Background: an optimization exercise with open tools, aiming at small area. Do not read the settings as production practice.
The RTL was checked by simulation tests, not by an equivalence proof against the original design.
Some runs may be left out. An edit can pass the tests and still lose a function that they never use.

==> design.v <==
`timescale 1ns / 1ps
module calculator_hex(
    input clk,
    input rst,
    input button,
    input [7:0]num1,
    input [7:0]num2,
    input [2:0]func,
    output reg [31:0]cal_result
    );
    reg flag;
    always @(posedge clk or posedge rst) begin
        if(rst)
            flag <= 1'b0;
        else if(button)
            flag <= 1'b1;
        else;
    end
    reg button_pos;
    always @(posedge clk or posedge rst) begin
        if(rst)
            button_pos <= 1'b0;
        else
            button_pos <= button;
    end
    always @(negedge clk or posedge rst) begin
        if(rst)
            cal_result <= 32'b0;
        else if(button&&!button_pos)
        begin
            case({flag,func})
                4'b0000: cal_result <= num1 + num2;
                4'b0001: cal_result <= num1 - num2;
                4'b0010: cal_result <= num1 * num2;
                4'b0011: cal_result <= num1 / num2;
                4'b0100: cal_result <= num1 % num2;
                4'b0101: cal_result <= num1 * num1;
                4'b1000: cal_result <= cal_result + num2;
                4'b1001: cal_result <= cal_result - num2;
                4'b1010: cal_result <= cal_result * num2;
                4'b1011: cal_result <= cal_result / num2;
                4'b1100: cal_result <= cal_result % num2;
                4'b1101: cal_result <= cal_result * cal_result;
            endcase
        end
        else;
    end
endmodule
==> run.sh <==
#!/bin/bash
# synth_recipe.tcl (not shown) runs the flow's synth.tcl, then flattens the netlist and writes it again
# the make line also repeats each setting of config.mk as NAME=value (left out here)
make -C /OpenROAD-flow-scripts/flow DESIGN_CONFIG=/design/flow/config.mk WORK_HOME=/design/flow/orfs CLKGATE_MAP_FILE= SYNTH_SCRIPT=/design/flow/synth_recipe.tcl finish
==> config.mk <==
export PLATFORM = sky130hd
export DESIGN_NAME = calculator_hex
export DESIGN_NICKNAME = calculator_hex
export VERILOG_FILES = /design/flow/design.v
export SDC_FILE = /design/flow/constraint.sdc
export NUM_CORES = 8
export LEC_CHECK = 0
export CAP_MARGIN = 20
export CORE_MARGIN = 2
export CORE_UTILIZATION = 40
export SLEW_MARGIN = 20
==> constraint.sdc <==
create_clock -name core_clock -period 350.0 [get_ports {clk}]
set_input_delay 70.0000 -clock core_clock [delete_from_list [all_inputs] [get_ports {clk}]]
set_output_delay 70.0000 -clock core_clock [all_outputs]
set_load 0.01 [all_outputs]
Run 1, the metal 1 layer:
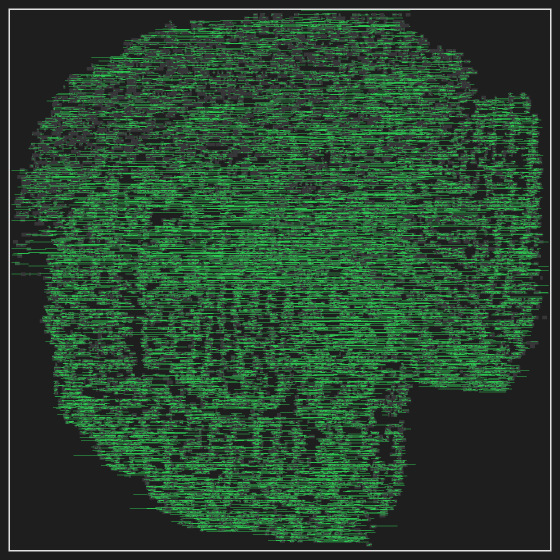
wire length on this layer	96.7 mm
longest straight run	82.3 µm
vias: 64.6k
final wirelength: 223000 µm
GR Util met1: 34.1%

Run 1, the metal 2 layer:
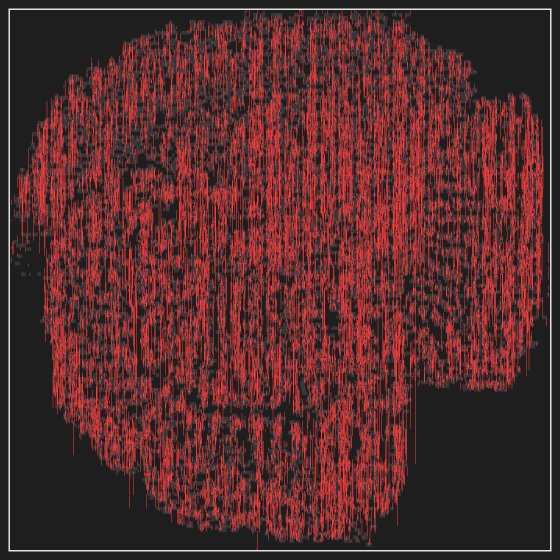
main direction	vertical
wire length on this layer	104 mm
nets with wire on the layer	8615
routing usage on met2: 44.4%

Run 1, the metal 3 layer:
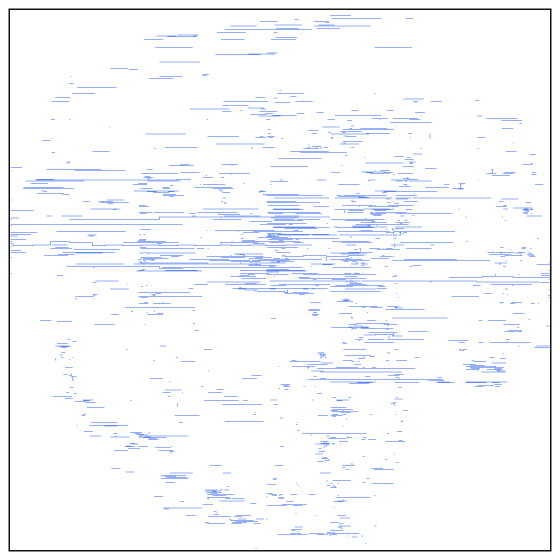
nets with wire on the layer	708
main direction	horizontal
share of all routed wire	5.6%
wire length on this layer	12500 µm
longest straight run	129 µm
met3 GRT Util: 2.51%

Run 1, metal 4:
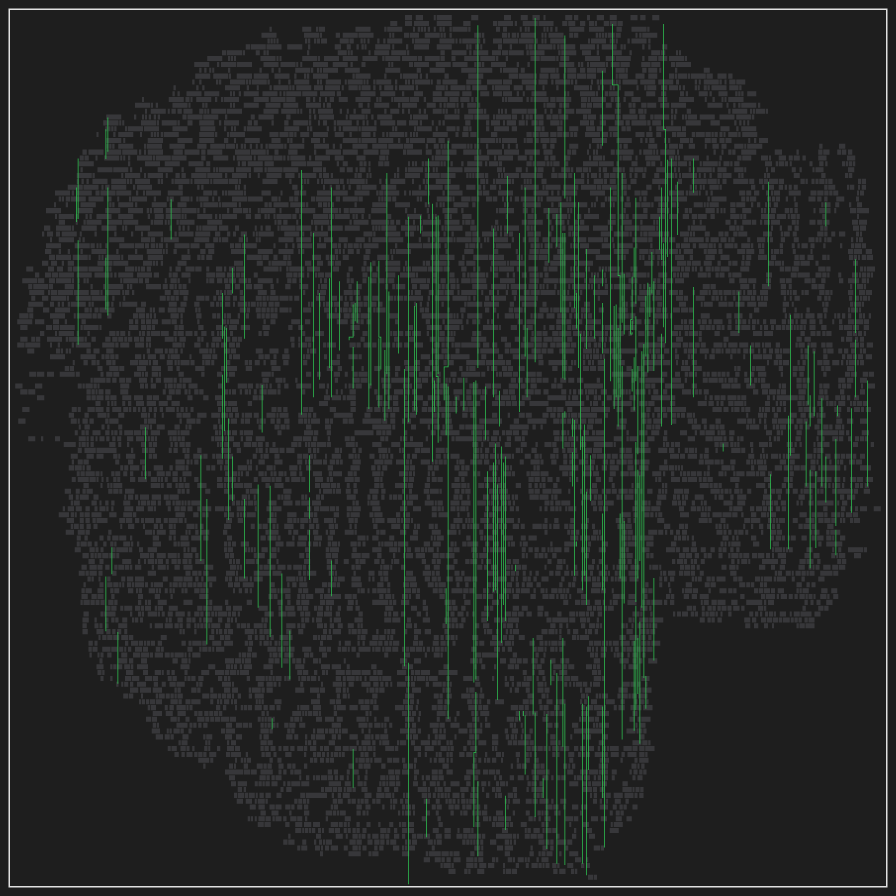
nets with wire on the layer	167
share of all routed wire	4.3%

[run 1: critical path, delay by kind of cell]
| kind | cells | cell delay [ns] |
|---|---|---|
| buffers and inverters | 22 | 3.71 |
| AND/OR/NAND/NOR | 123 | 33.34 |
| adder cells (fa/ha/maj) | 32 | 9.87 |
| multiplexers | 5 | 1.65 |
| AO/OA/AOI/OAI | 220 | 48.30 |
[run 1: repair_timing]
item                                   in CTS  in global routing
resized for setup                           0                  4
endpoints found under the hold margin       0                  0
setup buffers                               0                  3
setup endpoints to repair                   0                  1
[run 1: worst min-delay path by stage]
| stage | slack, ns | cells past startpoint | start | end |
|---|---|---|---|---|
| after global placement | 0.51 | 2 | cal_result[10] | cal_result[10] |
| after floorplan | 0.59 | 2 | cal_result[30] | cal_result[30] |
| after global routing | 0.54 | 2 | cal_result[10] | cal_result[10] |
| final | 0.52 | 2 | cal_result[10] | cal_result[10] |
| after CTS | 0.52 | 2 | cal_result[10] | cal_result[10] |
| after detailed placement | 0.51 | 2 | cal_result[10] | cal_result[10] |
[run 1: logic make-up after synthesis]
kind of cell    Yosys count  synth area share (%)
buf+inv                1119                  6.73
fa+ha+maj              1335                  32.4
xor+xnor                497                  6.72
flops                    34                  1.31
mux                     201                  3.37
compound gates         2256                  24.4
simple gates           3204                  25.1
[run 1: placed cells by master, fill, tap and decap left out, drive strengths merged, types with 311 or more instances in the layout]
cell	netlist	final
a21oi	476	476
and2	311	311
fa	588	588
ha	741	741
inv	830	824
nand2	856	856
nor2	702	702
nor3	376	376
o21a	322	322
o21ai	330	330
xnor2	339	339
[run 1: layout make-up]
| cell class | instances | area (µm²) | share of cell area [%] |
|---|---|---|---|
| diodes | 5 | 12.5 | 0.0183 |
| clock buffers | 7 | 143 | 0.209 |
| clock inverters | 1 | 5.00 | 0.00733 |
| inverters | 834 | 3140 | 4.60 |
| multi-input cells | 7493 | 59900 | 87.8 |
| flip-flops and latches | 34 | 851 | 1.25 |
| well taps | 2175 | 2720 | 3.99 |
| repair buffers | 174 | 1430 | 2.10 |
==> impl_results.md, run 1 <==
- Final setup vio count: 0
- Most common cell on crit path: o21a_1
- Vias in the first global route: 63.0k
- WL/cell: 20.8 µm
- Clk buf depth: 2
- Crit path kind: in -> reg
- DR top layer: met5
- Via density: 6.02
- Hold buffer count at CTS: 0
- Post-route cell area: 68200 µm²
- Most common cell in the synthesized netlist: nand2_1
- Reg-to-Reg End: cal_result[0]
- Clock transition at path regs: 0.05 ns
- Die Wd: 407 µm
- Final Slew Violations: 0
- Worst hold slack: 0.522 ns
- Yosys warns: 1
- Top reg by flops: cal_result
- R2R Path Start: flag
- Crit path capture type: flop
- Last element of the critical path: cal_result[0]
- Synth cell count leaders: 851 x nand2_1, 828 x inv_1, 741 x ha_1
- Row count: 148
- Die area: 166000 µm²
- Placed Cells: 10.7k
- Initial Utilization: 40.1%
- Yosys reg bits: 34
- Global-route wire length before repair: 352000 µm
- Post-synth top area cell: fa_1
- Top Registers: cal_result: 32 flops, button_pos: 1 flops, flag: 1 flops
- Boundary pin count: 54
- FF-to-FF setup slack: 78.02 ns
- Clk Latency, worst-skew pair: 0.31 ns
- CP startpoint: num2[0]
- Max reg flops: 32
- Max incr delay on CP: 0.78 ns
- Placed Area: 68000 µm²
- Total Routing Usage GR: 26.1%
- Top_reg_cell synth: dfrtn_1
- Share of async-settable or async-resettable flops after synthesis: 100%
- Slew at the pin closest to its max-slew limit: 1.13 ns
- Top post-synthesis cells by area: fa_1 18%, ha_1 14%, nand2_1 4.9%
- DR iter-0 viols: 4832
- CTS root buffer: clkbuf_16
- Synthesis-to-finish area growth: 4.79%
- Mapped Avg Cell Area: 7.53 µm²
- Max-cap violations: 0
- Outcome: timing/DRC/antenna clean
- IO buf count: 53
- Detailed Place HPWL: 178000 µm
- Remaining DRCs: 0
- Share of layout cells above drive strength 1: 6.41%
- Min-delay worst type: reg -> reg
- Clock sinks: 34
- Met3 WL post-DR: 12500 µm
- Yosys cell types: 153
- Syn_nets: 9997
- Grt ovf: 0
- Unrepaired setup endpoints after global routing: no
- DRT Pass-1 Iters: 6
- CP Max Fanout: 43
- Top Usage Layer GRT: met2
- WL met2: 104000 µm
- Fin nets: 9893
- CP max-delay cell: or4_1
- Post-synth EDFFs: 0
- Share of the synthesized area in the top cell type: 18.1%
- Antenna violations before repair: 9
- Met1 WL: 96700 µm
- Post-route ant nets: 0
- Clock skew: 0.0197 ns
- H-tree depth: 2
- Fin worst setup slack: 7.92 ns
==> run 2, diff against run 1 <==
==> design.v (replaced) <==
`timescale 1ns / 1ps
module calculator_hex(
    input clk,
    input rst,
    input button,
    input [7:0]num1,
    input [7:0]num2,
    input [2:0]func,
    output [31:0]cal_result
    );
    reg flag;           
    reg button_pos;     
    reg [31:0] R;       
    reg p;              
    reg q;              
    reg [23:0] T;       
    reg [15:0] U;       
    always @(posedge clk or posedge rst) begin
        if (rst)
            flag <= 1'b0;
        else if (button)
            flag <= 1'b1;
    end
    always @(posedge clk or posedge rst) begin
        if (rst)
            button_pos <= 1'b0;
        else
            button_pos <= button;
    end
    always @(posedge clk or posedge rst) begin
        if (rst)
            p <= 1'b1;
        else
            p <= ~p;
    end
    always @(negedge clk or posedge rst) begin
        if (rst)
            q <= 1'b0;
        else
            q <= p;
    end
    wire h2 = ~(p ^ q);                      
    wire take = button & ~button_pos & ~rst;
    wire f_add = (func == 3'd0);
    wire f_sub = (func == 3'd1);
    wire f_mul = (func == 3'd2);
    wire f_div = (func == 3'd3);
    wire f_mod = (func == 3'd4);
    wire f_sq  = (func == 3'd5);
    wire [31:0] A = {R[31:8], R[7:0] | (num1 & {8{~flag}})};
    wire [7:0]  B = num2;
    wire [7:0] y = h2 ? (take ? (f_mul ? B : A[7:0]) : A[23:16])
                      : (take ? A[15:8] : A[31:24]);
    wire [23:0] Z = h2 ? ((take & (f_mul | ~flag)) ? 24'd0 : T)
                       : (take ? {8'd0, U} : 24'd0);
    wire [31:0] acc [0:8];
    assign acc[0] = {Z, 8'd0};
    genvar k, i;
    generate
        for (k = 0; k < 8; k = k + 1) begin : mrow
            wire [32:0] c;
            assign c[k] = 1'b0;
            for (i = 0; i < 32; i = i + 1) begin : mbit
                if (i < k) begin : lo
                    assign acc[k+1][i] = acc[k][i];
                end else begin : fa
                    wire pp = A[i-k] & y[k];
                    assign acc[k+1][i] = acc[k][i] ^ pp ^ c[i];
                    assign c[i+1] = (acc[k][i] & pp) | (acc[k][i] & c[i]) | (pp & c[i]);
                end
            end
        end
    endgenerate
    wire [31:0] mac = acc[8];
    wire [15:0] dd = h2 ? A[15:0] : A[31:16];
    wire [7:0] rem [0:16];
    wire [15:0] qb;
    assign rem[0] = h2 ? T[7:0] : 8'd0;
    generate
        for (k = 0; k < 16; k = k + 1) begin : drow
            wire [8:0] x = {rem[k], dd[15-k]};
            wire [8:0] c;
            wire [7:0] s;
            assign c[0] = 1'b1;
            for (i = 0; i < 8; i = i + 1) begin : dbit
                assign s[i] = x[i] ^ ~B[i] ^ c[i];
                assign c[i+1] = (x[i] & ~B[i]) | (x[i] & c[i]) | (~B[i] & c[i]);
            end
            assign qb[15-k] = x[8] | c[8];
            assign rem[k+1] = qb[15-k] ? s : x[7:0];
        end
    endgenerate
    wire [31:0] addsub;
    wire [32:0] ca;
    assign ca[0] = f_sub;
    generate
        for (i = 0; i < 32; i = i + 1) begin : abit
            wire bb = (i < 8 ? B[i] : 1'b0) ^ f_sub;
            assign addsub[i] = A[i] ^ bb ^ ca[i];
            assign ca[i+1] = (A[i] & bb) | (A[i] & ca[i]) | (bb & ca[i]);
        end
    endgenerate
    always @(negedge clk or posedge rst) begin
        if (rst)
            T <= 24'd0;
        else
            T <= (take & (f_div | f_mod)) ? {qb, rem[16]} : mac[23:0];
    end
    always @(posedge clk or posedge rst) begin
        if (rst)
            U <= 16'd0;
        else
            U <= mac[15:0];
    end
    reg [31:0] Y;
    always @(*) begin
        case (func)
            3'd0, 3'd1: Y = addsub;
            3'd2, 3'd5: Y = mac;
            3'd3:       Y = {T[23:8], qb};
            3'd4:       Y = {24'd0, rem[16]};
            default:    Y = R;
        endcase
    end
    wire [31:0] N = take ? Y : R;
    assign cal_result = N;
    always @(posedge clk or posedge rst) begin
        if (rst)
            R <= 32'd0;
        else
            R <= N;
    end
endmodule
Run 2, congestion heat map:
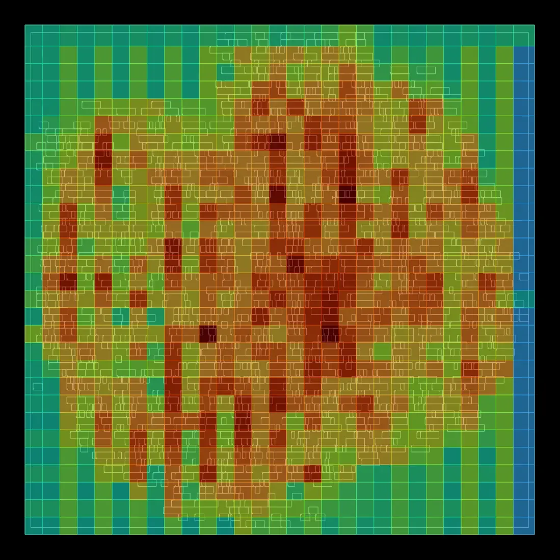
GR Util met1: 34.8%
WL/cell: 23.0 µm

Run 2, metal 4:
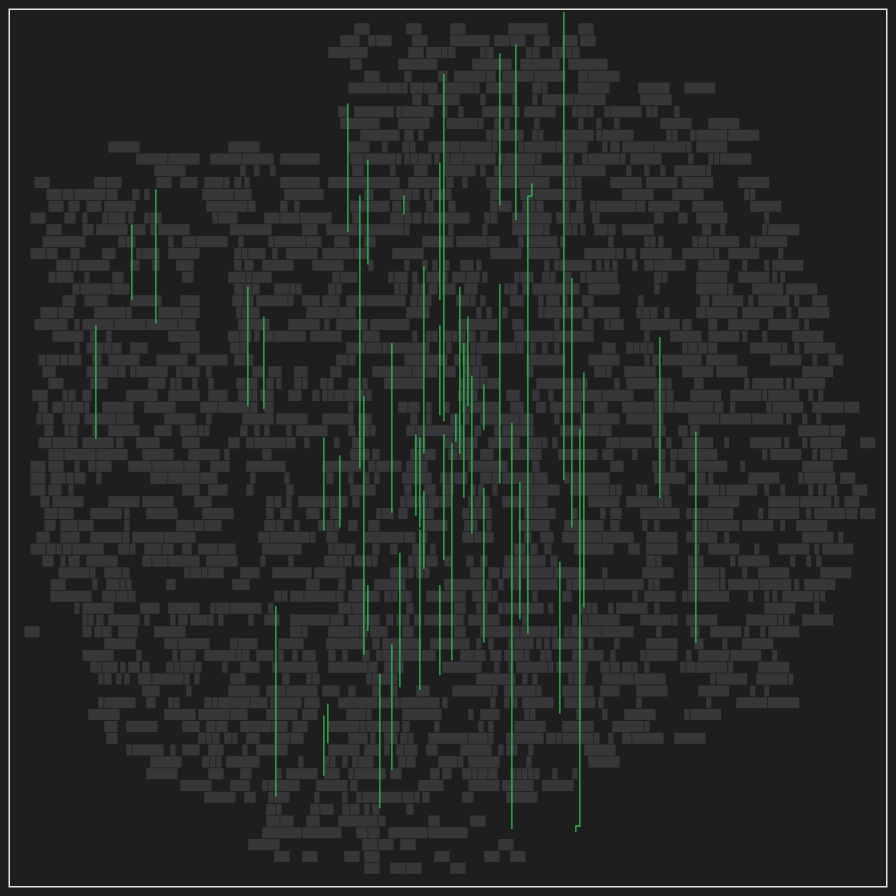
main direction	vertical
wire length on this layer	1870 µm
final wirelength: 49600 µm
vias: 12.5k

==> run 2 against run 1 <==
Compared with the run above:
- clock skew shrank 0.0047 ns
- core utilization increased by 2.2 points
- sequential cell count increased by 42
- first-iteration DRC count fell by 77%
- critical endpoint is now cal_result[7]
- register-to-register slack improved by 39 ns
- final area shrank 75%
- global-route usage down 0.77 points
- count of clock-buffer cells in the layout increased by 5
==> impl_results.md, run 2 <==
- Clk buf depth: 2
- CP Max Fanout: 54
- Hold buffer count at CTS: 0
- Min-delay worst type: reg -> reg
- Mapped Avg Cell Area: 9.67 µm²
- Final setup vio count: 0
- Clk Latency, worst-skew pair: 0.36 ns
- Hold path startpoint: p
- Die Wd: 202 µm
- Outcome: timing/DRC/antenna clean
- DRT Pass-1 Iters: 5
- Top_reg_cell synth: dfrtp_1
- Most frequent cells in the layout: 344 x fa_1, 248 x nor2_1, 152 x inv_1
- Final Slew Violations: 0
- Worst EP arrival: 233.62 ns
- Placed Area: 16800 µm²
- Most common cell after layout, fill and taps aside: fa_1
- Placed Cells: 2136
- IO buf count: 53
- CP startpoint: q
- CP max-delay cell: clkdlybuf4s50_1
- Clock skew: 0.0150 ns
- Share of layout cells above drive strength 1: 8.81%
- Max incr delay on CP: 0.65 ns
- Most common cell in the synthesized netlist: fa_1
- H-tree depth: 3
- Max-cap violations: 0
- Synth cell count leaders: 344 x fa_1, 248 x nor2_1, 153 x inv_1
- Most common cell on crit path: fa_1
- CTS root buffer: clkbuf_16
- Unrepaired setup endpoints after global routing: no
- Post-synth EDFFs: 0
- Global-route wire length before repair: 78300 µm
- Slew Limit Headroom: 26.7%
- Die area: 40600 µm²
- Hold Vio Cnt, Final: 0
- Grt ovf: 0
- Worst hold slack: 0.499 ns
- Slew at the pin closest to its max-slew limit: 1.10 ns
- Final GP Congestion: 0.969
- Detailed Place HPWL: 39000 µm
- Top reg by flops: R
- Share of async-settable or async-resettable flops after synthesis: 100%
- Clock sinks: 76
- Boundary pin count: 54
- Fin nets: 2021
- Post-route ant nets: 0
- Die height: 202 µm
- Crit path kind: reg -> out
- Syn_nets: 2005
- Antenna violations before repair: 1
- Max reg flops: 32
- Remaining DRCs: 0
- Via density: 5.78
- Vias in the first global route: 13.2k
- Post-CTS Setup Bufs: 0
- Top post-synthesis cells by area: fa_1 44%, dfrtp_1 8.0%, nor2_1 6.0%
- Synthesized area: 15600 µm²
- TritonCTS Buffers: 9
- Yosys cell types: 91
- Total core area: 38600 µm²
- FF-to-FF setup slack: 117.22 ns
- Yosys reg bits: 76
- DR iter-0 viols: 1096
- CTS tree: yes
- Critical Path Source Type: flop
- Yosys warns: 1
- Post-cts gate resize count: 0
- # diodes: 0
- Row count: 72
- Total Routing Usage GR: 25.3%
- Initial Utilization: 40.5%
- Post-synth top area cell: fa_1
- Clock transition at path regs: 0.06 ns
- Top Registers: R: 32 flops, T: 24 flops, U: 16 flops
- Synthesis-to-finish area growth: 9.41%
- Part of the Yosys area used for sequential elements: 12.2%
- Post-route cell area: 17100 µm²
- Crit path capture type: output port
- R2R Path Start: q
- Share of the synthesized area in the top cell type: 44.1%
Run 2, worst path highlighted:
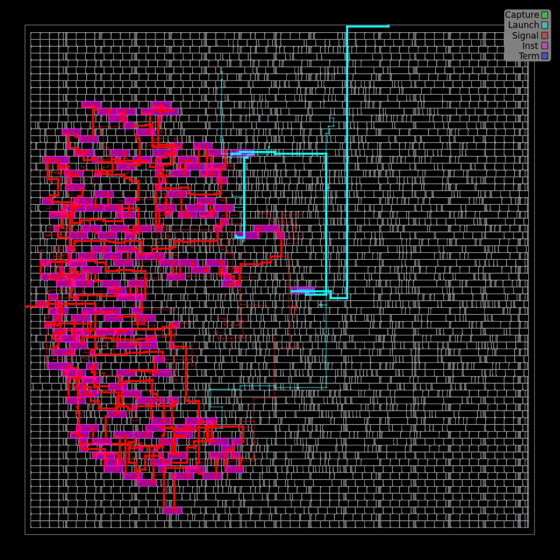
Fin Setup TNS: 0 ns
fin worst setup slack: 46.38 ns

Run 2, the metal 3 layer:
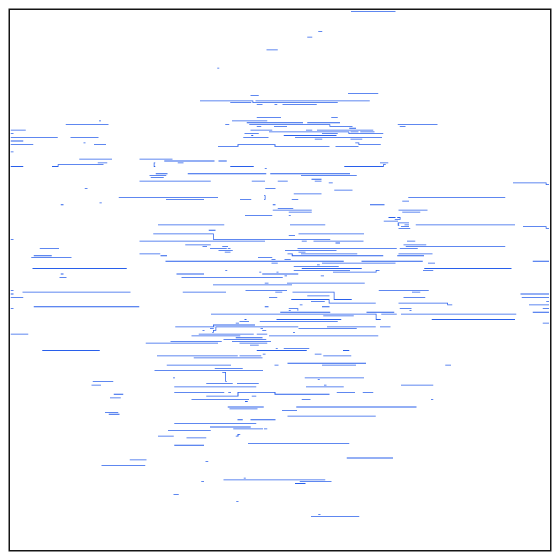
share of all routed wire	7.3%
wire length on this layer	3600 µm
met3 GRT Util: 3.47%

run 2: cell families (layout without fill, tap and decap cells):
kind of cell | after synthesis | after routing | share of synthesized area (%)
buffers and inverters | 238 | 259 | 5.88
and+or+nand+nor | 506 | 506 | 14.7
DFF | 76 | 76 | 12.2
AOI/OAI and AO/OA | 331 | 331 | 14.8
muxes | 66 | 66 | 4.64
adders and majority gates | 369 | 369 | 46.1
xor gates and xnor gates | 28 | 28 | 1.62
run 2: metal layers:
metal / vias to the layer above / track usage, % / share of wire, % / wire length [µm]
li1: 5322 / - / - / -
met1: 6479 / 34.8 / 42 / 20900
met2: 535 / 40.8 / 47 / 23200
met3: 112 / 3.47 / 7.3 / 3600
met4: 2 / 9.74 / 3.8 / 1870
met5: - / 0 / 0.026 / 13
run 2: cell type report:
class                           instances  area, µm²  share of cell area [%]
Clock inverter                          4       50.0                   0.293
Clock buffer                           12        246                    1.44
Sequential cell                        76       1900                    11.1
Multi-Input combinational cell       1300      12900                    75.3
Timing Repair Buffer                   88        793                    4.64
Inverter                              155        583                    3.41
Tap cell                              518        648                    3.79
run 2: worst paths after layout:
check                                 to  cells past startpoint
max                        cal_result[7]                    194
min                                    p                      1
max reg2reg                         R[7]                    193
min reg2reg                            p                      1
max in group asynchronous           T[2]                      3
min in group asynchronous          R[27]                      2
run 2: critical path, delay by kind of cell (launching register included):
family	cells	cell delay [ns]
and+or+nand+nor	22	4.63
AOI/OAI and AO/OA	24	4.40
DFF	1	0.51
xor gates and xnor gates	1	0.13
adders and majority gates	112	40.90
buffers and inverters	22	2.94
muxes	13	4.66
run 2: per-stage QoR:
stage          utilization [%]
4_1_cts                   44.3
2_1_floorplan                -
3_5_place_dp              43.5
5_1_grt                   44.3
6_report                  44.3
3_3_place_gp              43.5
==> run 3, diff against run 2 <==
--- a/design.v
+++ b/design.v
@@ -15,3 +15,3 @@
     reg q;              
-    reg [23:0] T;       
+    reg [27:0] T;       
     reg [15:0] U;       
@@ -51,13 +51,63 @@
     wire [7:0]  B = num2;
-    wire [7:0] y = h2 ? (take ? (f_mul ? B : A[7:0]) : A[23:16])
-                      : (take ? A[15:8] : A[31:24]);
-    wire [23:0] Z = h2 ? ((take & (f_mul | ~flag)) ? 24'd0 : T)
-                       : (take ? {8'd0, U} : 24'd0);
-    wire [31:0] acc [0:8];
-    assign acc[0] = {Z, 8'd0};
+    wire sqp  = ~take | (f_sq & flag);           
+    wire mulp = take & (f_mul | (f_sq & ~flag));  
+    wire addp = take & (f_add | f_sub) & h2;
+    wire subp = take & f_sub;
+    wire [1:0] j = {~take, ~h2};                  
+    wire [7:0] M = f_mul ? B : A[7:0];
+    reg [31:0] X;
+    always @(*) begin
+        if (!sqp)
+            X = A;
+        else begin
+            X = 32'd0;
+            case (j)
+                2'd0: X = {A[30:4], 1'b0, A[3:0]};
+                2'd1: X = {A[26:8], 1'b0, A[7:4]} & 32'h00ffffff;
+                2'd2: X = {A[22:12], 1'b0, A[11:8]} & 32'h0000ffff;
+                2'd3: X = {A[18:16], 1'b0, A[15:12]} & 32'h000000ff;
+            endcase
+        end
+    end
+    reg [3:0] n;
+    always @(*) begin
+        if (sqp) begin
+            case (j)
+                2'd0: n = A[3:0];
+                2'd1: n = A[7:4];
+                2'd2: n = A[11:8];
+                default: n = A[15:12];
+            endcase
+        end else if (mulp)
+            n = h2 ? M[3:0] : M[7:4];
+        else if (addp)
+            n = 4'd1;
+        else
+            n = 4'd0;
+    end
+    reg [31:0] AD;
+    reg [3:0]  cin;
+    always @(*) begin
+        AD = 32'd0;
+        cin = 4'd0;
+        if (sqp) begin
+            if (h2)
+                AD = {T[23:0], 8'd0};
+            else if (take)
+                AD = {8'd0, U, 8'd0};
+        end else if (mulp) begin
+            if (h2)
+                AD = {T, 4'd0};
+        end else if (addp) begin
+            AD = {{24{subp}}, B[7:4] ^ {4{subp}}, 3'd0, subp};
+            cin = B[3:0] ^ {4{subp}};
+        end
+    end
+    wire [31:0] acc [0:4];
+    assign acc[0] = AD;
     genvar k, i;
     generate
-        for (k = 0; k < 8; k = k + 1) begin : mrow
+        for (k = 0; k < 4; k = k + 1) begin : mrow
             wire [32:0] c;
-            assign c[k] = 1'b0;
+            assign c[k] = cin[k];
             for (i = 0; i < 32; i = i + 1) begin : mbit
@@ -66,3 +116,3 @@
                 end else begin : fa
-                    wire pp = A[i-k] & y[k];
+                    wire pp = X[i-k] & n[k];
                     assign acc[k+1][i] = acc[k][i] ^ pp ^ c[i];
@@ -73,3 +123,3 @@
     endgenerate
-    wire [31:0] mac = acc[8];
+    wire [31:0] mac = acc[4];
     wire [15:0] dd = h2 ? A[15:0] : A[31:16];
@@ -92,17 +142,7 @@
     endgenerate
-    wire [31:0] addsub;
-    wire [32:0] ca;
-    assign ca[0] = f_sub;
-    generate
-        for (i = 0; i < 32; i = i + 1) begin : abit
-            wire bb = (i < 8 ? B[i] : 1'b0) ^ f_sub;
-            assign addsub[i] = A[i] ^ bb ^ ca[i];
-            assign ca[i+1] = (A[i] & bb) | (A[i] & ca[i]) | (bb & ca[i]);
-        end
-    endgenerate
     always @(negedge clk or posedge rst) begin
         if (rst)
-            T <= 24'd0;
+            T <= 28'd0;
         else
-            T <= (take & (f_div | f_mod)) ? {qb, rem[16]} : mac[23:0];
+            T <= (take & (f_div | f_mod)) ? {4'd0, qb, rem[16]} : mac[27:0];
     end
@@ -117,7 +157,6 @@
         case (func)
-            3'd0, 3'd1: Y = addsub;
-            3'd2, 3'd5: Y = mac;
             3'd3:       Y = {T[23:8], qb};
             3'd4:       Y = {24'd0, rem[16]};
-            default:    Y = R;
+            3'd6, 3'd7: Y = R;
+            default:    Y = mac;
         endcase
Run 3, worst path highlighted:
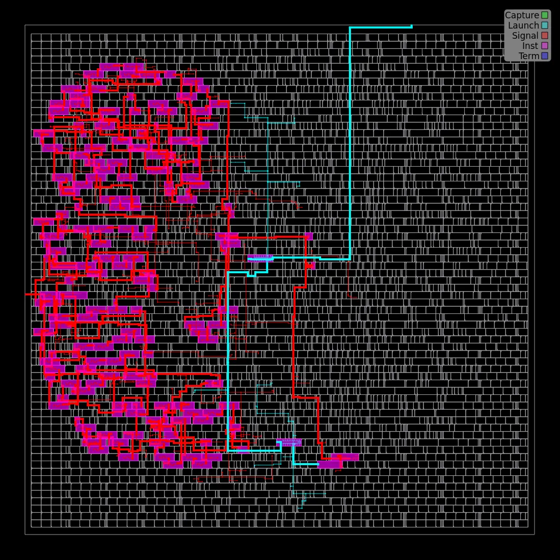
fin util: 44.5%
final std cells w/o fill: 2018
fin worst setup slack: 46.20 ns

Run 3, metal 4:
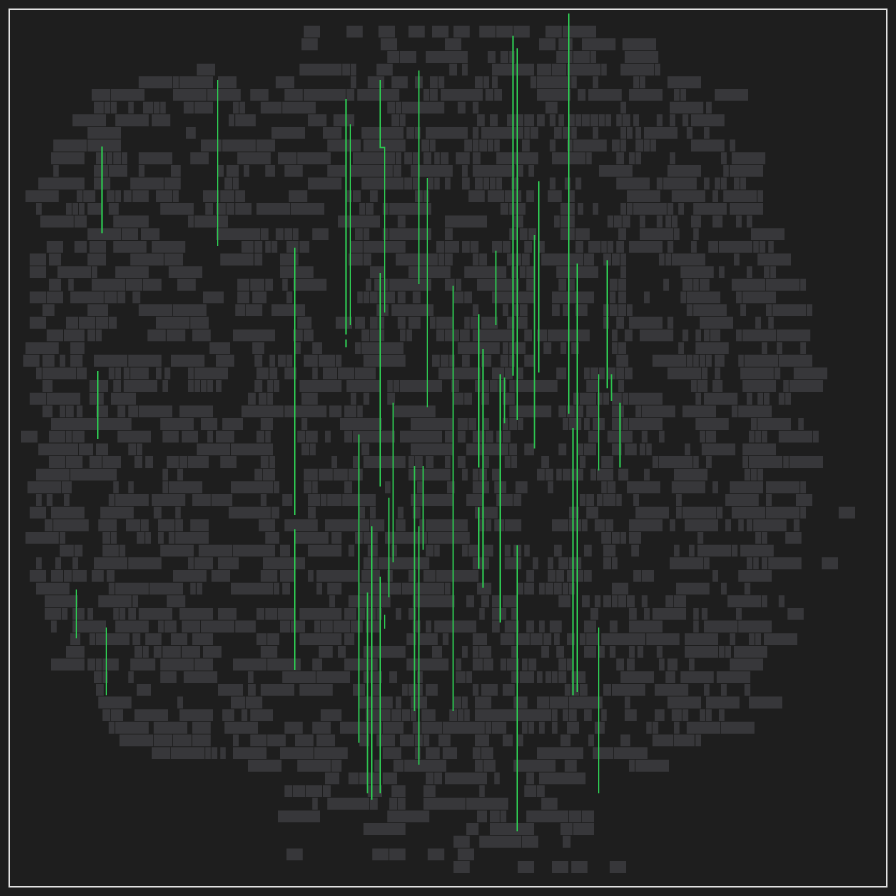
nets with wire on the layer	41
main direction	vertical
vias: 11.9k
final wirelength: 45100 µm

==> run 3 against run 2 <==
Compared with the run above:
- critical endpoint is now cal_result[3]
- synthesized cell count fell by 3.3%
- still clean
- core utilization up 0.25 points
- highest routed layer unchanged
- worst hold slack better by 0.015 ns
- count of clock-buffer cells in the layout decreased by 3
- sequential share of layout area up 2.3 points
- cell count fell by 6.3%
- die area is 13% lower
- non-clock buffer count shrank 7
- sequential cell count is 4 higher
==> impl_results.md, run 3 <==
- Outcome: timing/DRC/antenna clean
- Mapped Avg Cell Area: 8.70 µm²
- Max reg flops: 32
- Hold path startpoint: flag
- Synthesized area: 13600 µm²
- Unrepaired setup endpoints after global routing: no
- Worst hold endpoint: flag
- Row count: 67
- Clk buf depth: 2
- Reg2Reg Depth: 190
- Min-delay worst type: reg -> reg
- Fin Setup TNS: 0 ns
- Detailed Place HPWL: 35900 µm
- Hold Vio Cnt, Final: 0
- Yosys reg bits: 80
- Via density: 5.90
- Clk Latency, worst-skew pair: 0.36 ns
- Largest net degree at the start of global routing: 82
- IO buf count: 53
- Share of async-settable or async-resettable flops after synthesis: 100%
- Crit-path leading delay family: adder cells
- Hold buffer count at CTS: 0
- Remaining DRCs: 0
- DR iter-0 viols: 1215
- Reg-to-Reg End: R[7]
- Final setup vio count: 0
- Post-synth top area cell: fa_1
- Global-route wire length before repair: 70800 µm
- Die height: 188 µm
- CTS root buffer: clkbuf_16
- Critical Path Source Type: flop
- Final Slew Violations: 0
- Boundary pin count: 54
- Total core area: 33400 µm²
- CP max-delay cell: a221o_1
- Post-CTS Setup Bufs: 0
- Worst EP arrival: 233.80 ns
- Share of layout cells above drive strength 1: 8.67%
- Max-cap violations: 0
- Synthesis-to-finish area growth: 9.73%
- Worst Path Buf+Inv: 20
- Clock skew: 0.0118 ns
- R2R Path Start: q
- Post-cts gate resize count: 0
- Yosys warns: 1
- Die area: 35400 µm²
- Yosys cell types: 83
- Worst hold slack: 0.514 ns
- Share of the synthesized area in the top cell type: 33.2%
- Post-route ant nets: 0
- Fin nets: 1831
- Top_reg_cell synth: dfrtp_1
- FF-to-FF setup slack: 116.95 ns
- Slew at the pin closest to its max-slew limit: 1.15 ns
- Part of the Yosys area used for sequential elements: 14.8%
- Grt ovf: 0
- Synth cell count leaders: 233 x nand2_1, 225 x fa_1, 151 x nor2_1
- Max incr delay on CP: 0.73 ns
- Crit path kind: reg -> out
- Slew Limit Headroom: 23.2%
- Initial Utilization: 40.6%
- DRT Pass-1 Iters: 7
- Clock transition at path regs: 0.07 ns
- CP Max Fanout: 28
- Die Wd: 188 µm
- Post-synth EDFFs: 0
- Top post-synthesis cells by area: fa_1 33%, dfrtp_1 9.2%, nand2_1 6.4%
- Most common cell after layout, fill and taps aside: nand2_1
- Syn_nets: 1827
- Worst hold stages: 1
- Antenna violations before repair: 2
- Most frequent cells in the layout: 233 x nand2_1, 225 x fa_1, 150 x nor2_1
- Clock sinks: 80
- Most common cell in the synthesized netlist: nand2_1
- Crit path capture type: output port
- Top reg by flops: R
- CTS tree: yes
- H-tree depth: 3
- Most common cell on crit path: fa_1
Run 3, the metal 3 layer:
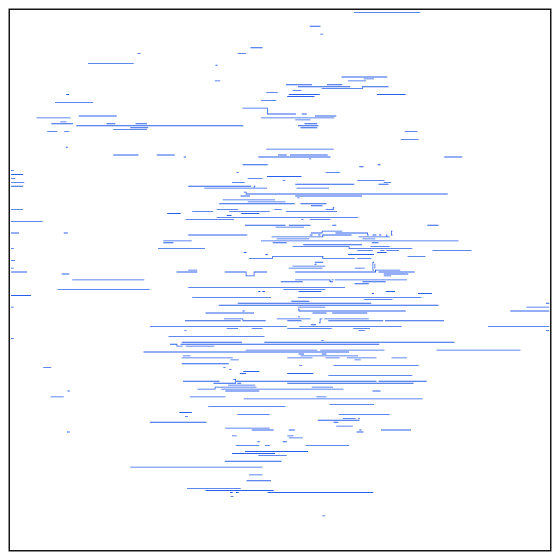
longest straight run	76.4 µm
main direction	horizontal
share of all routed wire	7.6%
met3 GRT Util: 4.47%

Run 3, congestion heat map:
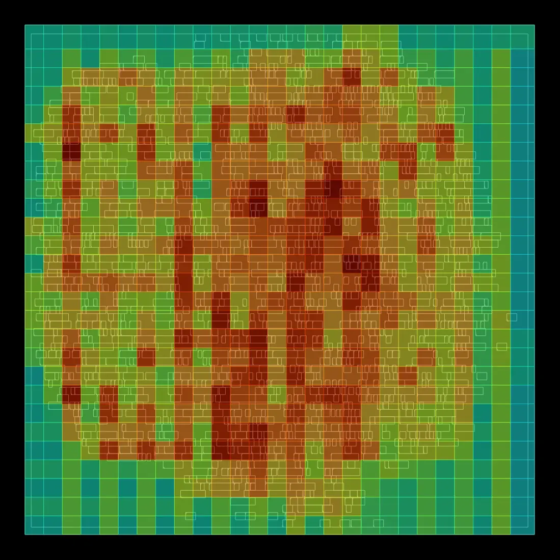
WL/cell: 22.3 µm
Total Routing Usage GR: 26.1%
Top Usage Layer GRT: met2
GR Util met1: 36.6%

[run 3: cell count changes after synthesis, sizes merged, moves of 11 or more]
cell	change
a21oi	+15
nor2	-100
inv	-21
and2	-41
a22o	-11
fa	-119
o21ai	+59
nand2	+109
[run 3: metal layers]
layer / GRT usage, % / routed length [µm] / vias up
met5: 0 / 12 / -
met4: 10.5 / 1760 / 2
met3: 4.47 / 3450 / 96
met2: 40.2 / 20300 / 538
met1: 36.6 / 19600 / 5978
li1: - / - / 5291
[run 3: kinds of logic after synthesis]
kind of cell | after synthesis | synth area share [%]
mux | 74 | 5.99
buf+inv | 222 | 6.30
xor+xnor | 20 | 1.35
simple gates | 507 | 16.4
fa+ha+maj | 246 | 35.1
compound gates | 411 | 20.1
flops | 80 | 14.8
[run 3: worst max path at each step]
stage,depth (start not counted),endpoint,slack (ns),start
detailed placement,191,cal_result[3],46.77,q
CTS,191,cal_result[6],46.27,q
global placement,191,cal_result[6],47.40,q
finish,191,cal_result[3],46.20,q
floorplan,204,cal_result[2],50.79,q
global route,190,cal_result[6],43.23,q
[run 3: worst reg2reg max path: cells and delay by family (launching register included)]
kind / cells / cell delay [ns]
mux: 15 / 5.58
simple gates: 15 / 3.20
flops: 1 / 0.59
xor+xnor: 1 / 0.31
buf+inv: 19 / 1.56
compound gates: 28 / 5.96
fa+ha+maj: 112 / 40.71
[run 3: per-stage QoR]
stage / cell area (µm²) / std cells / setup WS (ns)
floorplan: 13600 / 1560 / 50.79
global placement: 14600 / 2001 / 47.40
detailed placement: 14600 / 2001 / 46.77
CTS: 14900 / 2017 / 46.27
global route: 14900 / 2017 / 43.23
finish: 14900 / 2018 / 46.20
[run 3: cell type report]
cell class                 count  area (µm²)
inverter                     134         504
antenna                        1        2.50
sequential                    80        2000
fill                        3339       18500
clock buffer                   9         225
multi-input combinational   1258       10800
clock inverter                 7        77.6
timing repair buffer          81         741
tap                          448         561
## Run 4: files that changed since run 3, shown whole
==> design.v <==
`timescale 1ns / 1ps
module calculator_hex(
    input clk,
    input rst,
    input button,
    input [7:0]num1,
    input [7:0]num2,
    input [2:0]func,
    output [31:0]cal_result
    );
    reg flag;           
    reg button_pos;     
    reg [31:0] R;       
    reg p;              
    reg q;              
    reg [27:0] T;       
    reg [15:0] U;       
    always @(posedge clk or posedge rst) begin
        if (rst)
            flag <= 1'b0;
        else if (button)
            flag <= 1'b1;
    end
    always @(posedge clk or posedge rst) begin
        if (rst)
            button_pos <= 1'b0;
        else
            button_pos <= button;
    end
    always @(posedge clk or posedge rst) begin
        if (rst)
            p <= 1'b1;
        else
            p <= ~p;
    end
    always @(negedge clk or posedge rst) begin
        if (rst)
            q <= 1'b0;
        else
            q <= p;
    end
    wire h2 = ~(p ^ q);                      
    wire take = button & ~button_pos & ~rst;
    wire f_add = (func == 3'd0);
    wire f_sub = (func == 3'd1);
    wire f_mul = (func == 3'd2);
    wire f_div = (func == 3'd3);
    wire f_mod = (func == 3'd4);
    wire f_sq  = (func == 3'd5);
    wire [31:0] A = {R[31:8], R[7:0] | (num1 & {8{~flag}})};
    wire [7:0]  B = num2;
    wire divp = take & (f_div | f_mod);
    wire sqp  = ~take | (f_sq & flag);            
    wire mulp = take & (f_mul | (f_sq & ~flag));  
    wire addp = take & (f_add | f_sub) & h2;
    wire subp = f_sub;
    wire [1:0] j = {~take, ~h2};                  
    wire [7:0] M = f_mul ? B : A[7:0];
    wire [15:0] D = h2 ? A[15:0] : A[31:16];      
    reg [35:0] X;
    always @(*) begin
        X = 36'd0;
        if (divp)
            X = {4{1'b1, ~B}};
        else if (!sqp)
            X = {4'd0, A};
        else begin
            case (j)
                2'd0: X = {4'd0, A[30:4], 1'b0, A[3:0]};
                2'd1: X = {12'd0, A[26:8], 1'b0, A[7:4]};
                2'd2: X = {20'd0, A[22:12], 1'b0, A[11:8]};
                2'd3: X = {28'd0, A[18:16], 1'b0, A[15:12]};
            endcase
        end
    end
    reg [3:0] n;
    always @(*) begin
        if (divp)
            n = 4'b1111;
        else if (sqp) begin
            case (j)
                2'd0: n = A[3:0];
                2'd1: n = A[7:4];
                2'd2: n = A[11:8];
                default: n = A[15:12];
            endcase
        end else if (mulp)
            n = h2 ? M[3:0] : M[7:4];
        else if (addp)
            n = 4'd1;
        else
            n = 4'd0;
    end
    wire [3:0] nn = {n[0], n[1], n[2], n[3]};
    reg [35:0] ADm;
    reg [3:0]  cin;
    reg [3:1]  inj;
    always @(*) begin
        ADm = 36'd0;
        cin = 4'd0;
        inj = 3'd0;
        if (divp) begin
            cin = 4'b1111;
            inj = {D[12], D[13], D[14]};
        end else if (sqp) begin
            if (h2)
                ADm[28:5] = T[23:0];
            else if (take)
                ADm[20:5] = U;
        end else if (mulp) begin
            if (h2)
                ADm[28:1] = T;
        end else if (addp) begin
            ADm[28:0] = {{24{subp}}, B[7:3] ^ {5{subp}}};
            cin = {B[0], B[1], B[2], 1'b0} ^ {4{subp}} & 4'b1110;
            inj = {subp, 2'b00};
        end
    end
    wire [15:0] Drev;
    genvar k, i, s;
    generate
        for (i = 0; i < 16; i = i + 1) begin : drv
            assign Drev[i] = D[15 - i];
        end
    endgenerate
    wire [15:0] qb;
    wire [31:0] mac;
    wire [7:0]  rem;
    generate
        for (k = 0; k < 4; k = k + 1) begin : mrow
            for (s = 0; s < 4; s = s + 1) begin : seg
                wire [8:0] in;
                wire [8:0] sum;
                wire [8:0] o;
                wire [9:0] c;
                wire       ci0;
                wire [8:0] pp = X[9*s+8:9*s] & {9{nn[k]}};
                if (k == 0) begin : r0
                    if (s == 0) begin : s0
                        assign in = divp ? {(h2 ? T[7:0] : 8'd0), D[15]} : ADm[8:0];
                    end else begin : sn
                        assign in = divp ? {mrow[3].seg[s-1].o[7:0], Drev[4*s]} : ADm[9*s+8:9*s];
                    end
                end else begin : rk
                    if (s == 0) begin : s0
                        assign in = {mrow[k-1].seg[0].o[7:0], inj[k]};
                    end else begin : sn
                        assign in = {mrow[k-1].seg[s].o[7:0],
                                     divp ? Drev[4*s+k] : mrow[k-1].seg[s-1].o[8]};
                    end
                end
                if (s == 0) begin : c0
                    assign ci0 = cin[k];
                end else begin : cn
                    assign ci0 = mrow[k].seg[s-1].c[9] | divp;
                end
                assign c[0] = ci0;
                for (i = 0; i < 9; i = i + 1) begin : fab
                    assign sum[i] = in[i] ^ pp[i] ^ c[i];
                    assign c[i+1] = (in[i] & pp[i]) | (in[i] & c[i]) | (pp[i] & c[i]);
                end
                assign qb[15 - (4*s + k)] = c[9];
                wire keep = divp & ~c[9];
                assign o[7:0] = keep ? in[7:0] : sum[7:0];
                assign o[8] = sum[8];
            end
        end
    endgenerate
    assign mac = {mrow[3].seg[3].o[4:0], mrow[3].seg[2].o, mrow[3].seg[1].o, mrow[3].seg[0].o};
    assign rem = mrow[3].seg[3].o[7:0];
    always @(negedge clk or posedge rst) begin
        if (rst)
            T <= 28'd0;
        else
            T <= divp ? {4'd0, qb, rem} : mac[27:0];
    end
    always @(posedge clk or posedge rst) begin
        if (rst)
            U <= 16'd0;
        else
            U <= mac[15:0];
    end
    reg [31:0] Y;
    always @(*) begin
        case (func)
            3'd3:       Y = {T[23:8], qb};
            3'd4:       Y = {24'd0, rem};
            3'd6, 3'd7: Y = R;
            default:    Y = mac;
        endcase
    end
    wire [31:0] N = take ? Y : R;
    assign cal_result = N;
    always @(posedge clk or posedge rst) begin
        if (rst)
            R <= 32'd0;
        else
            R <= N;
    end
endmodule
==> config.mk <==
export PLATFORM = sky130hd
export DESIGN_NAME = calculator_hex
export DESIGN_NICKNAME = calculator_hex
export VERILOG_FILES = /design/flow/design.v
export SDC_FILE = /design/flow/constraint.sdc
export NUM_CORES = 8
export LEC_CHECK = 0
export CAP_MARGIN = 20
export CORE_MARGIN = 2
export CORE_UTILIZATION = 40
export CTS_BUF_LIST = sky130_fd_sc_hd__clkbuf_8
export SLEW_MARGIN = 20
Run 4, congestion heat map:
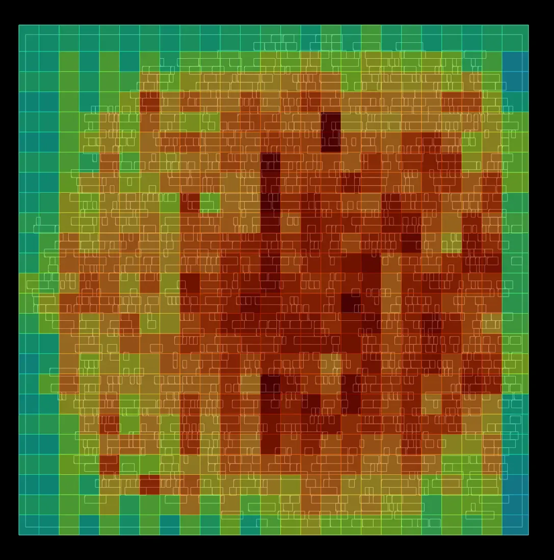
GR Util met1: 48.9%
Total Routing Usage GR: 36.7%
routing usage on met2: 53.9%
met3 GRT Util: 10.2%
fin util: 44.7%

Run 4, the metal 1 layer:
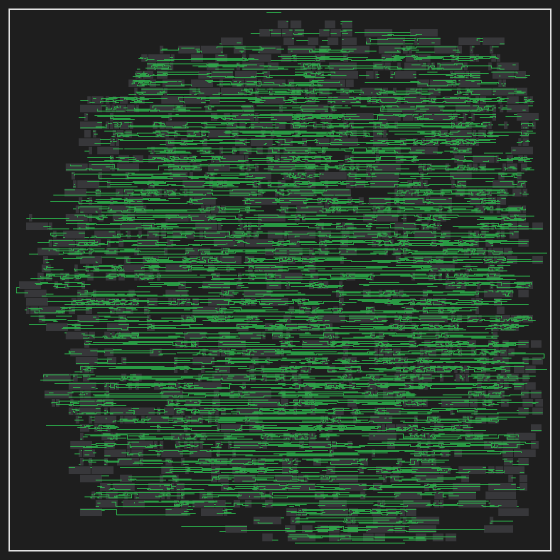
nets with wire on the layer	1442
wire length on this layer	21.3 mm
final wirelength: 55200 µm
vias: 11.9k

==> run 4 against run 3 <==
Compared with the run above:
- synthesized cell count down 9.2%
- worst hold slack improved by 0.018 ns
- routed wire length increased by 23%
- sequential share of layout area increased by 2.2 points
- critical path depth grew 16
- register-to-register slack worse by 12 ns
- first-iteration DRC count up 52%
- via count hardly changed
- final area is 14% lower
- critical endpoint is now cal_result[2]
- largest cell class unchanged
==> impl_results.md, run 4 <==
- Largest net degree at the start of global routing: 98
- Most frequent cells in the layout: 186 x nor2_1, 162 x nand2_1, 137 x fa_1
- Top_reg_cell synth: dfrtp_1
- DRT Pass-1 Iters: 9
- Detailed Place HPWL: 42200 µm
- Post-cts gate resize count: 0
- Placed Cells: 1798
- Part of the Yosys area used for sequential elements: 17.2%
- Remaining DRCs: 0
- Crit path capture type: output port
- Synth cell count leaders: 187 x nor2_1, 162 x nand2_1, 137 x fa_1
- Share of the synthesized area in the top cell type: 23.5%
- Total core area: 28700 µm²
- Top Registers: R: 32 flops, T: 28 flops, U: 16 flops
- Worst EP arrival: 246.21 ns
- TritonCTS Buffers: 9
- Max-cap violations: 0
- Clock sinks: 80
- Crit path kind: reg -> out
- Fin Setup TNS: 0 ns
- Area of the multi-input gates: 9030 µm²
- Share of layout cells above drive strength 1: 11.7%
- Final setup vio count: 0
- Storage cell area: 2000 µm²
- Vias in the first global route: 11.7k
- Fill cells: 2893
- Final std cells w/o fill: 1816
- Synthesis-to-finish area growth: 10.2%
- Die area: 30500 µm²
- Most common cell on crit path: fa_1
- Top reg by flops: R
- Min-delay worst type: reg -> reg
- Worst hold slack: 0.532 ns
- Post-CTS Setup Bufs: 0
- Critical Path Source Type: flop
- Final GP Congestion: 1.00
- Fin nets: 1585
- CP max-delay cell: a311oi_1
- CTS tree: yes
- Worst Path Buf+Inv: 37
- Slew Limit Headroom: 21.1%
- Hold Vio Cnt, Final: 0
- Post-route ant nets: 0
- Crit-path leading delay family: adder cells
- Die Wd: 175 µm
- Slew at the pin closest to its max-slew limit: 1.17 ns
- Initial Utilization: 40.6%
- Clk buf depth: 2
- H-tree depth: 3
- Global-route wire length before repair: 81500 µm
- Yosys reg bits: 80
- Most common cell in the synthesized netlist: nor2_1
- Post-synth top area cell: fa_1
- Hold buffer count at CTS: 0
- Clock transition at path regs: 0.10 ns
- IO buf count: 53
- WL/cell: 30.4 µm
- Clock skew: 0.0506 ns
- Yosys warns: 1
- Final Slew Violations: 0
- Syn_nets: 1576
- Max reg flops: 32
- Clk Latency, worst-skew pair: 0.41 ns
- Unrepaired setup endpoints after global routing: no
- Max incr delay on CP: 0.88 ns
- Antenna violations before repair: 3
- Outcome: timing/DRC/antenna clean
- Die height: 175 µm
- Boundary pin count: 54
Run 4, the metal 2 layer:
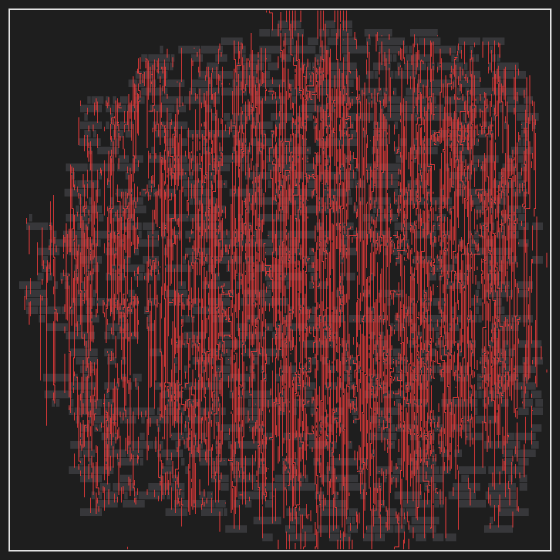
wire length on this layer	23.7 mm
share of all routed wire	43%
nets with wire on the layer	1329

Run 4, the metal 3 layer:
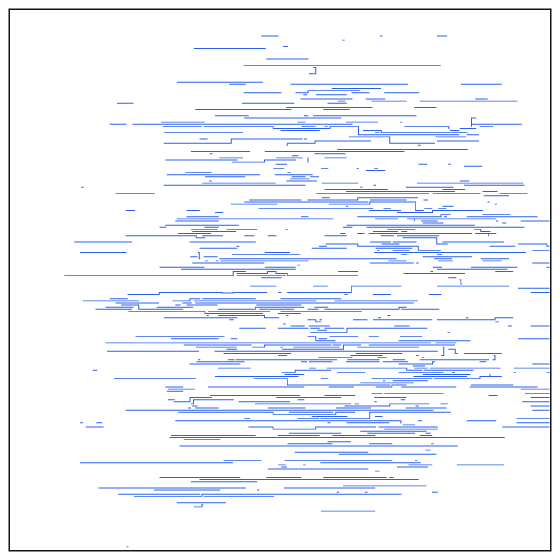
nets with wire on the layer	276
wire length on this layer	6870 µm
longest straight run	108 µm
share of all routed wire	12%
main direction	horizontal

==> run 4: worst paths after layout <==
check / start / cells after the start / end / slack [ns]
min in group asynchronous: rst / 2 / R[9] / 69.98
setup reg to reg: q / 206 / R[2] / 104.65
max in group asynchronous: rst / 3 / T[0] / 103.84
hold reg to reg: p / 1 / p / 0.53
hold / removal: p / 1 / p / 0.53
setup / recovery: q / 207 / cal_result[2] / 33.79
==> run 4: cells by family (layout without fill, tap and decap cells) <==
| logic type | after synthesis | after routing | share of synthesized area (%) |
|---|---|---|---|
| buf+inv | 174 | 188 | 5.82 |
| xor+xnor | 10 | 10 | 0.881 |
| mux | 92 | 92 | 8.68 |
| flops | 80 | 80 | 17.2 |
| compound gates | 435 | 435 | 24.6 |
| simple gates | 487 | 487 | 19.2 |
| fa+ha+maj | 138 | 138 | 23.7 |
| other cells | 0 | 2 | 0 |
==> run 4: layer usage <==
layer	GRT usage (%)	share of wire, %
met1	48.9	38
met2	53.9	43
met3	10.2	12
met4	20.1	6.2
met5	0	0
==> run 4: through the flow <==
step                cell area (µm²)
floorplan                     11600
global placement              12600
detailed placement            12600
CTS                           12800
global route                  12800
finish                        12800
==> run 4: cell type report <==
type / count / area share, %
antenna: 2 / 0.0390
sequential: 80 / 15.6
tap: 384 / 3.74
clock inverter: 7 / 0.468
clock buffer: 9 / 0.965
timing repair buffer: 91 / 6.45
inverter: 81 / 2.38
multi-input combinational: 1162 / 70.3
==> run 4: worst reg2reg max path, delay by kind of cell (launching register included) <==
kind | cells | cell delay, ns
muxes | 5 | 1.92
AOI/OAI and AO/OA | 26 | 7.61
xor gates and xnor gates | 1 | 0.53
DFF | 1 | 0.46
adders and majority gates | 122 | 51.63
buffers and inverters | 36 | 4.31
and+or+nand+nor | 16 | 3.83
==> run 5, diff against run 4 <==
--- a/config.mk
+++ b/config.mk
@@ -10,3 +10,2 @@
 export CORE_UTILIZATION = 40
-export CTS_BUF_LIST = sky130_fd_sc_hd__clkbuf_8
 export SLEW_MARGIN = 20
Run 5, metal 4:
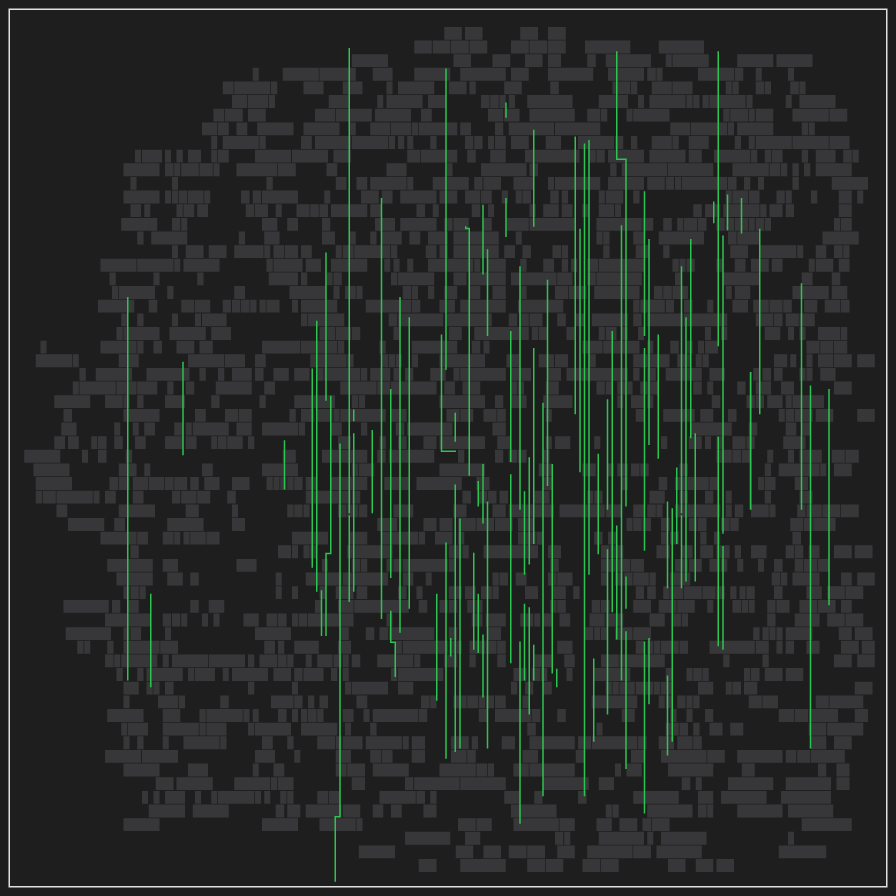
share of all routed wire	5.9%
nets with wire on the layer	77
vias: 12.0k
final wirelength: 55400 µm

Run 5, the metal 1 layer:
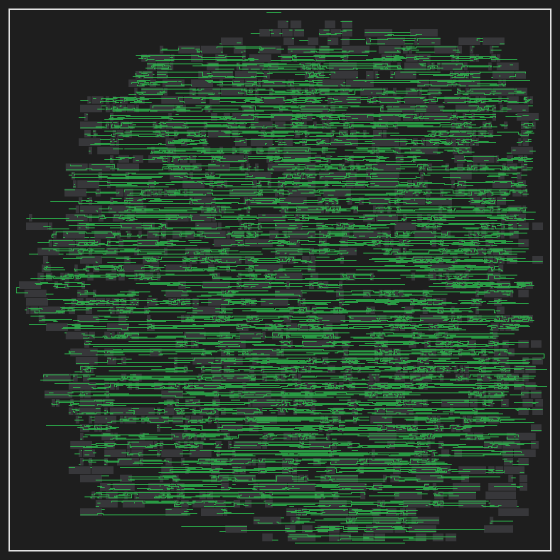
wire length on this layer	21.5 mm
share of all routed wire	39%
nets with wire on the layer	1446
GR Util met1: 49.0%

==> run 5 against run 4 <==
Compared with the run above:
- still clean
- sequential share of layout area down 0.12 points
- sequential cell count did not move
- cell count is essentially flat
- critical path depth grew 1
- global-route usage barely moved
- die area unchanged
- routed wire length increased by 0.30%
==> impl_results.md, run 5 <==
- FF-to-FF setup slack: 104.64 ns
- Clk buf depth: 2
- Worst hold endpoint: p
- Boundary pin count: 54
- Syn_nets: 1576
- Synthesis-to-finish area growth: 11.0%
- Worst Path Buf+Inv: 37
- Share of the synthesized area in the top cell type: 23.5%
- Grt ovf: 0
- Outcome: timing/DRC/antenna clean
- Fin Setup TNS: 0 ns
- Total core area: 28700 µm²
- Most common cell on crit path: fa_1
- CTS root buffer: clkbuf_16
- CP max-delay cell: and3_1
- H-tree depth: 3
- Most frequent cells in the layout: 186 x nor2_1, 162 x nand2_1, 137 x fa_1
- Top post-synthesis cells by area: fa_1 24%, dfrtp_1 11%, dfrtn_1 6.2%
- Critical Path Source Type: flop
- Max incr delay on CP: 0.75 ns
- Largest net degree at the start of global routing: 98
- Reg-to-Reg End: R[2]
- Slew Limit Headroom: 23.2%
- Die height: 175 µm
- Final Slew Violations: 0
- Post-CTS Setup Bufs: 0
- Clock skew: 0.0179 ns
- Top_reg_cell synth: dfrtp_1
- CP Max Fanout: 48
- R2R Path Start: q
- Part of the Yosys area used for sequential elements: 17.2%
- Crit path capture type: output port
- Most common cell after layout, fill and taps aside: nor2_1
- Clock sinks: 80
- Mapped Avg Cell Area: 8.23 µm²
- Worst hold stages: 1
- Post-synth EDFFs: 0
- Global-route wire length before repair: 81600 µm
- TritonCTS Buffers: 9
- Top reg by flops: R
- Clock transition at path regs: 0.07 ns
- Die area: 30500 µm²
- Vias in the first global route: 11.7k
- Share of async-settable or async-resettable flops after synthesis: 100%
- Unrepaired setup endpoints after global routing: no
- IO buf count: 53
- Max reg flops: 32
- Synthesized area: 11600 µm²
Run 5, the metal 2 layer:
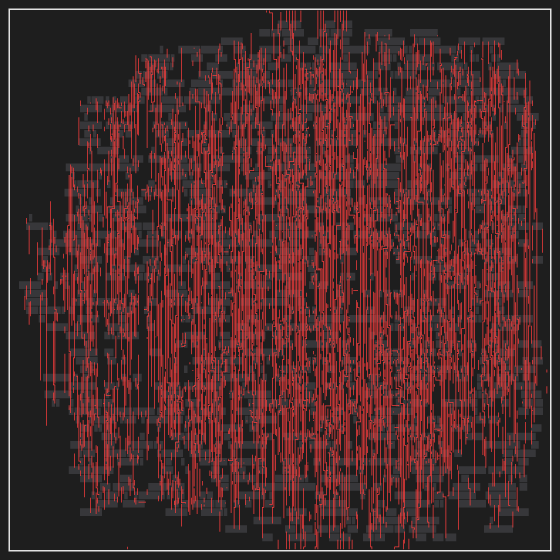
main direction	vertical
longest straight run	99.3 µm
share of all routed wire	43%
nets with wire on the layer	1344
wire length on this layer	24.0 mm
routing usage on met2: 54.7%

Run 5, the metal 3 layer:
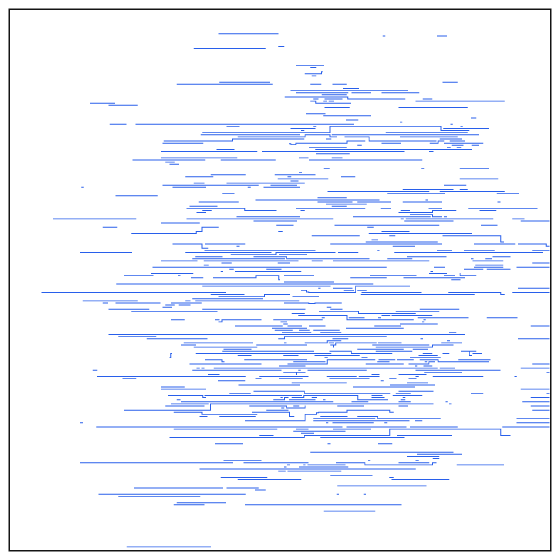
main direction	horizontal
nets with wire on the layer	260
share of all routed wire	12%
wire length on this layer	6590 µm
met3 GRT Util: 9.81%

[run 5: cell counts after synthesis]
No cell type changed its count.
[run 5: through the flow]
stage,util (%),cells,setup slack (ns),hold slack (ns),area [µm²]
finish,45.1,1815,33.81,0.525,12900
global route,45.1,1814,30.56,0.548,12900
CTS,45.1,1814,34.26,0.530,12900
detailed placement,44.1,1798,34.78,0.513,12600
global placement,44.1,1798,35.70,0.506,12600
floorplan,-,1416,41.65,0.461,11600
[run 5: cell type report]
class | instances | area [µm²]
fill | 2882 | 15800
multi-input combinational | 1162 | 9030
sequential | 80 | 2000
timing repair buffer | 91 | 828
tap | 384 | 480
inverter | 81 | 305
clock buffer | 9 | 225
clock inverter | 7 | 60.1
antenna | 1 | 2.50
[run 5: worst max path at each step]
stage	from	endpoint	slack [ns]	cells past startpoint
after floorplan	q	cal_result[2]	41.65	223
after global placement	q	cal_result[1]	35.70	208
after detailed placement	q	cal_result[2]	34.78	208
after CTS	q	cal_result[2]	34.26	208
after global routing	q	cal_result[2]	30.56	207
final	q	cal_result[2]	33.81	208
[run 5: cells by family after synthesis]
family / Yosys count / share of synthesized area (%)
fa+ha+maj: 138 / 23.7
buf+inv: 174 / 5.82
mux: 92 / 8.68
xor+xnor: 10 / 0.881
compound gates: 435 / 24.6
flops: 80 / 17.2
simple gates: 487 / 19.2
[run 5: layer usage]
metal  GRT usage (%)  vias up  share of wire [%]
met4            18.3        0                6.0
met2            54.7      848                 43
met5               0        -                  0
li1                -     5012                  -
met1            49.0     5939                 39
met3            9.81      200                 12
--- run 6 (changed files replaced; the others as in run 5) ---
==> design.v <==
`timescale 1ns / 1ps
module calculator_hex(
    input clk,
    input rst,
    input button,
    input [7:0]num1,
    input [7:0]num2,
    input [2:0]func,
    output [31:0]cal_result
    );
    reg flag;           
    reg button_pos;     
    reg [31:0] R;       
    reg p;              
    reg q;              
    reg [27:0] T;       
    always @(posedge clk or posedge rst) begin
        if (rst)
            flag <= 1'b0;
        else if (button)
            flag <= 1'b1;
    end
    always @(posedge clk or posedge rst) begin
        if (rst)
            button_pos <= 1'b0;
        else
            button_pos <= button;
    end
    always @(posedge clk or posedge rst) begin
        if (rst)
            p <= 1'b1;
        else
            p <= ~p;
    end
    always @(negedge clk or posedge rst) begin
        if (rst)
            q <= 1'b0;
        else
            q <= p;
    end
    wire h2 = ~(p ^ q);                      
    wire take = button & ~button_pos & ~rst;
    wire f_add = (func == 3'd0);
    wire f_sub = (func == 3'd1);
    wire f_mul = (func == 3'd2);
    wire f_div = (func == 3'd3);
    wire f_mod = (func == 3'd4);
    wire f_sq  = (func == 3'd5);
    wire [31:0] A = {R[31:8], R[7:0] | (num1 & {8{~flag}})};
    wire [7:0]  B = num2;
    wire divp  = take & (f_div | f_mod);
    wire sqsel = f_sq & flag;
    wire sqdbl = ~take & ~h2;                     
    wire sq1   = take & sqsel & ~h2;              
    wire sq0   = take & sqsel & h2;               
    wire mulp  = take & (f_mul | (f_sq & ~flag));  
    wire addp  = take & (f_add | f_sub) & h2;
    wire subp  = f_sub;
    wire [7:0] M = f_mul ? B : A[7:0];
    wire [15:0] D = h2 ? A[15:0] : A[31:16];      
    wire [7:0]  W3 = {A[18:16], 1'b0, A[15:12]};
    wire [15:0] W2 = {A[22:12], 1'b0, A[11:8]};
    wire [23:0] W1 = {A[26:8], 1'b0, A[7:4]};
    wire [31:0] W0 = {A[30:4], 1'b0, A[3:0]};
    reg [35:0] X;
    always @(*) begin
        X = 36'd0;
        if (divp)
            X = {4{1'b1, ~B}};
        else if (sqdbl)
            X = {11'd0, W2, 1'b0, W3};
        else if (sq1)
            X = {12'd0, W1};
        else if (sq0)
            X = {4'd0, W0};
        else
            X = {4'd0, A};
    end
    reg [3:0] n;
    always @(*) begin
        if (divp)
            n = 4'b1111;
        else if (sqdbl)
            n = A[11:8];
        else if (sq1)
            n = A[7:4];
        else if (sq0)
            n = A[3:0];
        else if (mulp)
            n = h2 ? M[3:0] : M[7:4];
        else if (addp)
            n = 4'd1;
        else
            n = 4'd0;
    end
    wire [3:0] n3 = sqdbl ? A[15:12] : n;
    wire [3:0] nn  = {n[0], n[1], n[2], n[3]};
    wire [3:0] nn3 = {n3[0], n3[1], n3[2], n3[3]};
    reg [35:0] ADm;
    reg [3:0]  cin;
    reg [3:1]  inj;
    always @(*) begin
        ADm = 36'd0;
        cin = 4'd0;
        inj = 3'd0;
        if (divp) begin
            cin = 4'b1111;
            inj = {D[12], D[13], D[14]};
        end else if (sq1)
            ADm[20:5] = T[24:9];
        else if (sq0)
            ADm[28:5] = T[23:0];
        else if (mulp) begin
            if (h2)
                ADm[28:1] = T;
        end else if (addp) begin
            ADm[28:0] = {{24{subp}}, B[7:3] ^ {5{subp}}};
            cin = {B[0], B[1], B[2], 1'b0} ^ {4{subp}} & 4'b1110;
            inj = {subp, 2'b00};
        end
    end
    wire [15:0] Drev;
    genvar k, i, s;
    generate
        for (i = 0; i < 16; i = i + 1) begin : drv
            assign Drev[i] = D[15 - i];
        end
    endgenerate
    wire [15:0] qb;
    wire [31:0] mac;
    generate
        for (k = 0; k < 4; k = k + 1) begin : mrow
            for (s = 0; s < 4; s = s + 1) begin : seg
                wire [8:0] in;
                wire [8:0] sum;
                wire [8:0] o;
                wire [9:0] c;
                wire [8:0] pp = X[9*s+8:9*s] & {9{(s == 0) ? nn3[k] : nn[k]}};
                if (k == 0) begin : r0
                    if (s == 0) begin : s0
                        assign in = divp ? {(h2 ? T[7:0] : 8'd0), Drev[0]} : ADm[8:0];
                    end else if (s == 1) begin : s1
                        assign in = divp ? {mrow[3].seg[0].o[7:0], Drev[4]}
                                  : sqdbl ? {mrow[3].seg[0].o[3:0], 5'd0}
                                  : ADm[17:9];
                    end else if (s == 2) begin : s2
                        assign in = divp ? {mrow[3].seg[1].o[7:0], Drev[8]}
                                  : sqdbl ? {5'd0, mrow[3].seg[0].o[7:4]}
                                  : ADm[26:18];
                    end else begin : s3
                        assign in = divp ? {mrow[3].seg[2].o[7:0], Drev[12]} : ADm[35:27];
                    end
                end else begin : rk
                    if (s == 0) begin : s0
                        assign in = {mrow[k-1].seg[0].o[7:0], inj[k]};
                    end else if (s == 1) begin : s1
                        assign in = {mrow[k-1].seg[1].o[7:0],
                                     divp ? Drev[4*s+k] : (mrow[k-1].seg[0].o[8] & ~sqdbl)};
                    end else begin : sn
                        assign in = {mrow[k-1].seg[s].o[7:0],
                                     divp ? Drev[4*s+k] : mrow[k-1].seg[s-1].o[8]};
                    end
                end
                if (s == 0) begin : c0
                    assign c[0] = cin[k];
                end else if (s == 1) begin : c1
                    assign c[0] = (mrow[k].seg[0].c[9] & ~sqdbl) | divp;
                end else begin : cn
                    assign c[0] = mrow[k].seg[s-1].c[9] | divp;
                end
                for (i = 0; i < 9; i = i + 1) begin : fab
                    assign sum[i] = in[i] ^ pp[i] ^ c[i];
                    assign c[i+1] = (in[i] & pp[i]) | (in[i] & c[i]) | (pp[i] & c[i]);
                end
                assign qb[15 - (4*s + k)] = c[9];
                wire keep = divp & ~c[9];
                assign o[7:0] = keep ? in[7:0] : sum[7:0];
                assign o[8] = sum[8];
            end
        end
    endgenerate
    wire [7:0] rem = mrow[3].seg[3].o[7:0];
    assign mac = {mrow[3].seg[3].o[4:0], mrow[3].seg[2].o, mrow[3].seg[1].o, mrow[3].seg[0].o};
    always @(negedge clk or posedge rst) begin
        if (rst)
            T <= 28'd0;
        else
            T <= divp ? {4'd0, qb, rem} : mac[27:0];
    end
    reg [31:0] Y;
    always @(*) begin
        case (func)
            3'd3:       Y = {T[23:8], qb};
            3'd4:       Y = {24'd0, rem};
            3'd6, 3'd7: Y = R;
            default:    Y = mac;
        endcase
    end
    wire [31:0] N = take ? Y : R;
    assign cal_result = N;
    always @(posedge clk or posedge rst) begin
        if (rst)
            R <= 32'd0;
        else
            R <= N;
    end
endmodule
Run 6, congestion heat map:
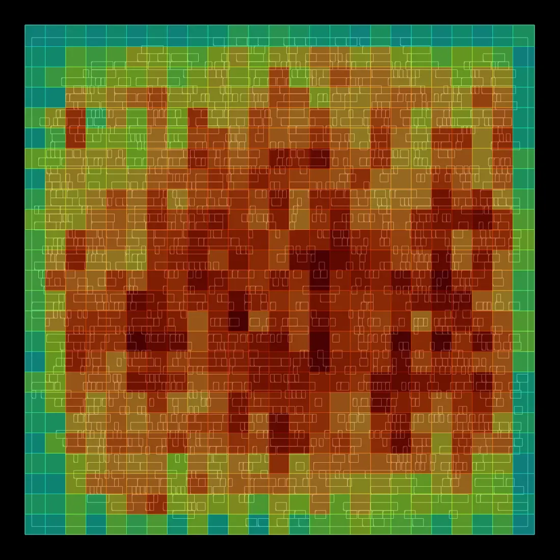
routing usage on met2: 58.6%
GR Util met1: 52.9%

Run 6, worst path highlighted:
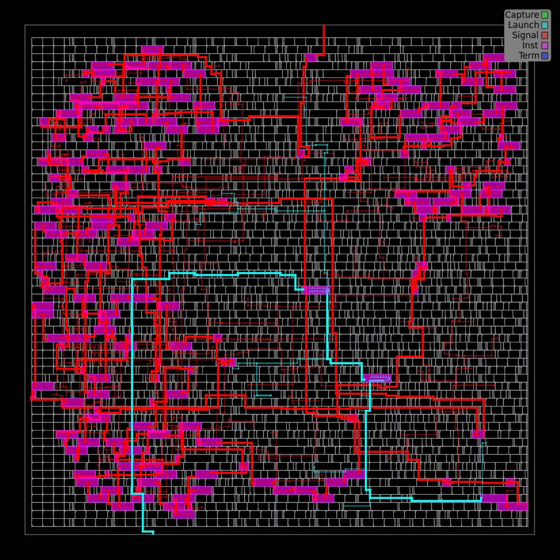
fin worst setup slack: 32.20 ns
final std cells w/o fill: 1866
fin util: 45.6%

==> run 6 against run 5 <==
Compared with the run above:
- clock skew down 0.0063 ns
- core utilization grew 0.56 points
- highest routed layer is now met5
- sequential cell count is 16 lower
- setup slack got worse by 1.6 ns
- count of clock-buffer cells in the layout rose by 3
- sequential share of layout area is 2.9 points lower
- final area is 1.5% lower
- worst hold slack improved by 0.0022 ns
- first-iteration DRC count shrank 14%
- critical path type unchanged
- global-route usage is 3.7 points higher
==> impl_results.md, run 6 <==
- Share of layout cells above drive strength 1: 9.21%
- Die height: 173 µm
- Initial Utilization: 40.9%
- H-tree depth: 3
- Met1 WL: 23200 µm
- CP Max Fanout: 45
- Syn_nets: 1634
- Post-route cell area: 12700 µm²
- Yosys reg bits: 64
- Global-route wire length before repair: 87300 µm
- Critical Path Source Type: flop
- Synth cell count leaders: 232 x nor2_1, 182 x nand2_1, 138 x fa_1
- CTS tree: yes
- Yosys warns: 1
- Post-synth EDFFs: 0
- CP max-delay cell: or4bb_1
- Boundary pin count: 54
- Post-CTS Setup Bufs: 0
- Clock transition at path regs: 0.07 ns
- Detailed Place HPWL: 46900 µm
- Most frequent cells in the layout: 231 x nor2_1, 182 x nand2_1, 138 x fa_1
- Most common cell after layout, fill and taps aside: nor2_1
- Outcome: timing/DRC/antenna clean
- Most common cell in the synthesized netlist: nor2_1
- Antenna violations before repair: 2
- Mapped Avg Cell Area: 7.74 µm²
- Remaining DRCs: 0
- Hold buffer count at CTS: 0
- Total Routing Usage GR: 40.3%
- Top reg by flops: R
- Post-cts gate resize count: 0
- Share of the synthesized area in the top cell type: 24.2%
- Slew at the pin closest to its max-slew limit: 1.14 ns
- WP data required: 280.00 ns
- Max incr delay on CP: 0.83 ns
- Post-route ant nets: 0
- Clock sinks: 64
- Clock skew: 0.0116 ns
- DRT Pass-1 Iters: 6
- Hold Vio Cnt, Final: 0
- WL/cell: 32.3 µm
- Share of async-settable or async-resettable flops after synthesis: 100%
- Most common cell on crit path: fa_1
- Fin Setup TNS: 0 ns
- Vias in the first global route: 12.3k
- Min-delay worst type: reg -> reg
- CTS root buffer: clkbuf_16
- Yosys cell types: 92
- Clk buf depth: 2
- Met3 WL post-DR: 7160 µm
- Die Wd: 173 µm
- Post-synth top area cell: fa_1
- Unrepaired setup endpoints after global routing: no
- IO buf count: 53
- Top Registers: R: 32 flops, T: 28 flops
- Slew Limit Headroom: 23.6%
- Max-cap violations: 0
- Grt ovf: 0
- Largest net degree at the start of global routing: 53
- Top post-synthesis cells by area: fa_1 24%, nor2_1 7.6%, dfrtp_1 7.5%
- Part of the Yosys area used for sequential elements: 14.0%
- Crit path capture type: output port
- DR iter-0 viols: 1707
- Clk Latency, worst-skew pair: 0.36 ns
- TritonCTS Buffers: 9
- Top Usage Layer GRT: met2
- Synthesis-to-finish area growth: 11.7%
- Worst EP arrival: 247.80 ns
- WL met2: 24900 µm
- Synthesized area: 11400 µm²
- Total core area: 27900 µm²
- Final setup vio count: 0
- Via density: 6.80
- Placed Area: 12400 µm²
- Max reg flops: 32
- Fin nets: 1642
- Final Slew Violations: 0
- Top_reg_cell synth: dfrtp_1
- Final GP Congestion: 1.08
- Die area: 29900 µm²
- Mapped Cells: 1474
- Crit path kind: reg -> out
- Row count: 61
- DR top layer: met5
Run 6, the metal 1 layer:
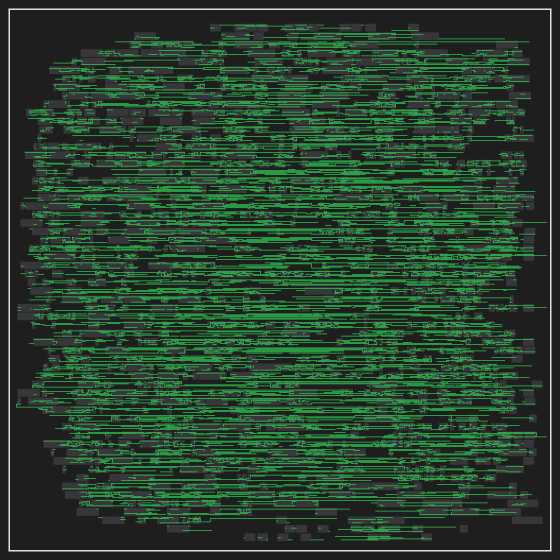
share of all routed wire	39%
nets with wire on the layer	1509
wire length on this layer	23.2 mm
main direction	horizontal
vias: 12.7k
final wirelength: 60200 µm

Run 6, the metal 3 layer:
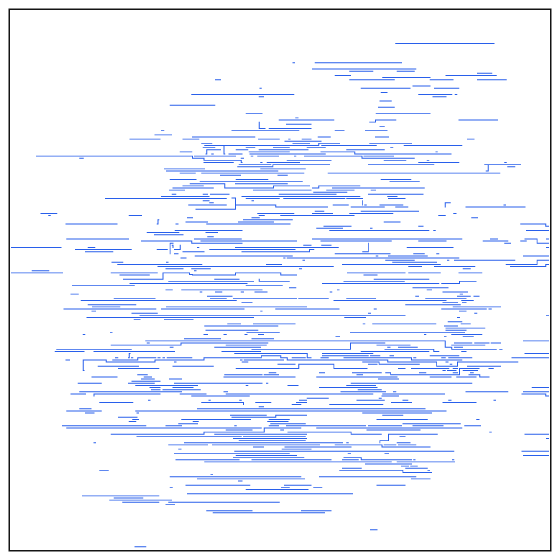
longest straight run	99.4 µm
wire length on this layer	7160 µm
main direction	horizontal
met3 GRT Util: 10.6%

[run 6: cell count changes after synthesis, sizes merged, moves of 10 or more]
cell / previous run / this run
mux2i: 51 / 41
a21oi: 120 / 132
o22ai: 17 / 27
nor2: 187 / 232
dfrtp: 50 / 34
inv: 80 / 67
or2: 34 / 9
a31oi: 11 / 27
or3: 3 / 13
o21ai: 113 / 135
nand2: 162 / 183
[run 6: path summary, 6_finish.rpt]
path	start	cells after the start	slack [ns]	end
max in group asynchronous	rst	3	103.96	T[8]
min in group asynchronous	rst	2	70.05	flag
max	q	214	32.20	cal_result[2]
max reg2reg	q	213	102.92	R[2]
min	p	1	0.53	p
min reg2reg	p	1	0.53	p
[run 6: area by class of cell]
| class | instances | area (µm²) |
|---|---|---|
| clock buffers | 12 | 289 |
| inverters | 68 | 255 |
| clock inverters | 4 | 53.8 |
| fillers | 2902 | 15200 |
| repair buffers | 101 | 891 |
| multi-input cells | 1238 | 9180 |
| flip-flops and latches | 64 | 1600 |
| diodes | 1 | 2.50 |
| well taps | 378 | 473 |
[run 6: cell families after synthesis]
group,synth area share (%)
and+or+nand+nor,20.2
xor gates and xnor gates,0.910
adders and majority gates,24.2
buffers and inverters,6.03
AOI/OAI and AO/OA,27.7
muxes,6.93
DFF,14.0
[run 6: critical path: cells and delay by family, from the launching register on]
kind | cells | cell delay, ns
adders and majority gates | 122 | 51.09
AOI/OAI and AO/OA | 25 | 6.59
buffers and inverters | 37 | 5.54
and+or+nand+nor | 18 | 5.05
muxes | 10 | 3.09
DFF | 1 | 0.59
xor gates and xnor gates | 2 | 0.35
[run 6: per-stage QoR]
stage | hold WS, ns | cells | util (%) | setup slack, ns
2_1_floorplan | 0.452 | 1474 | - | 39.69
3_3_place_gp | 0.508 | 1848 | 44.4 | 33.71
3_5_place_dp | 0.516 | 1848 | 44.4 | 33.08
6_report | 0.527 | 1866 | 45.6 | 32.20
4_1_cts | 0.533 | 1864 | 45.6 | 32.65
5_1_grt | 0.539 | 1865 | 45.6 | 28.47
==> run 7, diff against run 6 <==
--- a/design.v
+++ b/design.v
@@ -72,3 +72,3 @@
         else if (sq1)
-            X = {12'd0, W1};
+            X = {8'd0, W1, 4'd0};
         else if (sq0)
@@ -98,2 +98,3 @@
     wire [3:0] nn3 = {n3[0], n3[1], n3[2], n3[3]};
+    wire selT1 = take & h2 & (f_mul | f_sq | f_div | f_mod);
     reg [35:0] ADm;
@@ -105,2 +106,6 @@
         inj = 3'd0;
+        if (selT1)
+            ADm[28:1] = T;
+        if (sq1)
+            ADm[24:9] = T[24:9];
         if (divp) begin
@@ -108,10 +113,4 @@
             inj = {D[12], D[13], D[14]};
-        end else if (sq1)
-            ADm[20:5] = T[24:9];
-        else if (sq0)
-            ADm[28:5] = T[23:0];
-        else if (mulp) begin
-            if (h2)
-                ADm[28:1] = T;
-        end else if (addp) begin
+        end
+        if (addp) begin
             ADm[28:0] = {{24{subp}}, B[7:3] ^ {5{subp}}};
@@ -137,6 +136,7 @@
                 wire [9:0] c;
-                wire [8:0] pp = X[9*s+8:9*s] & {9{(s == 0) ? nn3[k] : nn[k]}};
+                wire [8:0] ppm = (s == 3) ? 9'h01f : 9'h1ff;
+                wire [8:0] pp = X[9*s+8:9*s] & ({9{(s == 0) ? nn3[k] : nn[k]}} | ~ppm);
                 if (k == 0) begin : r0
                     if (s == 0) begin : s0
-                        assign in = divp ? {(h2 ? T[7:0] : 8'd0), Drev[0]} : ADm[8:0];
+                        assign in = {ADm[8:1], divp ? Drev[0] : ADm[0]};
                     end else if (s == 1) begin : s1
Run 7, congestion heat map:
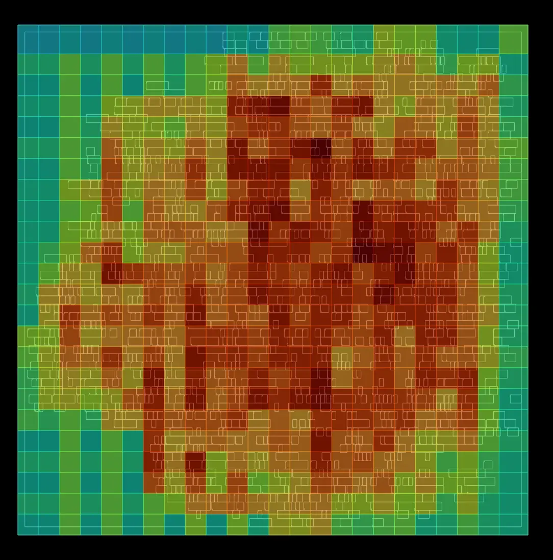
routing usage on met2: 50.7%
Total Routing Usage GR: 34.5%
GR Util met1: 46.2%

Run 7, worst path highlighted:
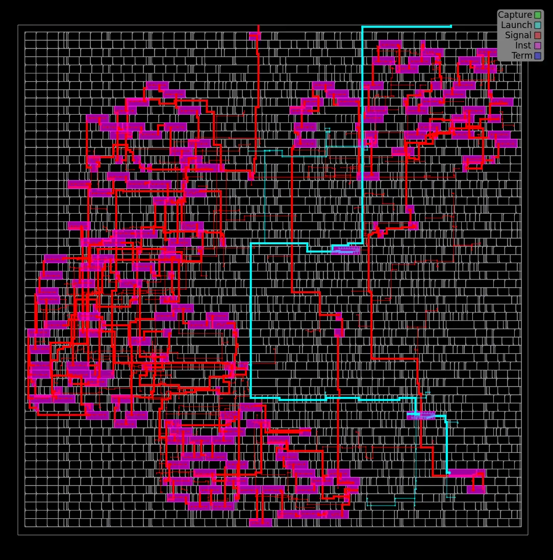
fin worst setup slack: 33.48 ns
fin util: 45.1%

==> run 7 against run 6 <==
Compared with the run above:
- routed wire length down 19%
- via count down 13%
- sequential share of layout area up 0.74 points
- setup slack better by 1.3 ns
- cell count down 9.1%
- sequential cell count unchanged
- die area down 5.4%
- final area down 5.5%
- largest cell class unchanged
==> impl_results.md, run 7 <==
- Share of the synthesized area in the top cell type: 26.0%
- Yosys cell types: 79
- Max incr delay on CP: 0.65 ns
- Placed Cells: 1680
- Crit path capture type: output port
- Max reg flops: 32
- Via density: 6.47
- Grt ovf: 0
- CP max-delay cell: fa_1
- WP data required: 280.00 ns
- Initial Utilization: 40.4%
- Global-route wire length before repair: 71500 µm
- Vias in the first global route: 10.7k
- CTS tree: yes
- Clock transition at path regs: 0.06 ns
- Share of async-settable or async-resettable flops after synthesis: 100%
- # diodes: 0
- Synth cell count leaders: 213 x nor2_1, 173 x nand2_1, 140 x fa_1
- Fin nets: 1515
- Outcome: timing/DRC/antenna clean
- H-tree depth: 3
- Detailed Place HPWL: 37400 µm
- Most common cell after layout, fill and taps aside: nor2_1
- Post-synth top area cell: fa_1
- Post-synth EDFFs: 0
- Most common cell on crit path: fa_1
- Mapped Avg Cell Area: 8.07 µm²
- Clock sinks: 64
- Min-delay worst type: reg -> reg
- Synth Area in Simple Gates: 21.2%
- XOR/XNOR Fraction of Synth Area: 0.881%
- Post-synthesis mux area share: 8.78%
- Clk buf depth: 2
- Hold buffer count at CTS: 0
- Post-cts gate resize count: 0
- Mapped Cells: 1337
- IO buf count: 53
- Final std cells w/o fill: 1697
- Antenna violations before repair: 0
- Hold Vio Cnt, Final: 0
- Most frequent cells in the layout: 212 x nor2_1, 173 x nand2_1, 140 x fa_1
- Die height: 168 µm
- Total core area: 26700 µm²
- Compound-Gate Fraction of Synth Area: 22.4%
Run 7, the metal 1 layer:
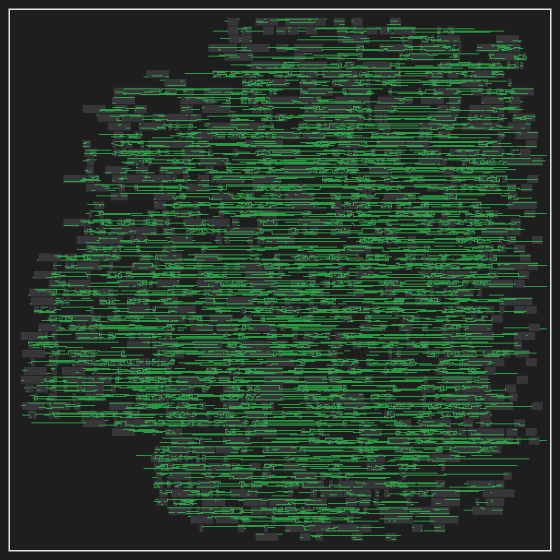
main direction	horizontal
nets with wire on the layer	1371
wire length on this layer	19000 µm
share of all routed wire	39%
longest straight run	63.0 µm
vias: 11.0k
final wirelength: 48600 µm

Run 7, the metal 2 layer:
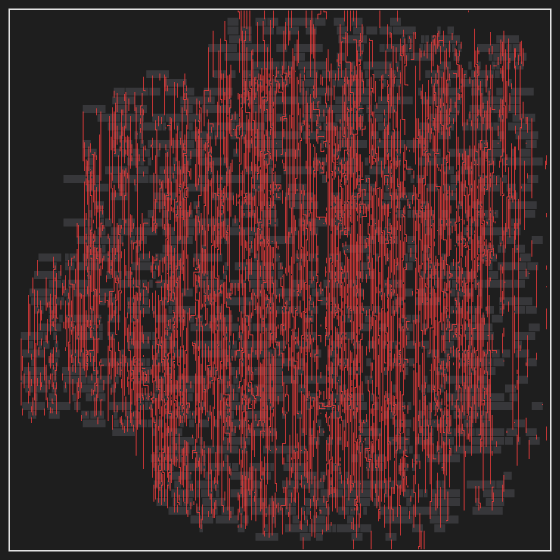
longest straight run	75.5 µm
main direction	vertical
wire length on this layer	20.6 mm

[run 7: changes by cell type in the layout (fill, tap and decap cells not counted), moves of 8 or more]
cell,change
o21ai_0,-45
a21oi_1,-29
nor2_1,-19
a31oi_1,-16
nand2b_1,+12
a221oi_1,+11
buf_4,-11
mux2_2,+11
or3_1,-10
nand2_1,-9
a22oi_1,-8
o22ai_1,-8
[run 7: path summary, 6_finish.rpt]
path	endpoint	from	cells past startpoint	slack, ns
worst min register to register	p	p	1	0.50
worst max-delay path	cal_result[28]	q	207	33.48
worst max register to register	T[0]	p	206	104.25
worst min-delay path	p	p	1	0.50
max in group asynchronous	T[12]	rst	3	103.95
min in group asynchronous	R[16]	rst	2	70.10
[run 7: metrics by stage]
stage               cell area (µm²)  hold slack (ns)  setup WS (ns)  util, %
finish                        12000            0.501          33.48     45.1
global placement              11700            0.489          34.98     43.8
CTS                           12000            0.505          33.55     45.0
detailed placement            11700            0.491          33.84     43.8
global route                  12000            0.532          30.28     45.1
floorplan                     10800            0.452          39.04        -
[run 7: layer usage]
layer	vias to the layer above	routed length [µm]	global-route usage, %
li1	4652	-	-
met1	5394	19000	46.2
met2	756	20600	50.7
met3	184	5960	10.2
met4	0	3040	17.2
met5	-	0	0
[run 7: area by class of cell]
class,instances,share of cell area (%)
tap,341,3.54
timing repair buffer,91,6.77
clock buffer,11,2.02
clock inverter,5,0.665
multi-input combinational,1119,71.6
inverter,66,2.06
sequential,64,13.3
[run 7: cells by family (layout without fill, tap and decap cells)]
logic type | after synthesis | after routing
DFF | 64 | 64
muxes | 88 | 88
and+or+nand+nor | 516 | 516
buffers and inverters | 154 | 173
xor gates and xnor gates | 10 | 10
adders and majority gates | 142 | 142
AOI/OAI and AO/OA | 363 | 363
==> run 8, diff against run 7 <==
--- a/design.v
+++ b/design.v
@@ -64,15 +64,14 @@
     wire [31:0] W0 = {A[30:4], 1'b0, A[3:0]};
-    reg [35:0] X;
-    always @(*) begin
-        X = 36'd0;
+    reg [31:0] X;
+    always @(*) begin
         if (divp)
-            X = {4{1'b1, ~B}};
+            X = {4{~B}};
         else if (sqdbl)
-            X = {11'd0, W2, 1'b0, W3};
+            X = {8'd0, W2, W3};
         else if (sq1)
-            X = {8'd0, W1, 4'd0};
+            X = {4'd0, W1, 4'd0};
         else if (sq0)
-            X = {4'd0, W0};
-        else
-            X = {4'd0, A};
+            X = W0;
+        else
+            X = A;
     end
@@ -99,3 +98,3 @@
     wire selT1 = take & h2 & (f_mul | f_sq | f_div | f_mod);
-    reg [35:0] ADm;
+    reg [31:0] ADm;
     reg [3:0]  cin;
@@ -103,3 +102,3 @@
     always @(*) begin
-        ADm = 36'd0;
+        ADm = 32'd0;
         cin = 4'd0;
@@ -109,3 +108,3 @@
         if (sq1)
-            ADm[24:9] = T[24:9];
+            ADm[24:9] = T[23:8];
         if (divp) begin
@@ -129,2 +128,3 @@
     wire [31:0] mac;
+    wire [7:0]  rem;
     generate
@@ -132,21 +132,24 @@
             for (s = 0; s < 4; s = s + 1) begin : seg
-                wire [8:0] in;
-                wire [8:0] sum;
-                wire [8:0] o;
-                wire [9:0] c;
-                wire [8:0] ppm = (s == 3) ? 9'h01f : 9'h1ff;
-                wire [8:0] pp = X[9*s+8:9*s] & ({9{(s == 0) ? nn3[k] : nn[k]}} | ~ppm);
+                wire [7:0] in;          
+                wire       x8;          
+                wire [7:0] sum;
+                wire [7:0] o;
+                wire [8:0] c;
+                wire [7:0] pp = X[8*s+7:8*s] & {8{(s == 0) ? nn3[k] : nn[k]}};
                 if (k == 0) begin : r0
                     if (s == 0) begin : s0
-                        assign in = {ADm[8:1], divp ? Drev[0] : ADm[0]};
-                    end else if (s == 1) begin : s1
-                        assign in = divp ? {mrow[3].seg[0].o[7:0], Drev[4]}
-                                  : sqdbl ? {mrow[3].seg[0].o[3:0], 5'd0}
-                                  : ADm[17:9];
-                    end else if (s == 2) begin : s2
-                        assign in = divp ? {mrow[3].seg[1].o[7:0], Drev[8]}
-                                  : sqdbl ? {5'd0, mrow[3].seg[0].o[7:4]}
-                                  : ADm[26:18];
-                    end else begin : s3
-                        assign in = divp ? {mrow[3].seg[2].o[7:0], Drev[12]} : ADm[35:27];
+                        assign in = {ADm[7:1], divp ? Drev[0] : ADm[0]};
+                        assign x8 = ADm[8];
+                    end else begin : sn
+                        wire [7:0] sq;   
+                        if (s == 1) begin : q1
+                            assign sq = sqdbl ? {mrow[3].seg[0].o[2:0], 5'd0} : 8'd0;
+                        end else if (s == 2) begin : q2
+                            assign sq = sqdbl ? {3'd0, mrow[3].seg[0].o[7:3]} : 8'd0;
+                        end else begin : q3
+                            assign sq = 8'd0;
+                        end
+                        assign in = divp ? {mrow[3].seg[s-1].o[6:0], Drev[4*s]}
+                                         : (ADm[8*s+7:8*s] | sq);
+                        assign x8 = mrow[3].seg[s-1].o[7];
                     end
@@ -154,10 +157,11 @@
                     if (s == 0) begin : s0
-                        assign in = {mrow[k-1].seg[0].o[7:0], inj[k]};
+                        assign in = {mrow[k-1].seg[0].o[6:0], inj[k]};
                     end else if (s == 1) begin : s1
-                        assign in = {mrow[k-1].seg[1].o[7:0],
-                                     divp ? Drev[4*s+k] : (mrow[k-1].seg[0].o[8] & ~sqdbl)};
+                        assign in = {mrow[k-1].seg[1].o[6:0],
+                                     divp ? Drev[4*s+k] : (mrow[k-1].seg[0].o[7] & ~sqdbl)};
                     end else begin : sn
-                        assign in = {mrow[k-1].seg[s].o[7:0],
-                                     divp ? Drev[4*s+k] : mrow[k-1].seg[s-1].o[8]};
+                        assign in = {mrow[k-1].seg[s].o[6:0],
+                                     divp ? Drev[4*s+k] : mrow[k-1].seg[s-1].o[7]};
                     end
+                    assign x8 = mrow[k-1].seg[s].o[7];
                 end
@@ -166,7 +170,7 @@
                 end else if (s == 1) begin : c1
-                    assign c[0] = (mrow[k].seg[0].c[9] & ~sqdbl) | divp;
+                    assign c[0] = (mrow[k].seg[0].c[8] & ~sqdbl) | divp;
                 end else begin : cn
-                    assign c[0] = mrow[k].seg[s-1].c[9] | divp;
+                    assign c[0] = mrow[k].seg[s-1].c[8] | divp;
                 end
-                for (i = 0; i < 9; i = i + 1) begin : fab
+                for (i = 0; i < 8; i = i + 1) begin : fab
                     assign sum[i] = in[i] ^ pp[i] ^ c[i];
@@ -174,6 +178,6 @@
                 end
-                assign qb[15 - (4*s + k)] = c[9];
-                wire keep = divp & ~c[9];
-                assign o[7:0] = keep ? in[7:0] : sum[7:0];
-                assign o[8] = sum[8];
+                wire qq = x8 | c[8];
+                assign qb[15 - (4*s + k)] = qq;
+                wire keep = divp & ~qq;
+                assign o = keep ? in : sum;
             end
@@ -181,4 +185,4 @@
     endgenerate
-    wire [7:0] rem = mrow[3].seg[3].o[7:0];
-    assign mac = {mrow[3].seg[3].o[4:0], mrow[3].seg[2].o, mrow[3].seg[1].o, mrow[3].seg[0].o};
+    assign mac = {mrow[3].seg[3].o, mrow[3].seg[2].o, mrow[3].seg[1].o, mrow[3].seg[0].o};
+    assign rem = mrow[3].seg[3].o;
     always @(negedge clk or posedge rst) begin
Run 8, the metal 2 layer:
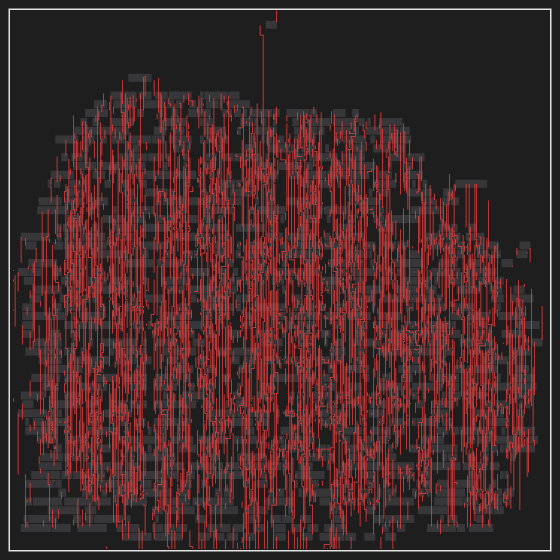
wire length on this layer	18800 µm
main direction	vertical
share of all routed wire	45%
nets with wire on the layer	1212
longest straight run	76.2 µm
routing usage on met2: 46.9%
final wirelength: 42200 µm

Run 8, congestion heat map:
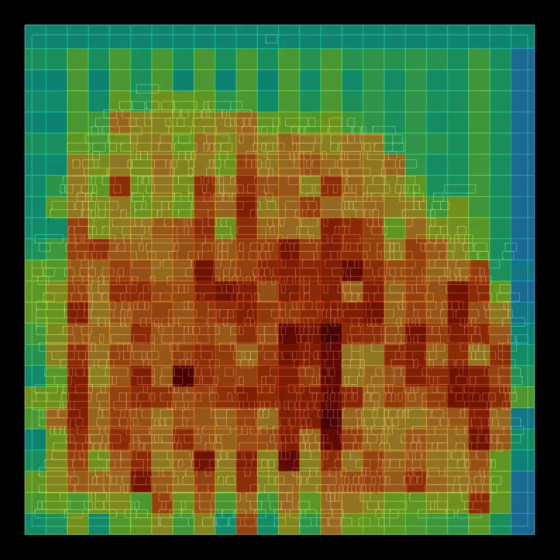
WL/cell: 26.5 µm
met3 GRT Util: 7.55%
fin util: 45.1%
GR Util met1: 41.0%

==> run 8 against run 7 <==
Compared with the run above:
- via count is 6.8% lower
- global-route usage is 3.9 points lower
- count of clock-buffer cells in the layout is 1 lower
==> impl_results.md, run 8 <==
- Initial Utilization: 40.6%
- CP startpoint: q
- DR iter-0 viols: 1409
- Critical Path Source Type: flop
- Synthesized area: 10600 µm²
- Largest net degree at the start of global routing: 58
- Most common cell after layout, fill and taps aside: nand2_1
- Post-CTS Setup Bufs: 0
- Part of the Yosys area used for sequential elements: 15.2%
- Share of layout cells above drive strength 1: 12.3%
- Most common cell in the synthesized netlist: nand2_1
- Final setup vio count: 0
- CP max-delay cell: o41ai_4
- Top post-synthesis cells by area: fa_1 24%, dfrtp_1 8.1%, dfrtn_1 6.9%
- Slew Limit Headroom: 29.5%
- Mapped Cells: 1231
- Post-route ant nets: 0
- Detailed Place HPWL: 33300 µm
- Top reg by flops: R
- Row count: 59
- Max incr delay on CP: 0.84 ns
- Die area: 27700 µm²
- Min-delay worst type: reg -> reg
- Post-synth EDFFs: 0
- Die Wd: 166 µm
- Max reg flops: 32
- Synthesis-to-finish area growth: 11.2%
- Clock transition at path regs: 0.06 ns
- Unrepaired setup endpoints after global routing: no
- Slew at the pin closest to its max-slew limit: 1.03 ns
- Final Slew Violations: 0
- Vias in the first global route: 10.1k
- Outcome: timing/DRC/antenna clean
- Most frequent cells in the layout: 141 x nand2_1, 139 x nor2_1, 128 x fa_1
- Syn_nets: 1383
- Share of the synthesized area in the top cell type: 24.3%
- Fin nets: 1402
- TritonCTS Buffers: 9
- Fin Setup TNS: 0 ns
- Most common cell on crit path: fa_1
- Post-synth top area cell: fa_1
- Total Routing Usage GR: 30.6%
Run 8, the metal 1 layer:
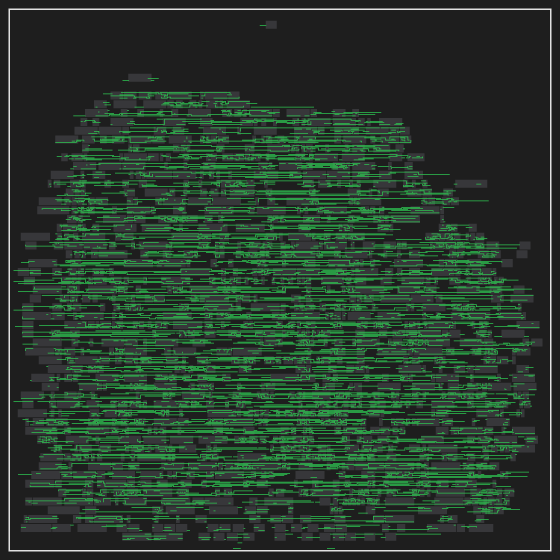
main direction	horizontal
longest straight run	64.4 µm
wire length on this layer	16700 µm
share of all routed wire	40%
nets with wire on the layer	1300
vias: 10.2k

Run 8, worst path highlighted:
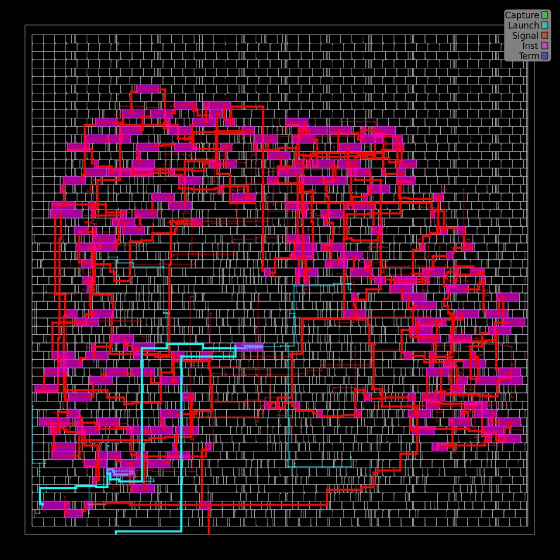
final std cells w/o fill: 1590
fin worst setup slack: 34.44 ns

[run 8: routing by layer]
layer | track usage, % | vias up | part of all wire [%]
met4 | 13.8 | 0 | 5.0
met3 | 7.55 | 123 | 11
met1 | 41.0 | 5074 | 40
li1 | - | 4378 | -
met2 | 46.9 | 667 | 45
met5 | 0 | - | 0
[run 8: area by class of cell]
| class | instances | area (µm²) |
|---|---|---|
| clock buffers | 10 | 250 |
| clock inverters | 6 | 41.3 |
| fillers | 2625 | 14300 |
| inverters | 67 | 251 |
| multi-input cells | 1036 | 8490 |
| flip-flops and latches | 64 | 1600 |
| well taps | 335 | 419 |
| repair buffers | 72 | 673 |
[run 8: worst min-delay path by stage]
| stage | cells after the start | to | from |
|---|---|---|---|
| global route | 1 | p | p |
| CTS | 1 | p | p |
| finish | 1 | p | p |
| floorplan | 1 | p | p |
| global placement | 1 | p | p |
| detailed placement | 1 | p | p |
[run 8: per-stage QoR]
step	area [µm²]	cells	worst slack, ns
final	11700	1590	34.44
after global routing	11700	1590	31.21
after CTS	11700	1590	34.86
after detailed placement	11400	1574	35.13
after global placement	11400	1574	36.23
after floorplan	10600	1231	41.69
[run 8: worst max-delay path, delay by kind of cell, from the launching register on]
family,cells,cell delay [ns]
AO/OA/AOI/OAI,28,7.66
adder cells (fa/ha/maj),113,46.06
XOR/XNOR,1,0.14
buffers and inverters,32,3.27
multiplexers,12,4.41
flip-flops,1,0.54
AND/OR/NAND/NOR,32,7.96
[run 8: kinds of logic (layout without fill, tap and decap cells)]
family          Yosys count  after routing  share of synthesized area, %
xor+xnor                  6              6                         0.498
mux                     111            111                          11.5
fa+ha+maj               130            130                          24.5
simple gates            447            447                          20.5
compound gates          342            342                          22.9
buf+inv                 131            155                          4.95
flops                    64             64                          15.2
==> run 9, diff against run 8 <==
==> flow/run.sh (new file) <==
#!/bin/bash
# Own layout flow: the standard synthesis, then the combinational logic
# re-mapped for area with ABC (registers untouched), then the standard
# layout, with the port buffers made of the smallest buffer cell.
set -euo pipefail
export BUFFER_PORTS_ARGS="-buffer_cell sky130_fd_sc_hd__buf_1"
RES=orfs/results/sky130hd/calculator_hex/base
bash standard.sh synth > standard_synth.log 2>&1
cp $RES/1_2_yosys.v standard_synth_netlist.v
python3 flow/genmodels.py $RES > genmodels.log 2>&1
yosys -s resyn.ys > resyn.log 2>&1
bash standard.sh > standard.log 2>&1
==> flow/area.abc (new file) <==
strash
ifraig
scorr
dc2
strash
&get -n
&deepsyn -T 60
&put
dch -f
map -a
topo
dnsize
==> flow/genmodels.py (new file) <==
# Writes comb_models.v (the platform's combinational cells as Verilog, so that
# Yosys can flatten them into logic) and resyn.ys (the re-mapping script).
import os, re, sys
flow_home = os.environ['FLOW_HOME']
lib = flow_home + '/platforms/sky130hd/lib/sky130_fd_sc_hd__tt_025C_1v80.lib'
cfg = open(flow_home + '/platforms/sky130hd/config.mk').read()
m = re.search(r'export DONT_USE_CELLS \+= \\\n((?:.*\\\n)*.*\n)', cfg)
dont_use = re.findall(r'sky130_fd_sc_hd__\w+', m.group(1))
txt = open(lib).read()
cells = re.split(r'\n\s*cell\s*\(', txt)[1:]
out = []
def conv(f):
    f = f.replace('!', '~').replace('+', '|').replace('*', '&')
    f = re.sub(r'([\w\)])\s+([\w~\(])', r'\1 & \2', f)
    return f
for c in cells:
    name = re.match(r'"?([\w]+)"?', c).group(1)
    if re.search(r'\b(ff|latch|statetable)\s*\(', c):
        continue
    pins = re.findall(r'pin\s*\(\s*"?(\w+)"?\s*\)\s*\{(.*?)\n\s{8}\}', c, re.S)
    ins = []; outs = []
    ok = True
    for p, body in pins:
        d = re.search(r'direction\s*:\s*"?(\w+)"?', body)
        if not d:
            continue
        if d.group(1) == 'input':
            ins.append(p)
        elif d.group(1) == 'output':
            f = re.search(r'function\s*:\s*"([^"]*)"', body)
            if not f:
                ok = False
                break
            outs.append((p, f.group(1)))
        else:
            ok = False
    if not ok or not outs:
        continue
    s = 'module %s(%s);\n' % (name, ', '.join(ins + [o for o, _ in outs]))
    for i in ins:
        s += '  input %s;\n' % i
    for o, f in outs:
        s += '  output %s;\n  assign %s = %s;\n' % (o, o, conv(f))
    s += 'endmodule\n'
    out.append(s)
open('comb_models.v', 'w').write('\n'.join(out))
res = sys.argv[1]
du = ' '.join('-dont_use ' + d for d in dont_use)
open('resyn.ys', 'w').write(f'''read_verilog comb_models.v
read_liberty -lib -ignore_redef {lib}
read_verilog {res}/1_2_yosys.v
hierarchy -check -top calculator_hex
flatten
opt -purge
techmap
opt -purge
abc -liberty {lib} -script flow/area.abc {du}
read_liberty -lib -overwrite {lib}
hierarchy -check -top calculator_hex
opt_clean -purge
splitnets
opt_clean -purge
hilomap -singleton -hicell sky130_fd_sc_hd__conb_1 HI -locell sky130_fd_sc_hd__conb_1 LO
opt_clean -purge
tee -o resyn_stat.log stat -liberty {lib}
check -assert -mapped
write_verilog -noattr -nohex -nodec {res}/1_2_yosys.v
''')
print(len(out), 'cell models,', len(dont_use), 'dont_use cells')
==> standard.sh (new file) <==
#!/bin/bash
# synth_recipe.tcl (not shown) runs the flow's synth.tcl, then flattens the netlist and writes it again
# the make line also repeats each setting of config.mk as NAME=value (left out here)
make -C /OpenROAD-flow-scripts/flow DESIGN_CONFIG=/design/flow/config.mk WORK_HOME=/design/flow/orfs CLKGATE_MAP_FILE= SYNTH_SCRIPT=/design/flow/synth_recipe.tcl "${@:-finish}"
removed: run.sh
Run 9, the metal 3 layer:
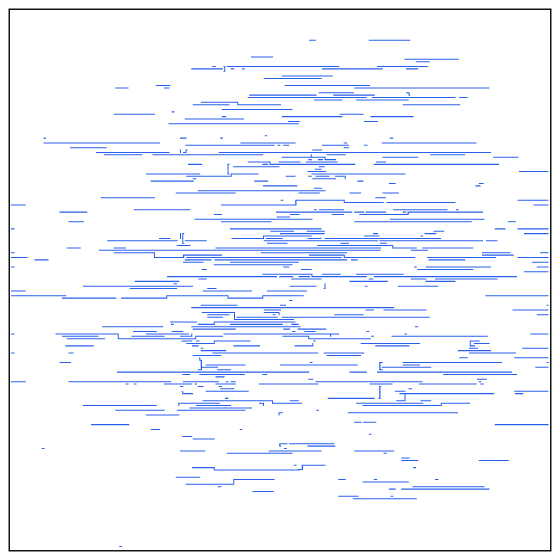
longest straight run	79.8 µm
nets with wire on the layer	242
share of all routed wire	9.8%
main direction	horizontal
wire length on this layer	4340 µm
final wirelength: 44500 µm
vias: 11.5k

Run 9, congestion heat map:
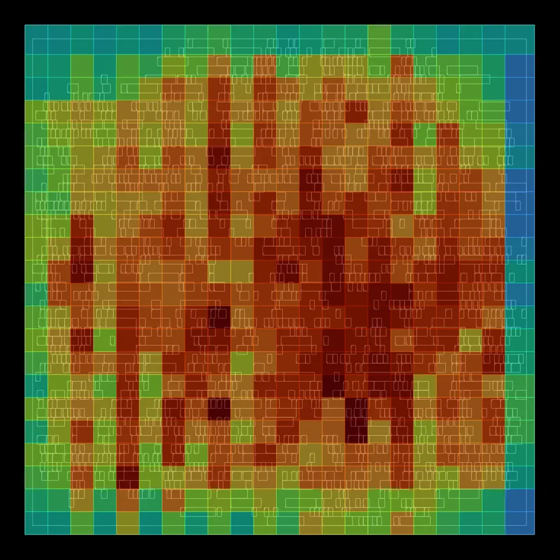
routing usage on met2: 57.1%
fin util: 46.0%

==> run 9 against run 8 <==
Compared with the run above:
- still clean
- non-clock buffer count rose by 8
- register-to-register slack improved by 14 ns
- via count up 12%
- final area shrank 14%
- setup slack improved by 15 ns
- synthesized cell count grew 26%
- count of clock-buffer cells in the layout up 4
- cell count is 21% higher
- largest cell class unchanged
==> impl_results.md, run 9 <==
- Top reg by flops: R
- Outcome: timing/DRC/antenna clean
- Slew Limit Headroom: 32.0%
- Final GP Congestion: 1.10
- Fin nets: 1664
- Row count: 54
- Post-cts gate resize count: 0
- Die height: 154 µm
- Slew at the pin closest to its max-slew limit: 1.01 ns
- WL met2: 18800 µm
- WP data required: 280.00 ns
- Clock skew: 0.0142 ns
- Hold buffer count at CTS: 0
- Min-delay worst type: reg -> reg
- Boundary pin count: 54
- Worst Path Buf+Inv: 49
- Total Routing Usage GR: 37.5%
- CP Max Fanout: 24
- Via density: 5.95
- Initial Utilization: 41.0%
- Mapped Cells: 1551
- Share of layout cells above drive strength 1: 4.68%
- DR top layer: met4
- Clock sinks: 64
- Crit-path leading delay family: simple AND/OR/NAND/NOR gates
- DRT Pass-1 Iters: 6
- Remaining DRCs: 0
- CTS root buffer: clkbuf_16
- H-tree depth: 3
- Worst hold slack: 0.446 ns
- Most frequent cells in the layout: 372 x nand2_1, 284 x nor2_1, 190 x clkinv_1
- WL/cell: 23.1 µm
- Fin Setup TNS: 0 ns
- Largest net degree at the start of global routing: 64
- Yosys warns: 1
- Max incr delay on CP: 0.83 ns
- CP max-delay cell: a21boi_0
- Max-cap violations: 0
- Clock transition at path regs: 0.05 ns
- Most common cell on crit path: nand2_1
- Hold Vio Cnt, Final: 0
- CTS tree: yes
- Clk buf depth: 2
- Synthesis-to-finish area growth: 12.1%
- Vias in the first global route: 10.7k
- Worst EP arrival: 230.88 ns
- Die Wd: 154 µm
- Synthesized area: 8970 µm²
- Met1 WL: 18000 µm
- Post-CTS Setup Bufs: 0
- DR iter-0 viols: 1357
- Die area: 23700 µm²
- Grt ovf: 0
- Clk Latency, worst-skew pair: 0.36 ns
- IO buf count: 53
- Fill cells: 2452
- Mapped Avg Cell Area: 5.79 µm²
- Final Slew Violations: 0
- Top Registers: R: 32 flops, T: 28 flops
- Total core area: 21900 µm²
- Crit path capture type: output port
- Placed Cells: 1911
- Critical Path Source Type: flop
- Syn_nets: 1573
- Pre-CTS setup slack: 50.23 ns
- TritonCTS Buffers: 9
- Met3 WL post-DR: 4340 µm
- Final setup vio count: 0
- Post-route ant nets: 0
- Antenna violations before repair: 1
- Max reg flops: 32
- Detailed Place HPWL: 35800 µm
Run 9, the metal 1 layer:
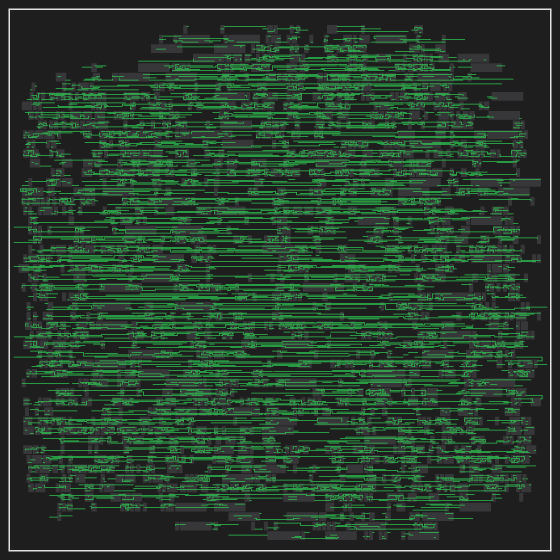
wire length on this layer	18000 µm
longest straight run	52.4 µm
GR Util met1: 49.1%

Run 9, worst path highlighted:
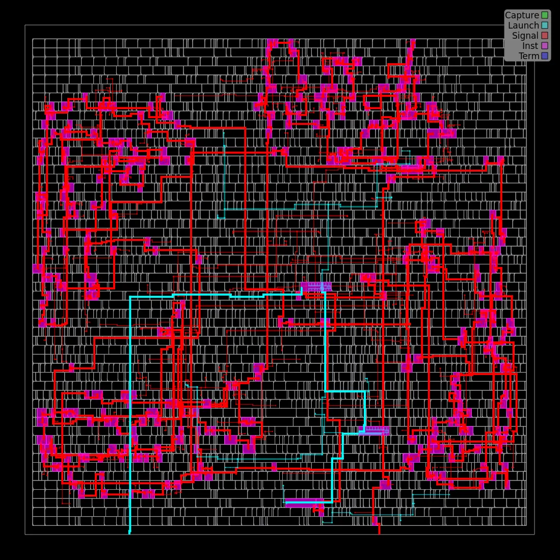
final std cells w/o fill: 1928
fin worst setup slack: 49.12 ns

[run 9: final cells by class]
cell class / instances / area (µm²) / area share (%)
diodes: 1 / 2.50 / 0.0249
clock buffers: 14 / 285 / 2.84
clock inverters: 2 / 35.0 / 0.348
inverters: 191 / 717 / 7.13
multi-input cells: 1296 / 6670 / 66.3
flip-flops and latches: 64 / 1600 / 15.9
well taps: 280 / 350 / 3.48
repair buffers: 80 / 402 / 3.99
[run 9: path summary, 6_finish.rpt]
check,startpoint,endpoint,slack [ns],cells after the start
max,q,cal_result[1],49.12,347
min,p,p,0.45,1
max reg2reg,button_pos,T[4],118.78,351
min reg2reg,p,p,0.45,1
max in group asynchronous,rst,T[10],104.50,3
min in group asynchronous,rst,button_pos,69.47,2
[run 9: per-stage QoR]
| step | instance area [µm²] |
|---|---|
| after floorplan | 8970 |
| after global placement | 9740 |
| after detailed placement | 9740 |
| after CTS | 10100 |
| after global routing | 10100 |
| final | 10100 |
[run 9: routing by layer]
layer	vias to the layer above	GRT usage (%)
li1	5339	-
met1	5269	49.1
met2	685	57.1
met3	174	6.62
met4	0	23.8
met5	-	0

==> layout pictures side by side <==
Metal 4.
picture 1
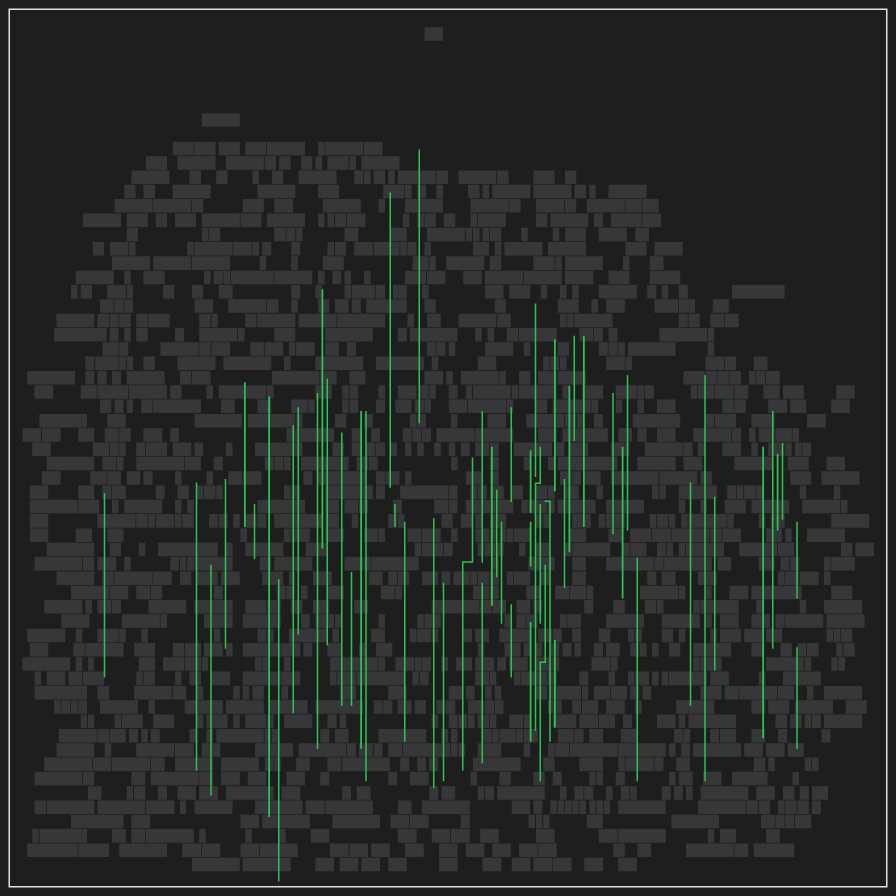
picture 2
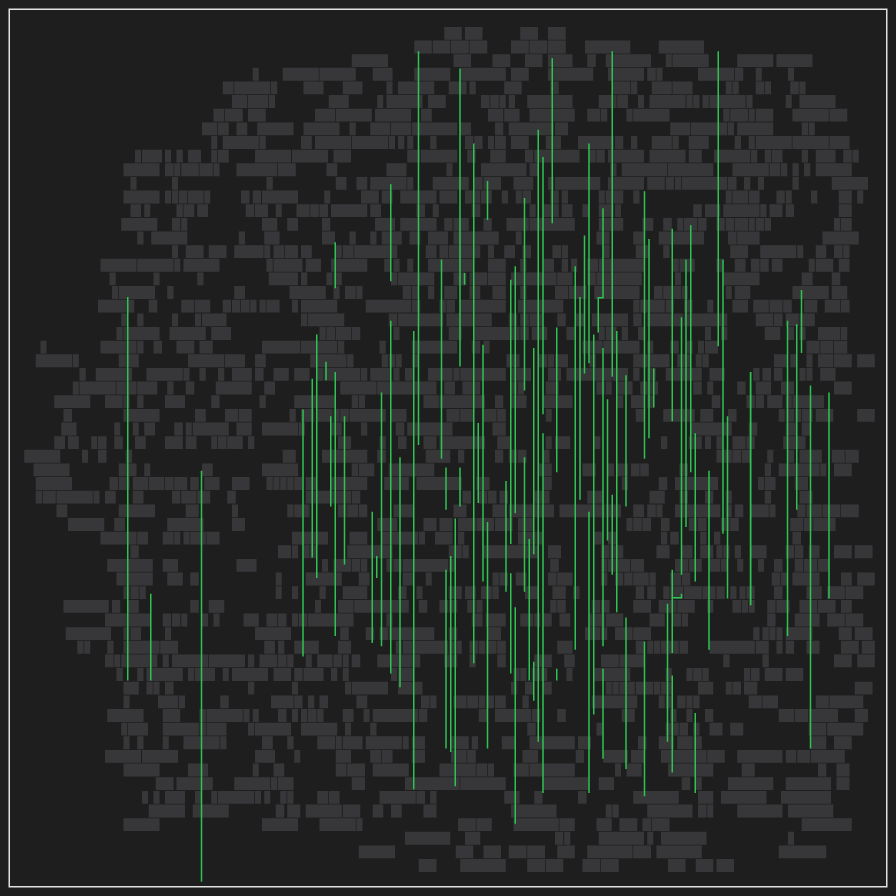
picture 3
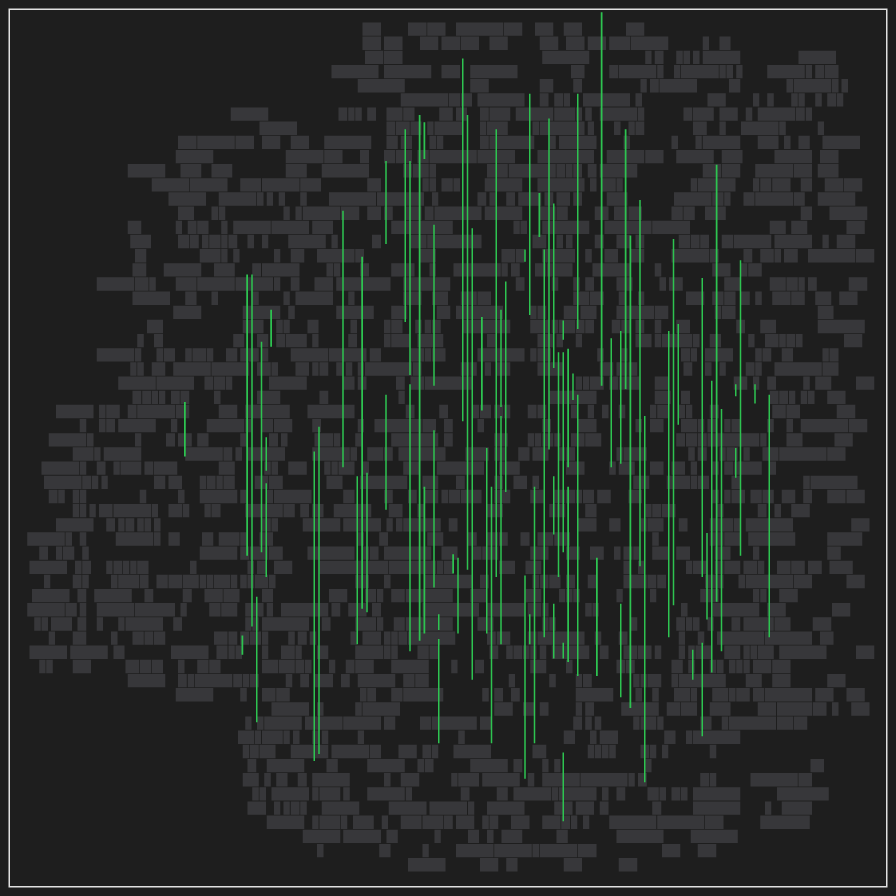
picture 4
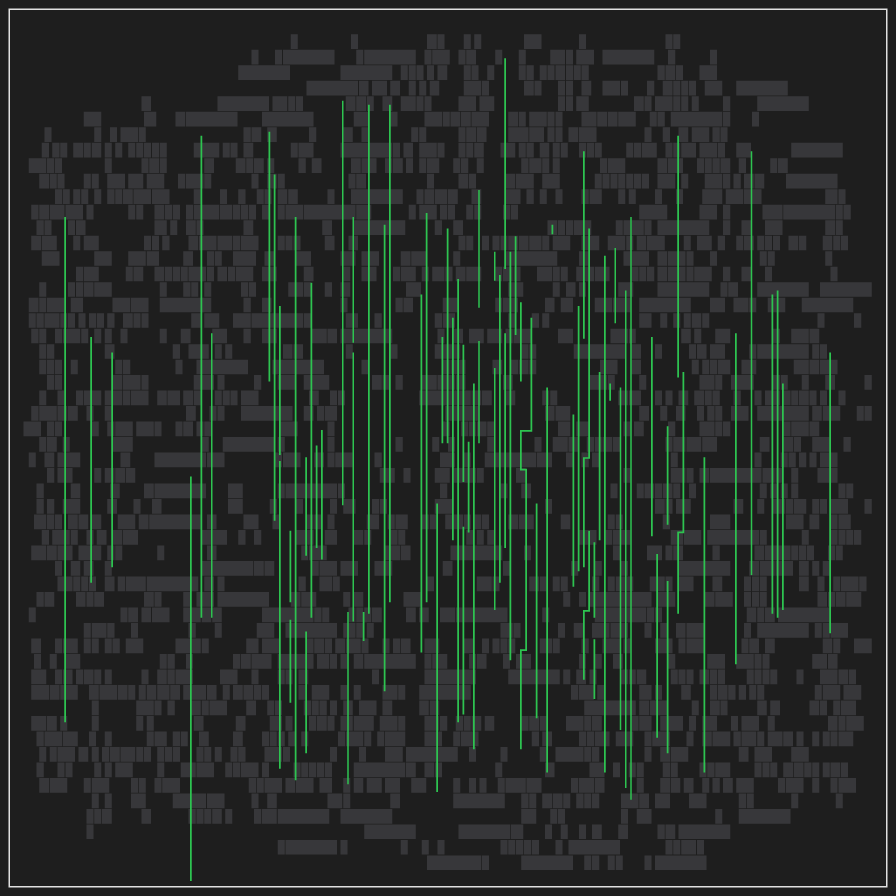
picture 5
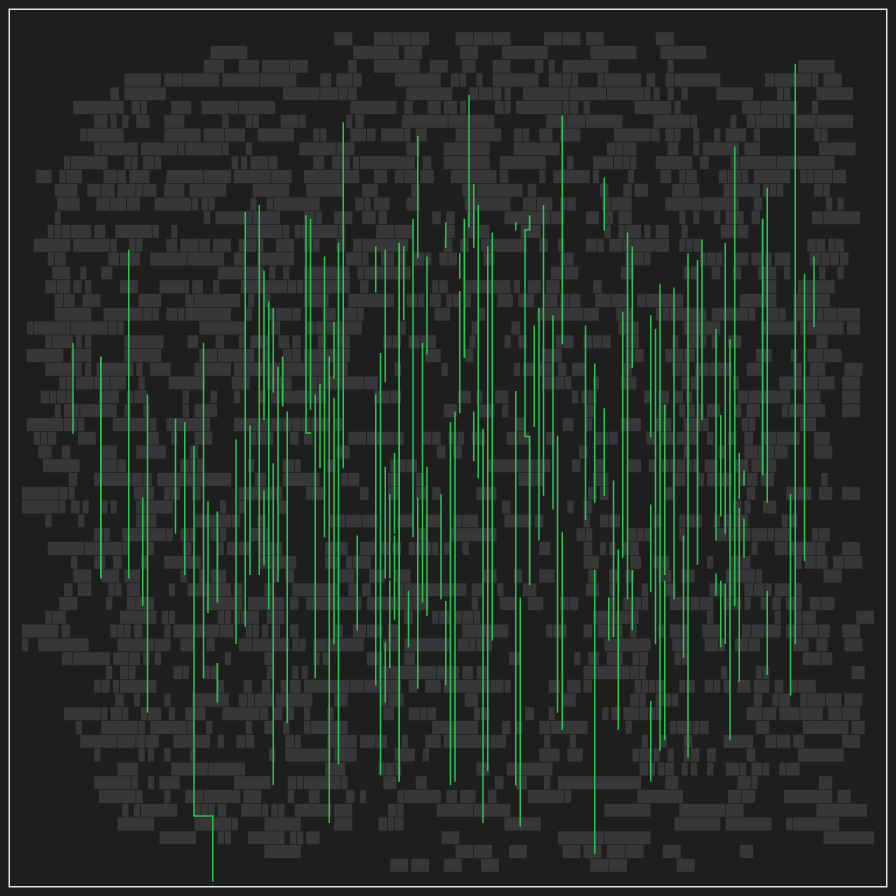
- run 8 = picture 1
- run 6 = picture 5
- run 7 = picture 3
- run 9 = picture 4
- run 4 = picture 2

Key to picture 3:
nets with wire on the layer	65
main direction	vertical


==> layout pictures side by side <==
Worst path highlighted.
Plate I
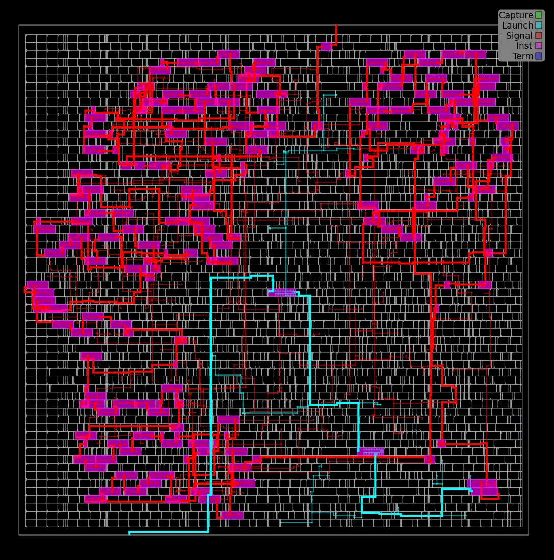
Plate II
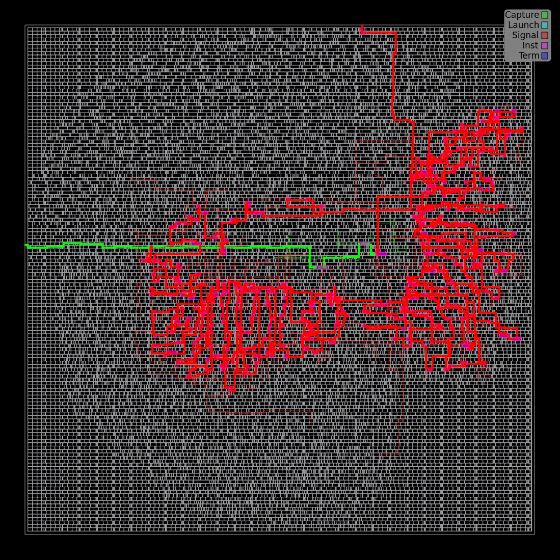
- most cells: Plate II
| from | picture |
|---|---|
| run 1 | Plate II |
| run 5 | Plate I |

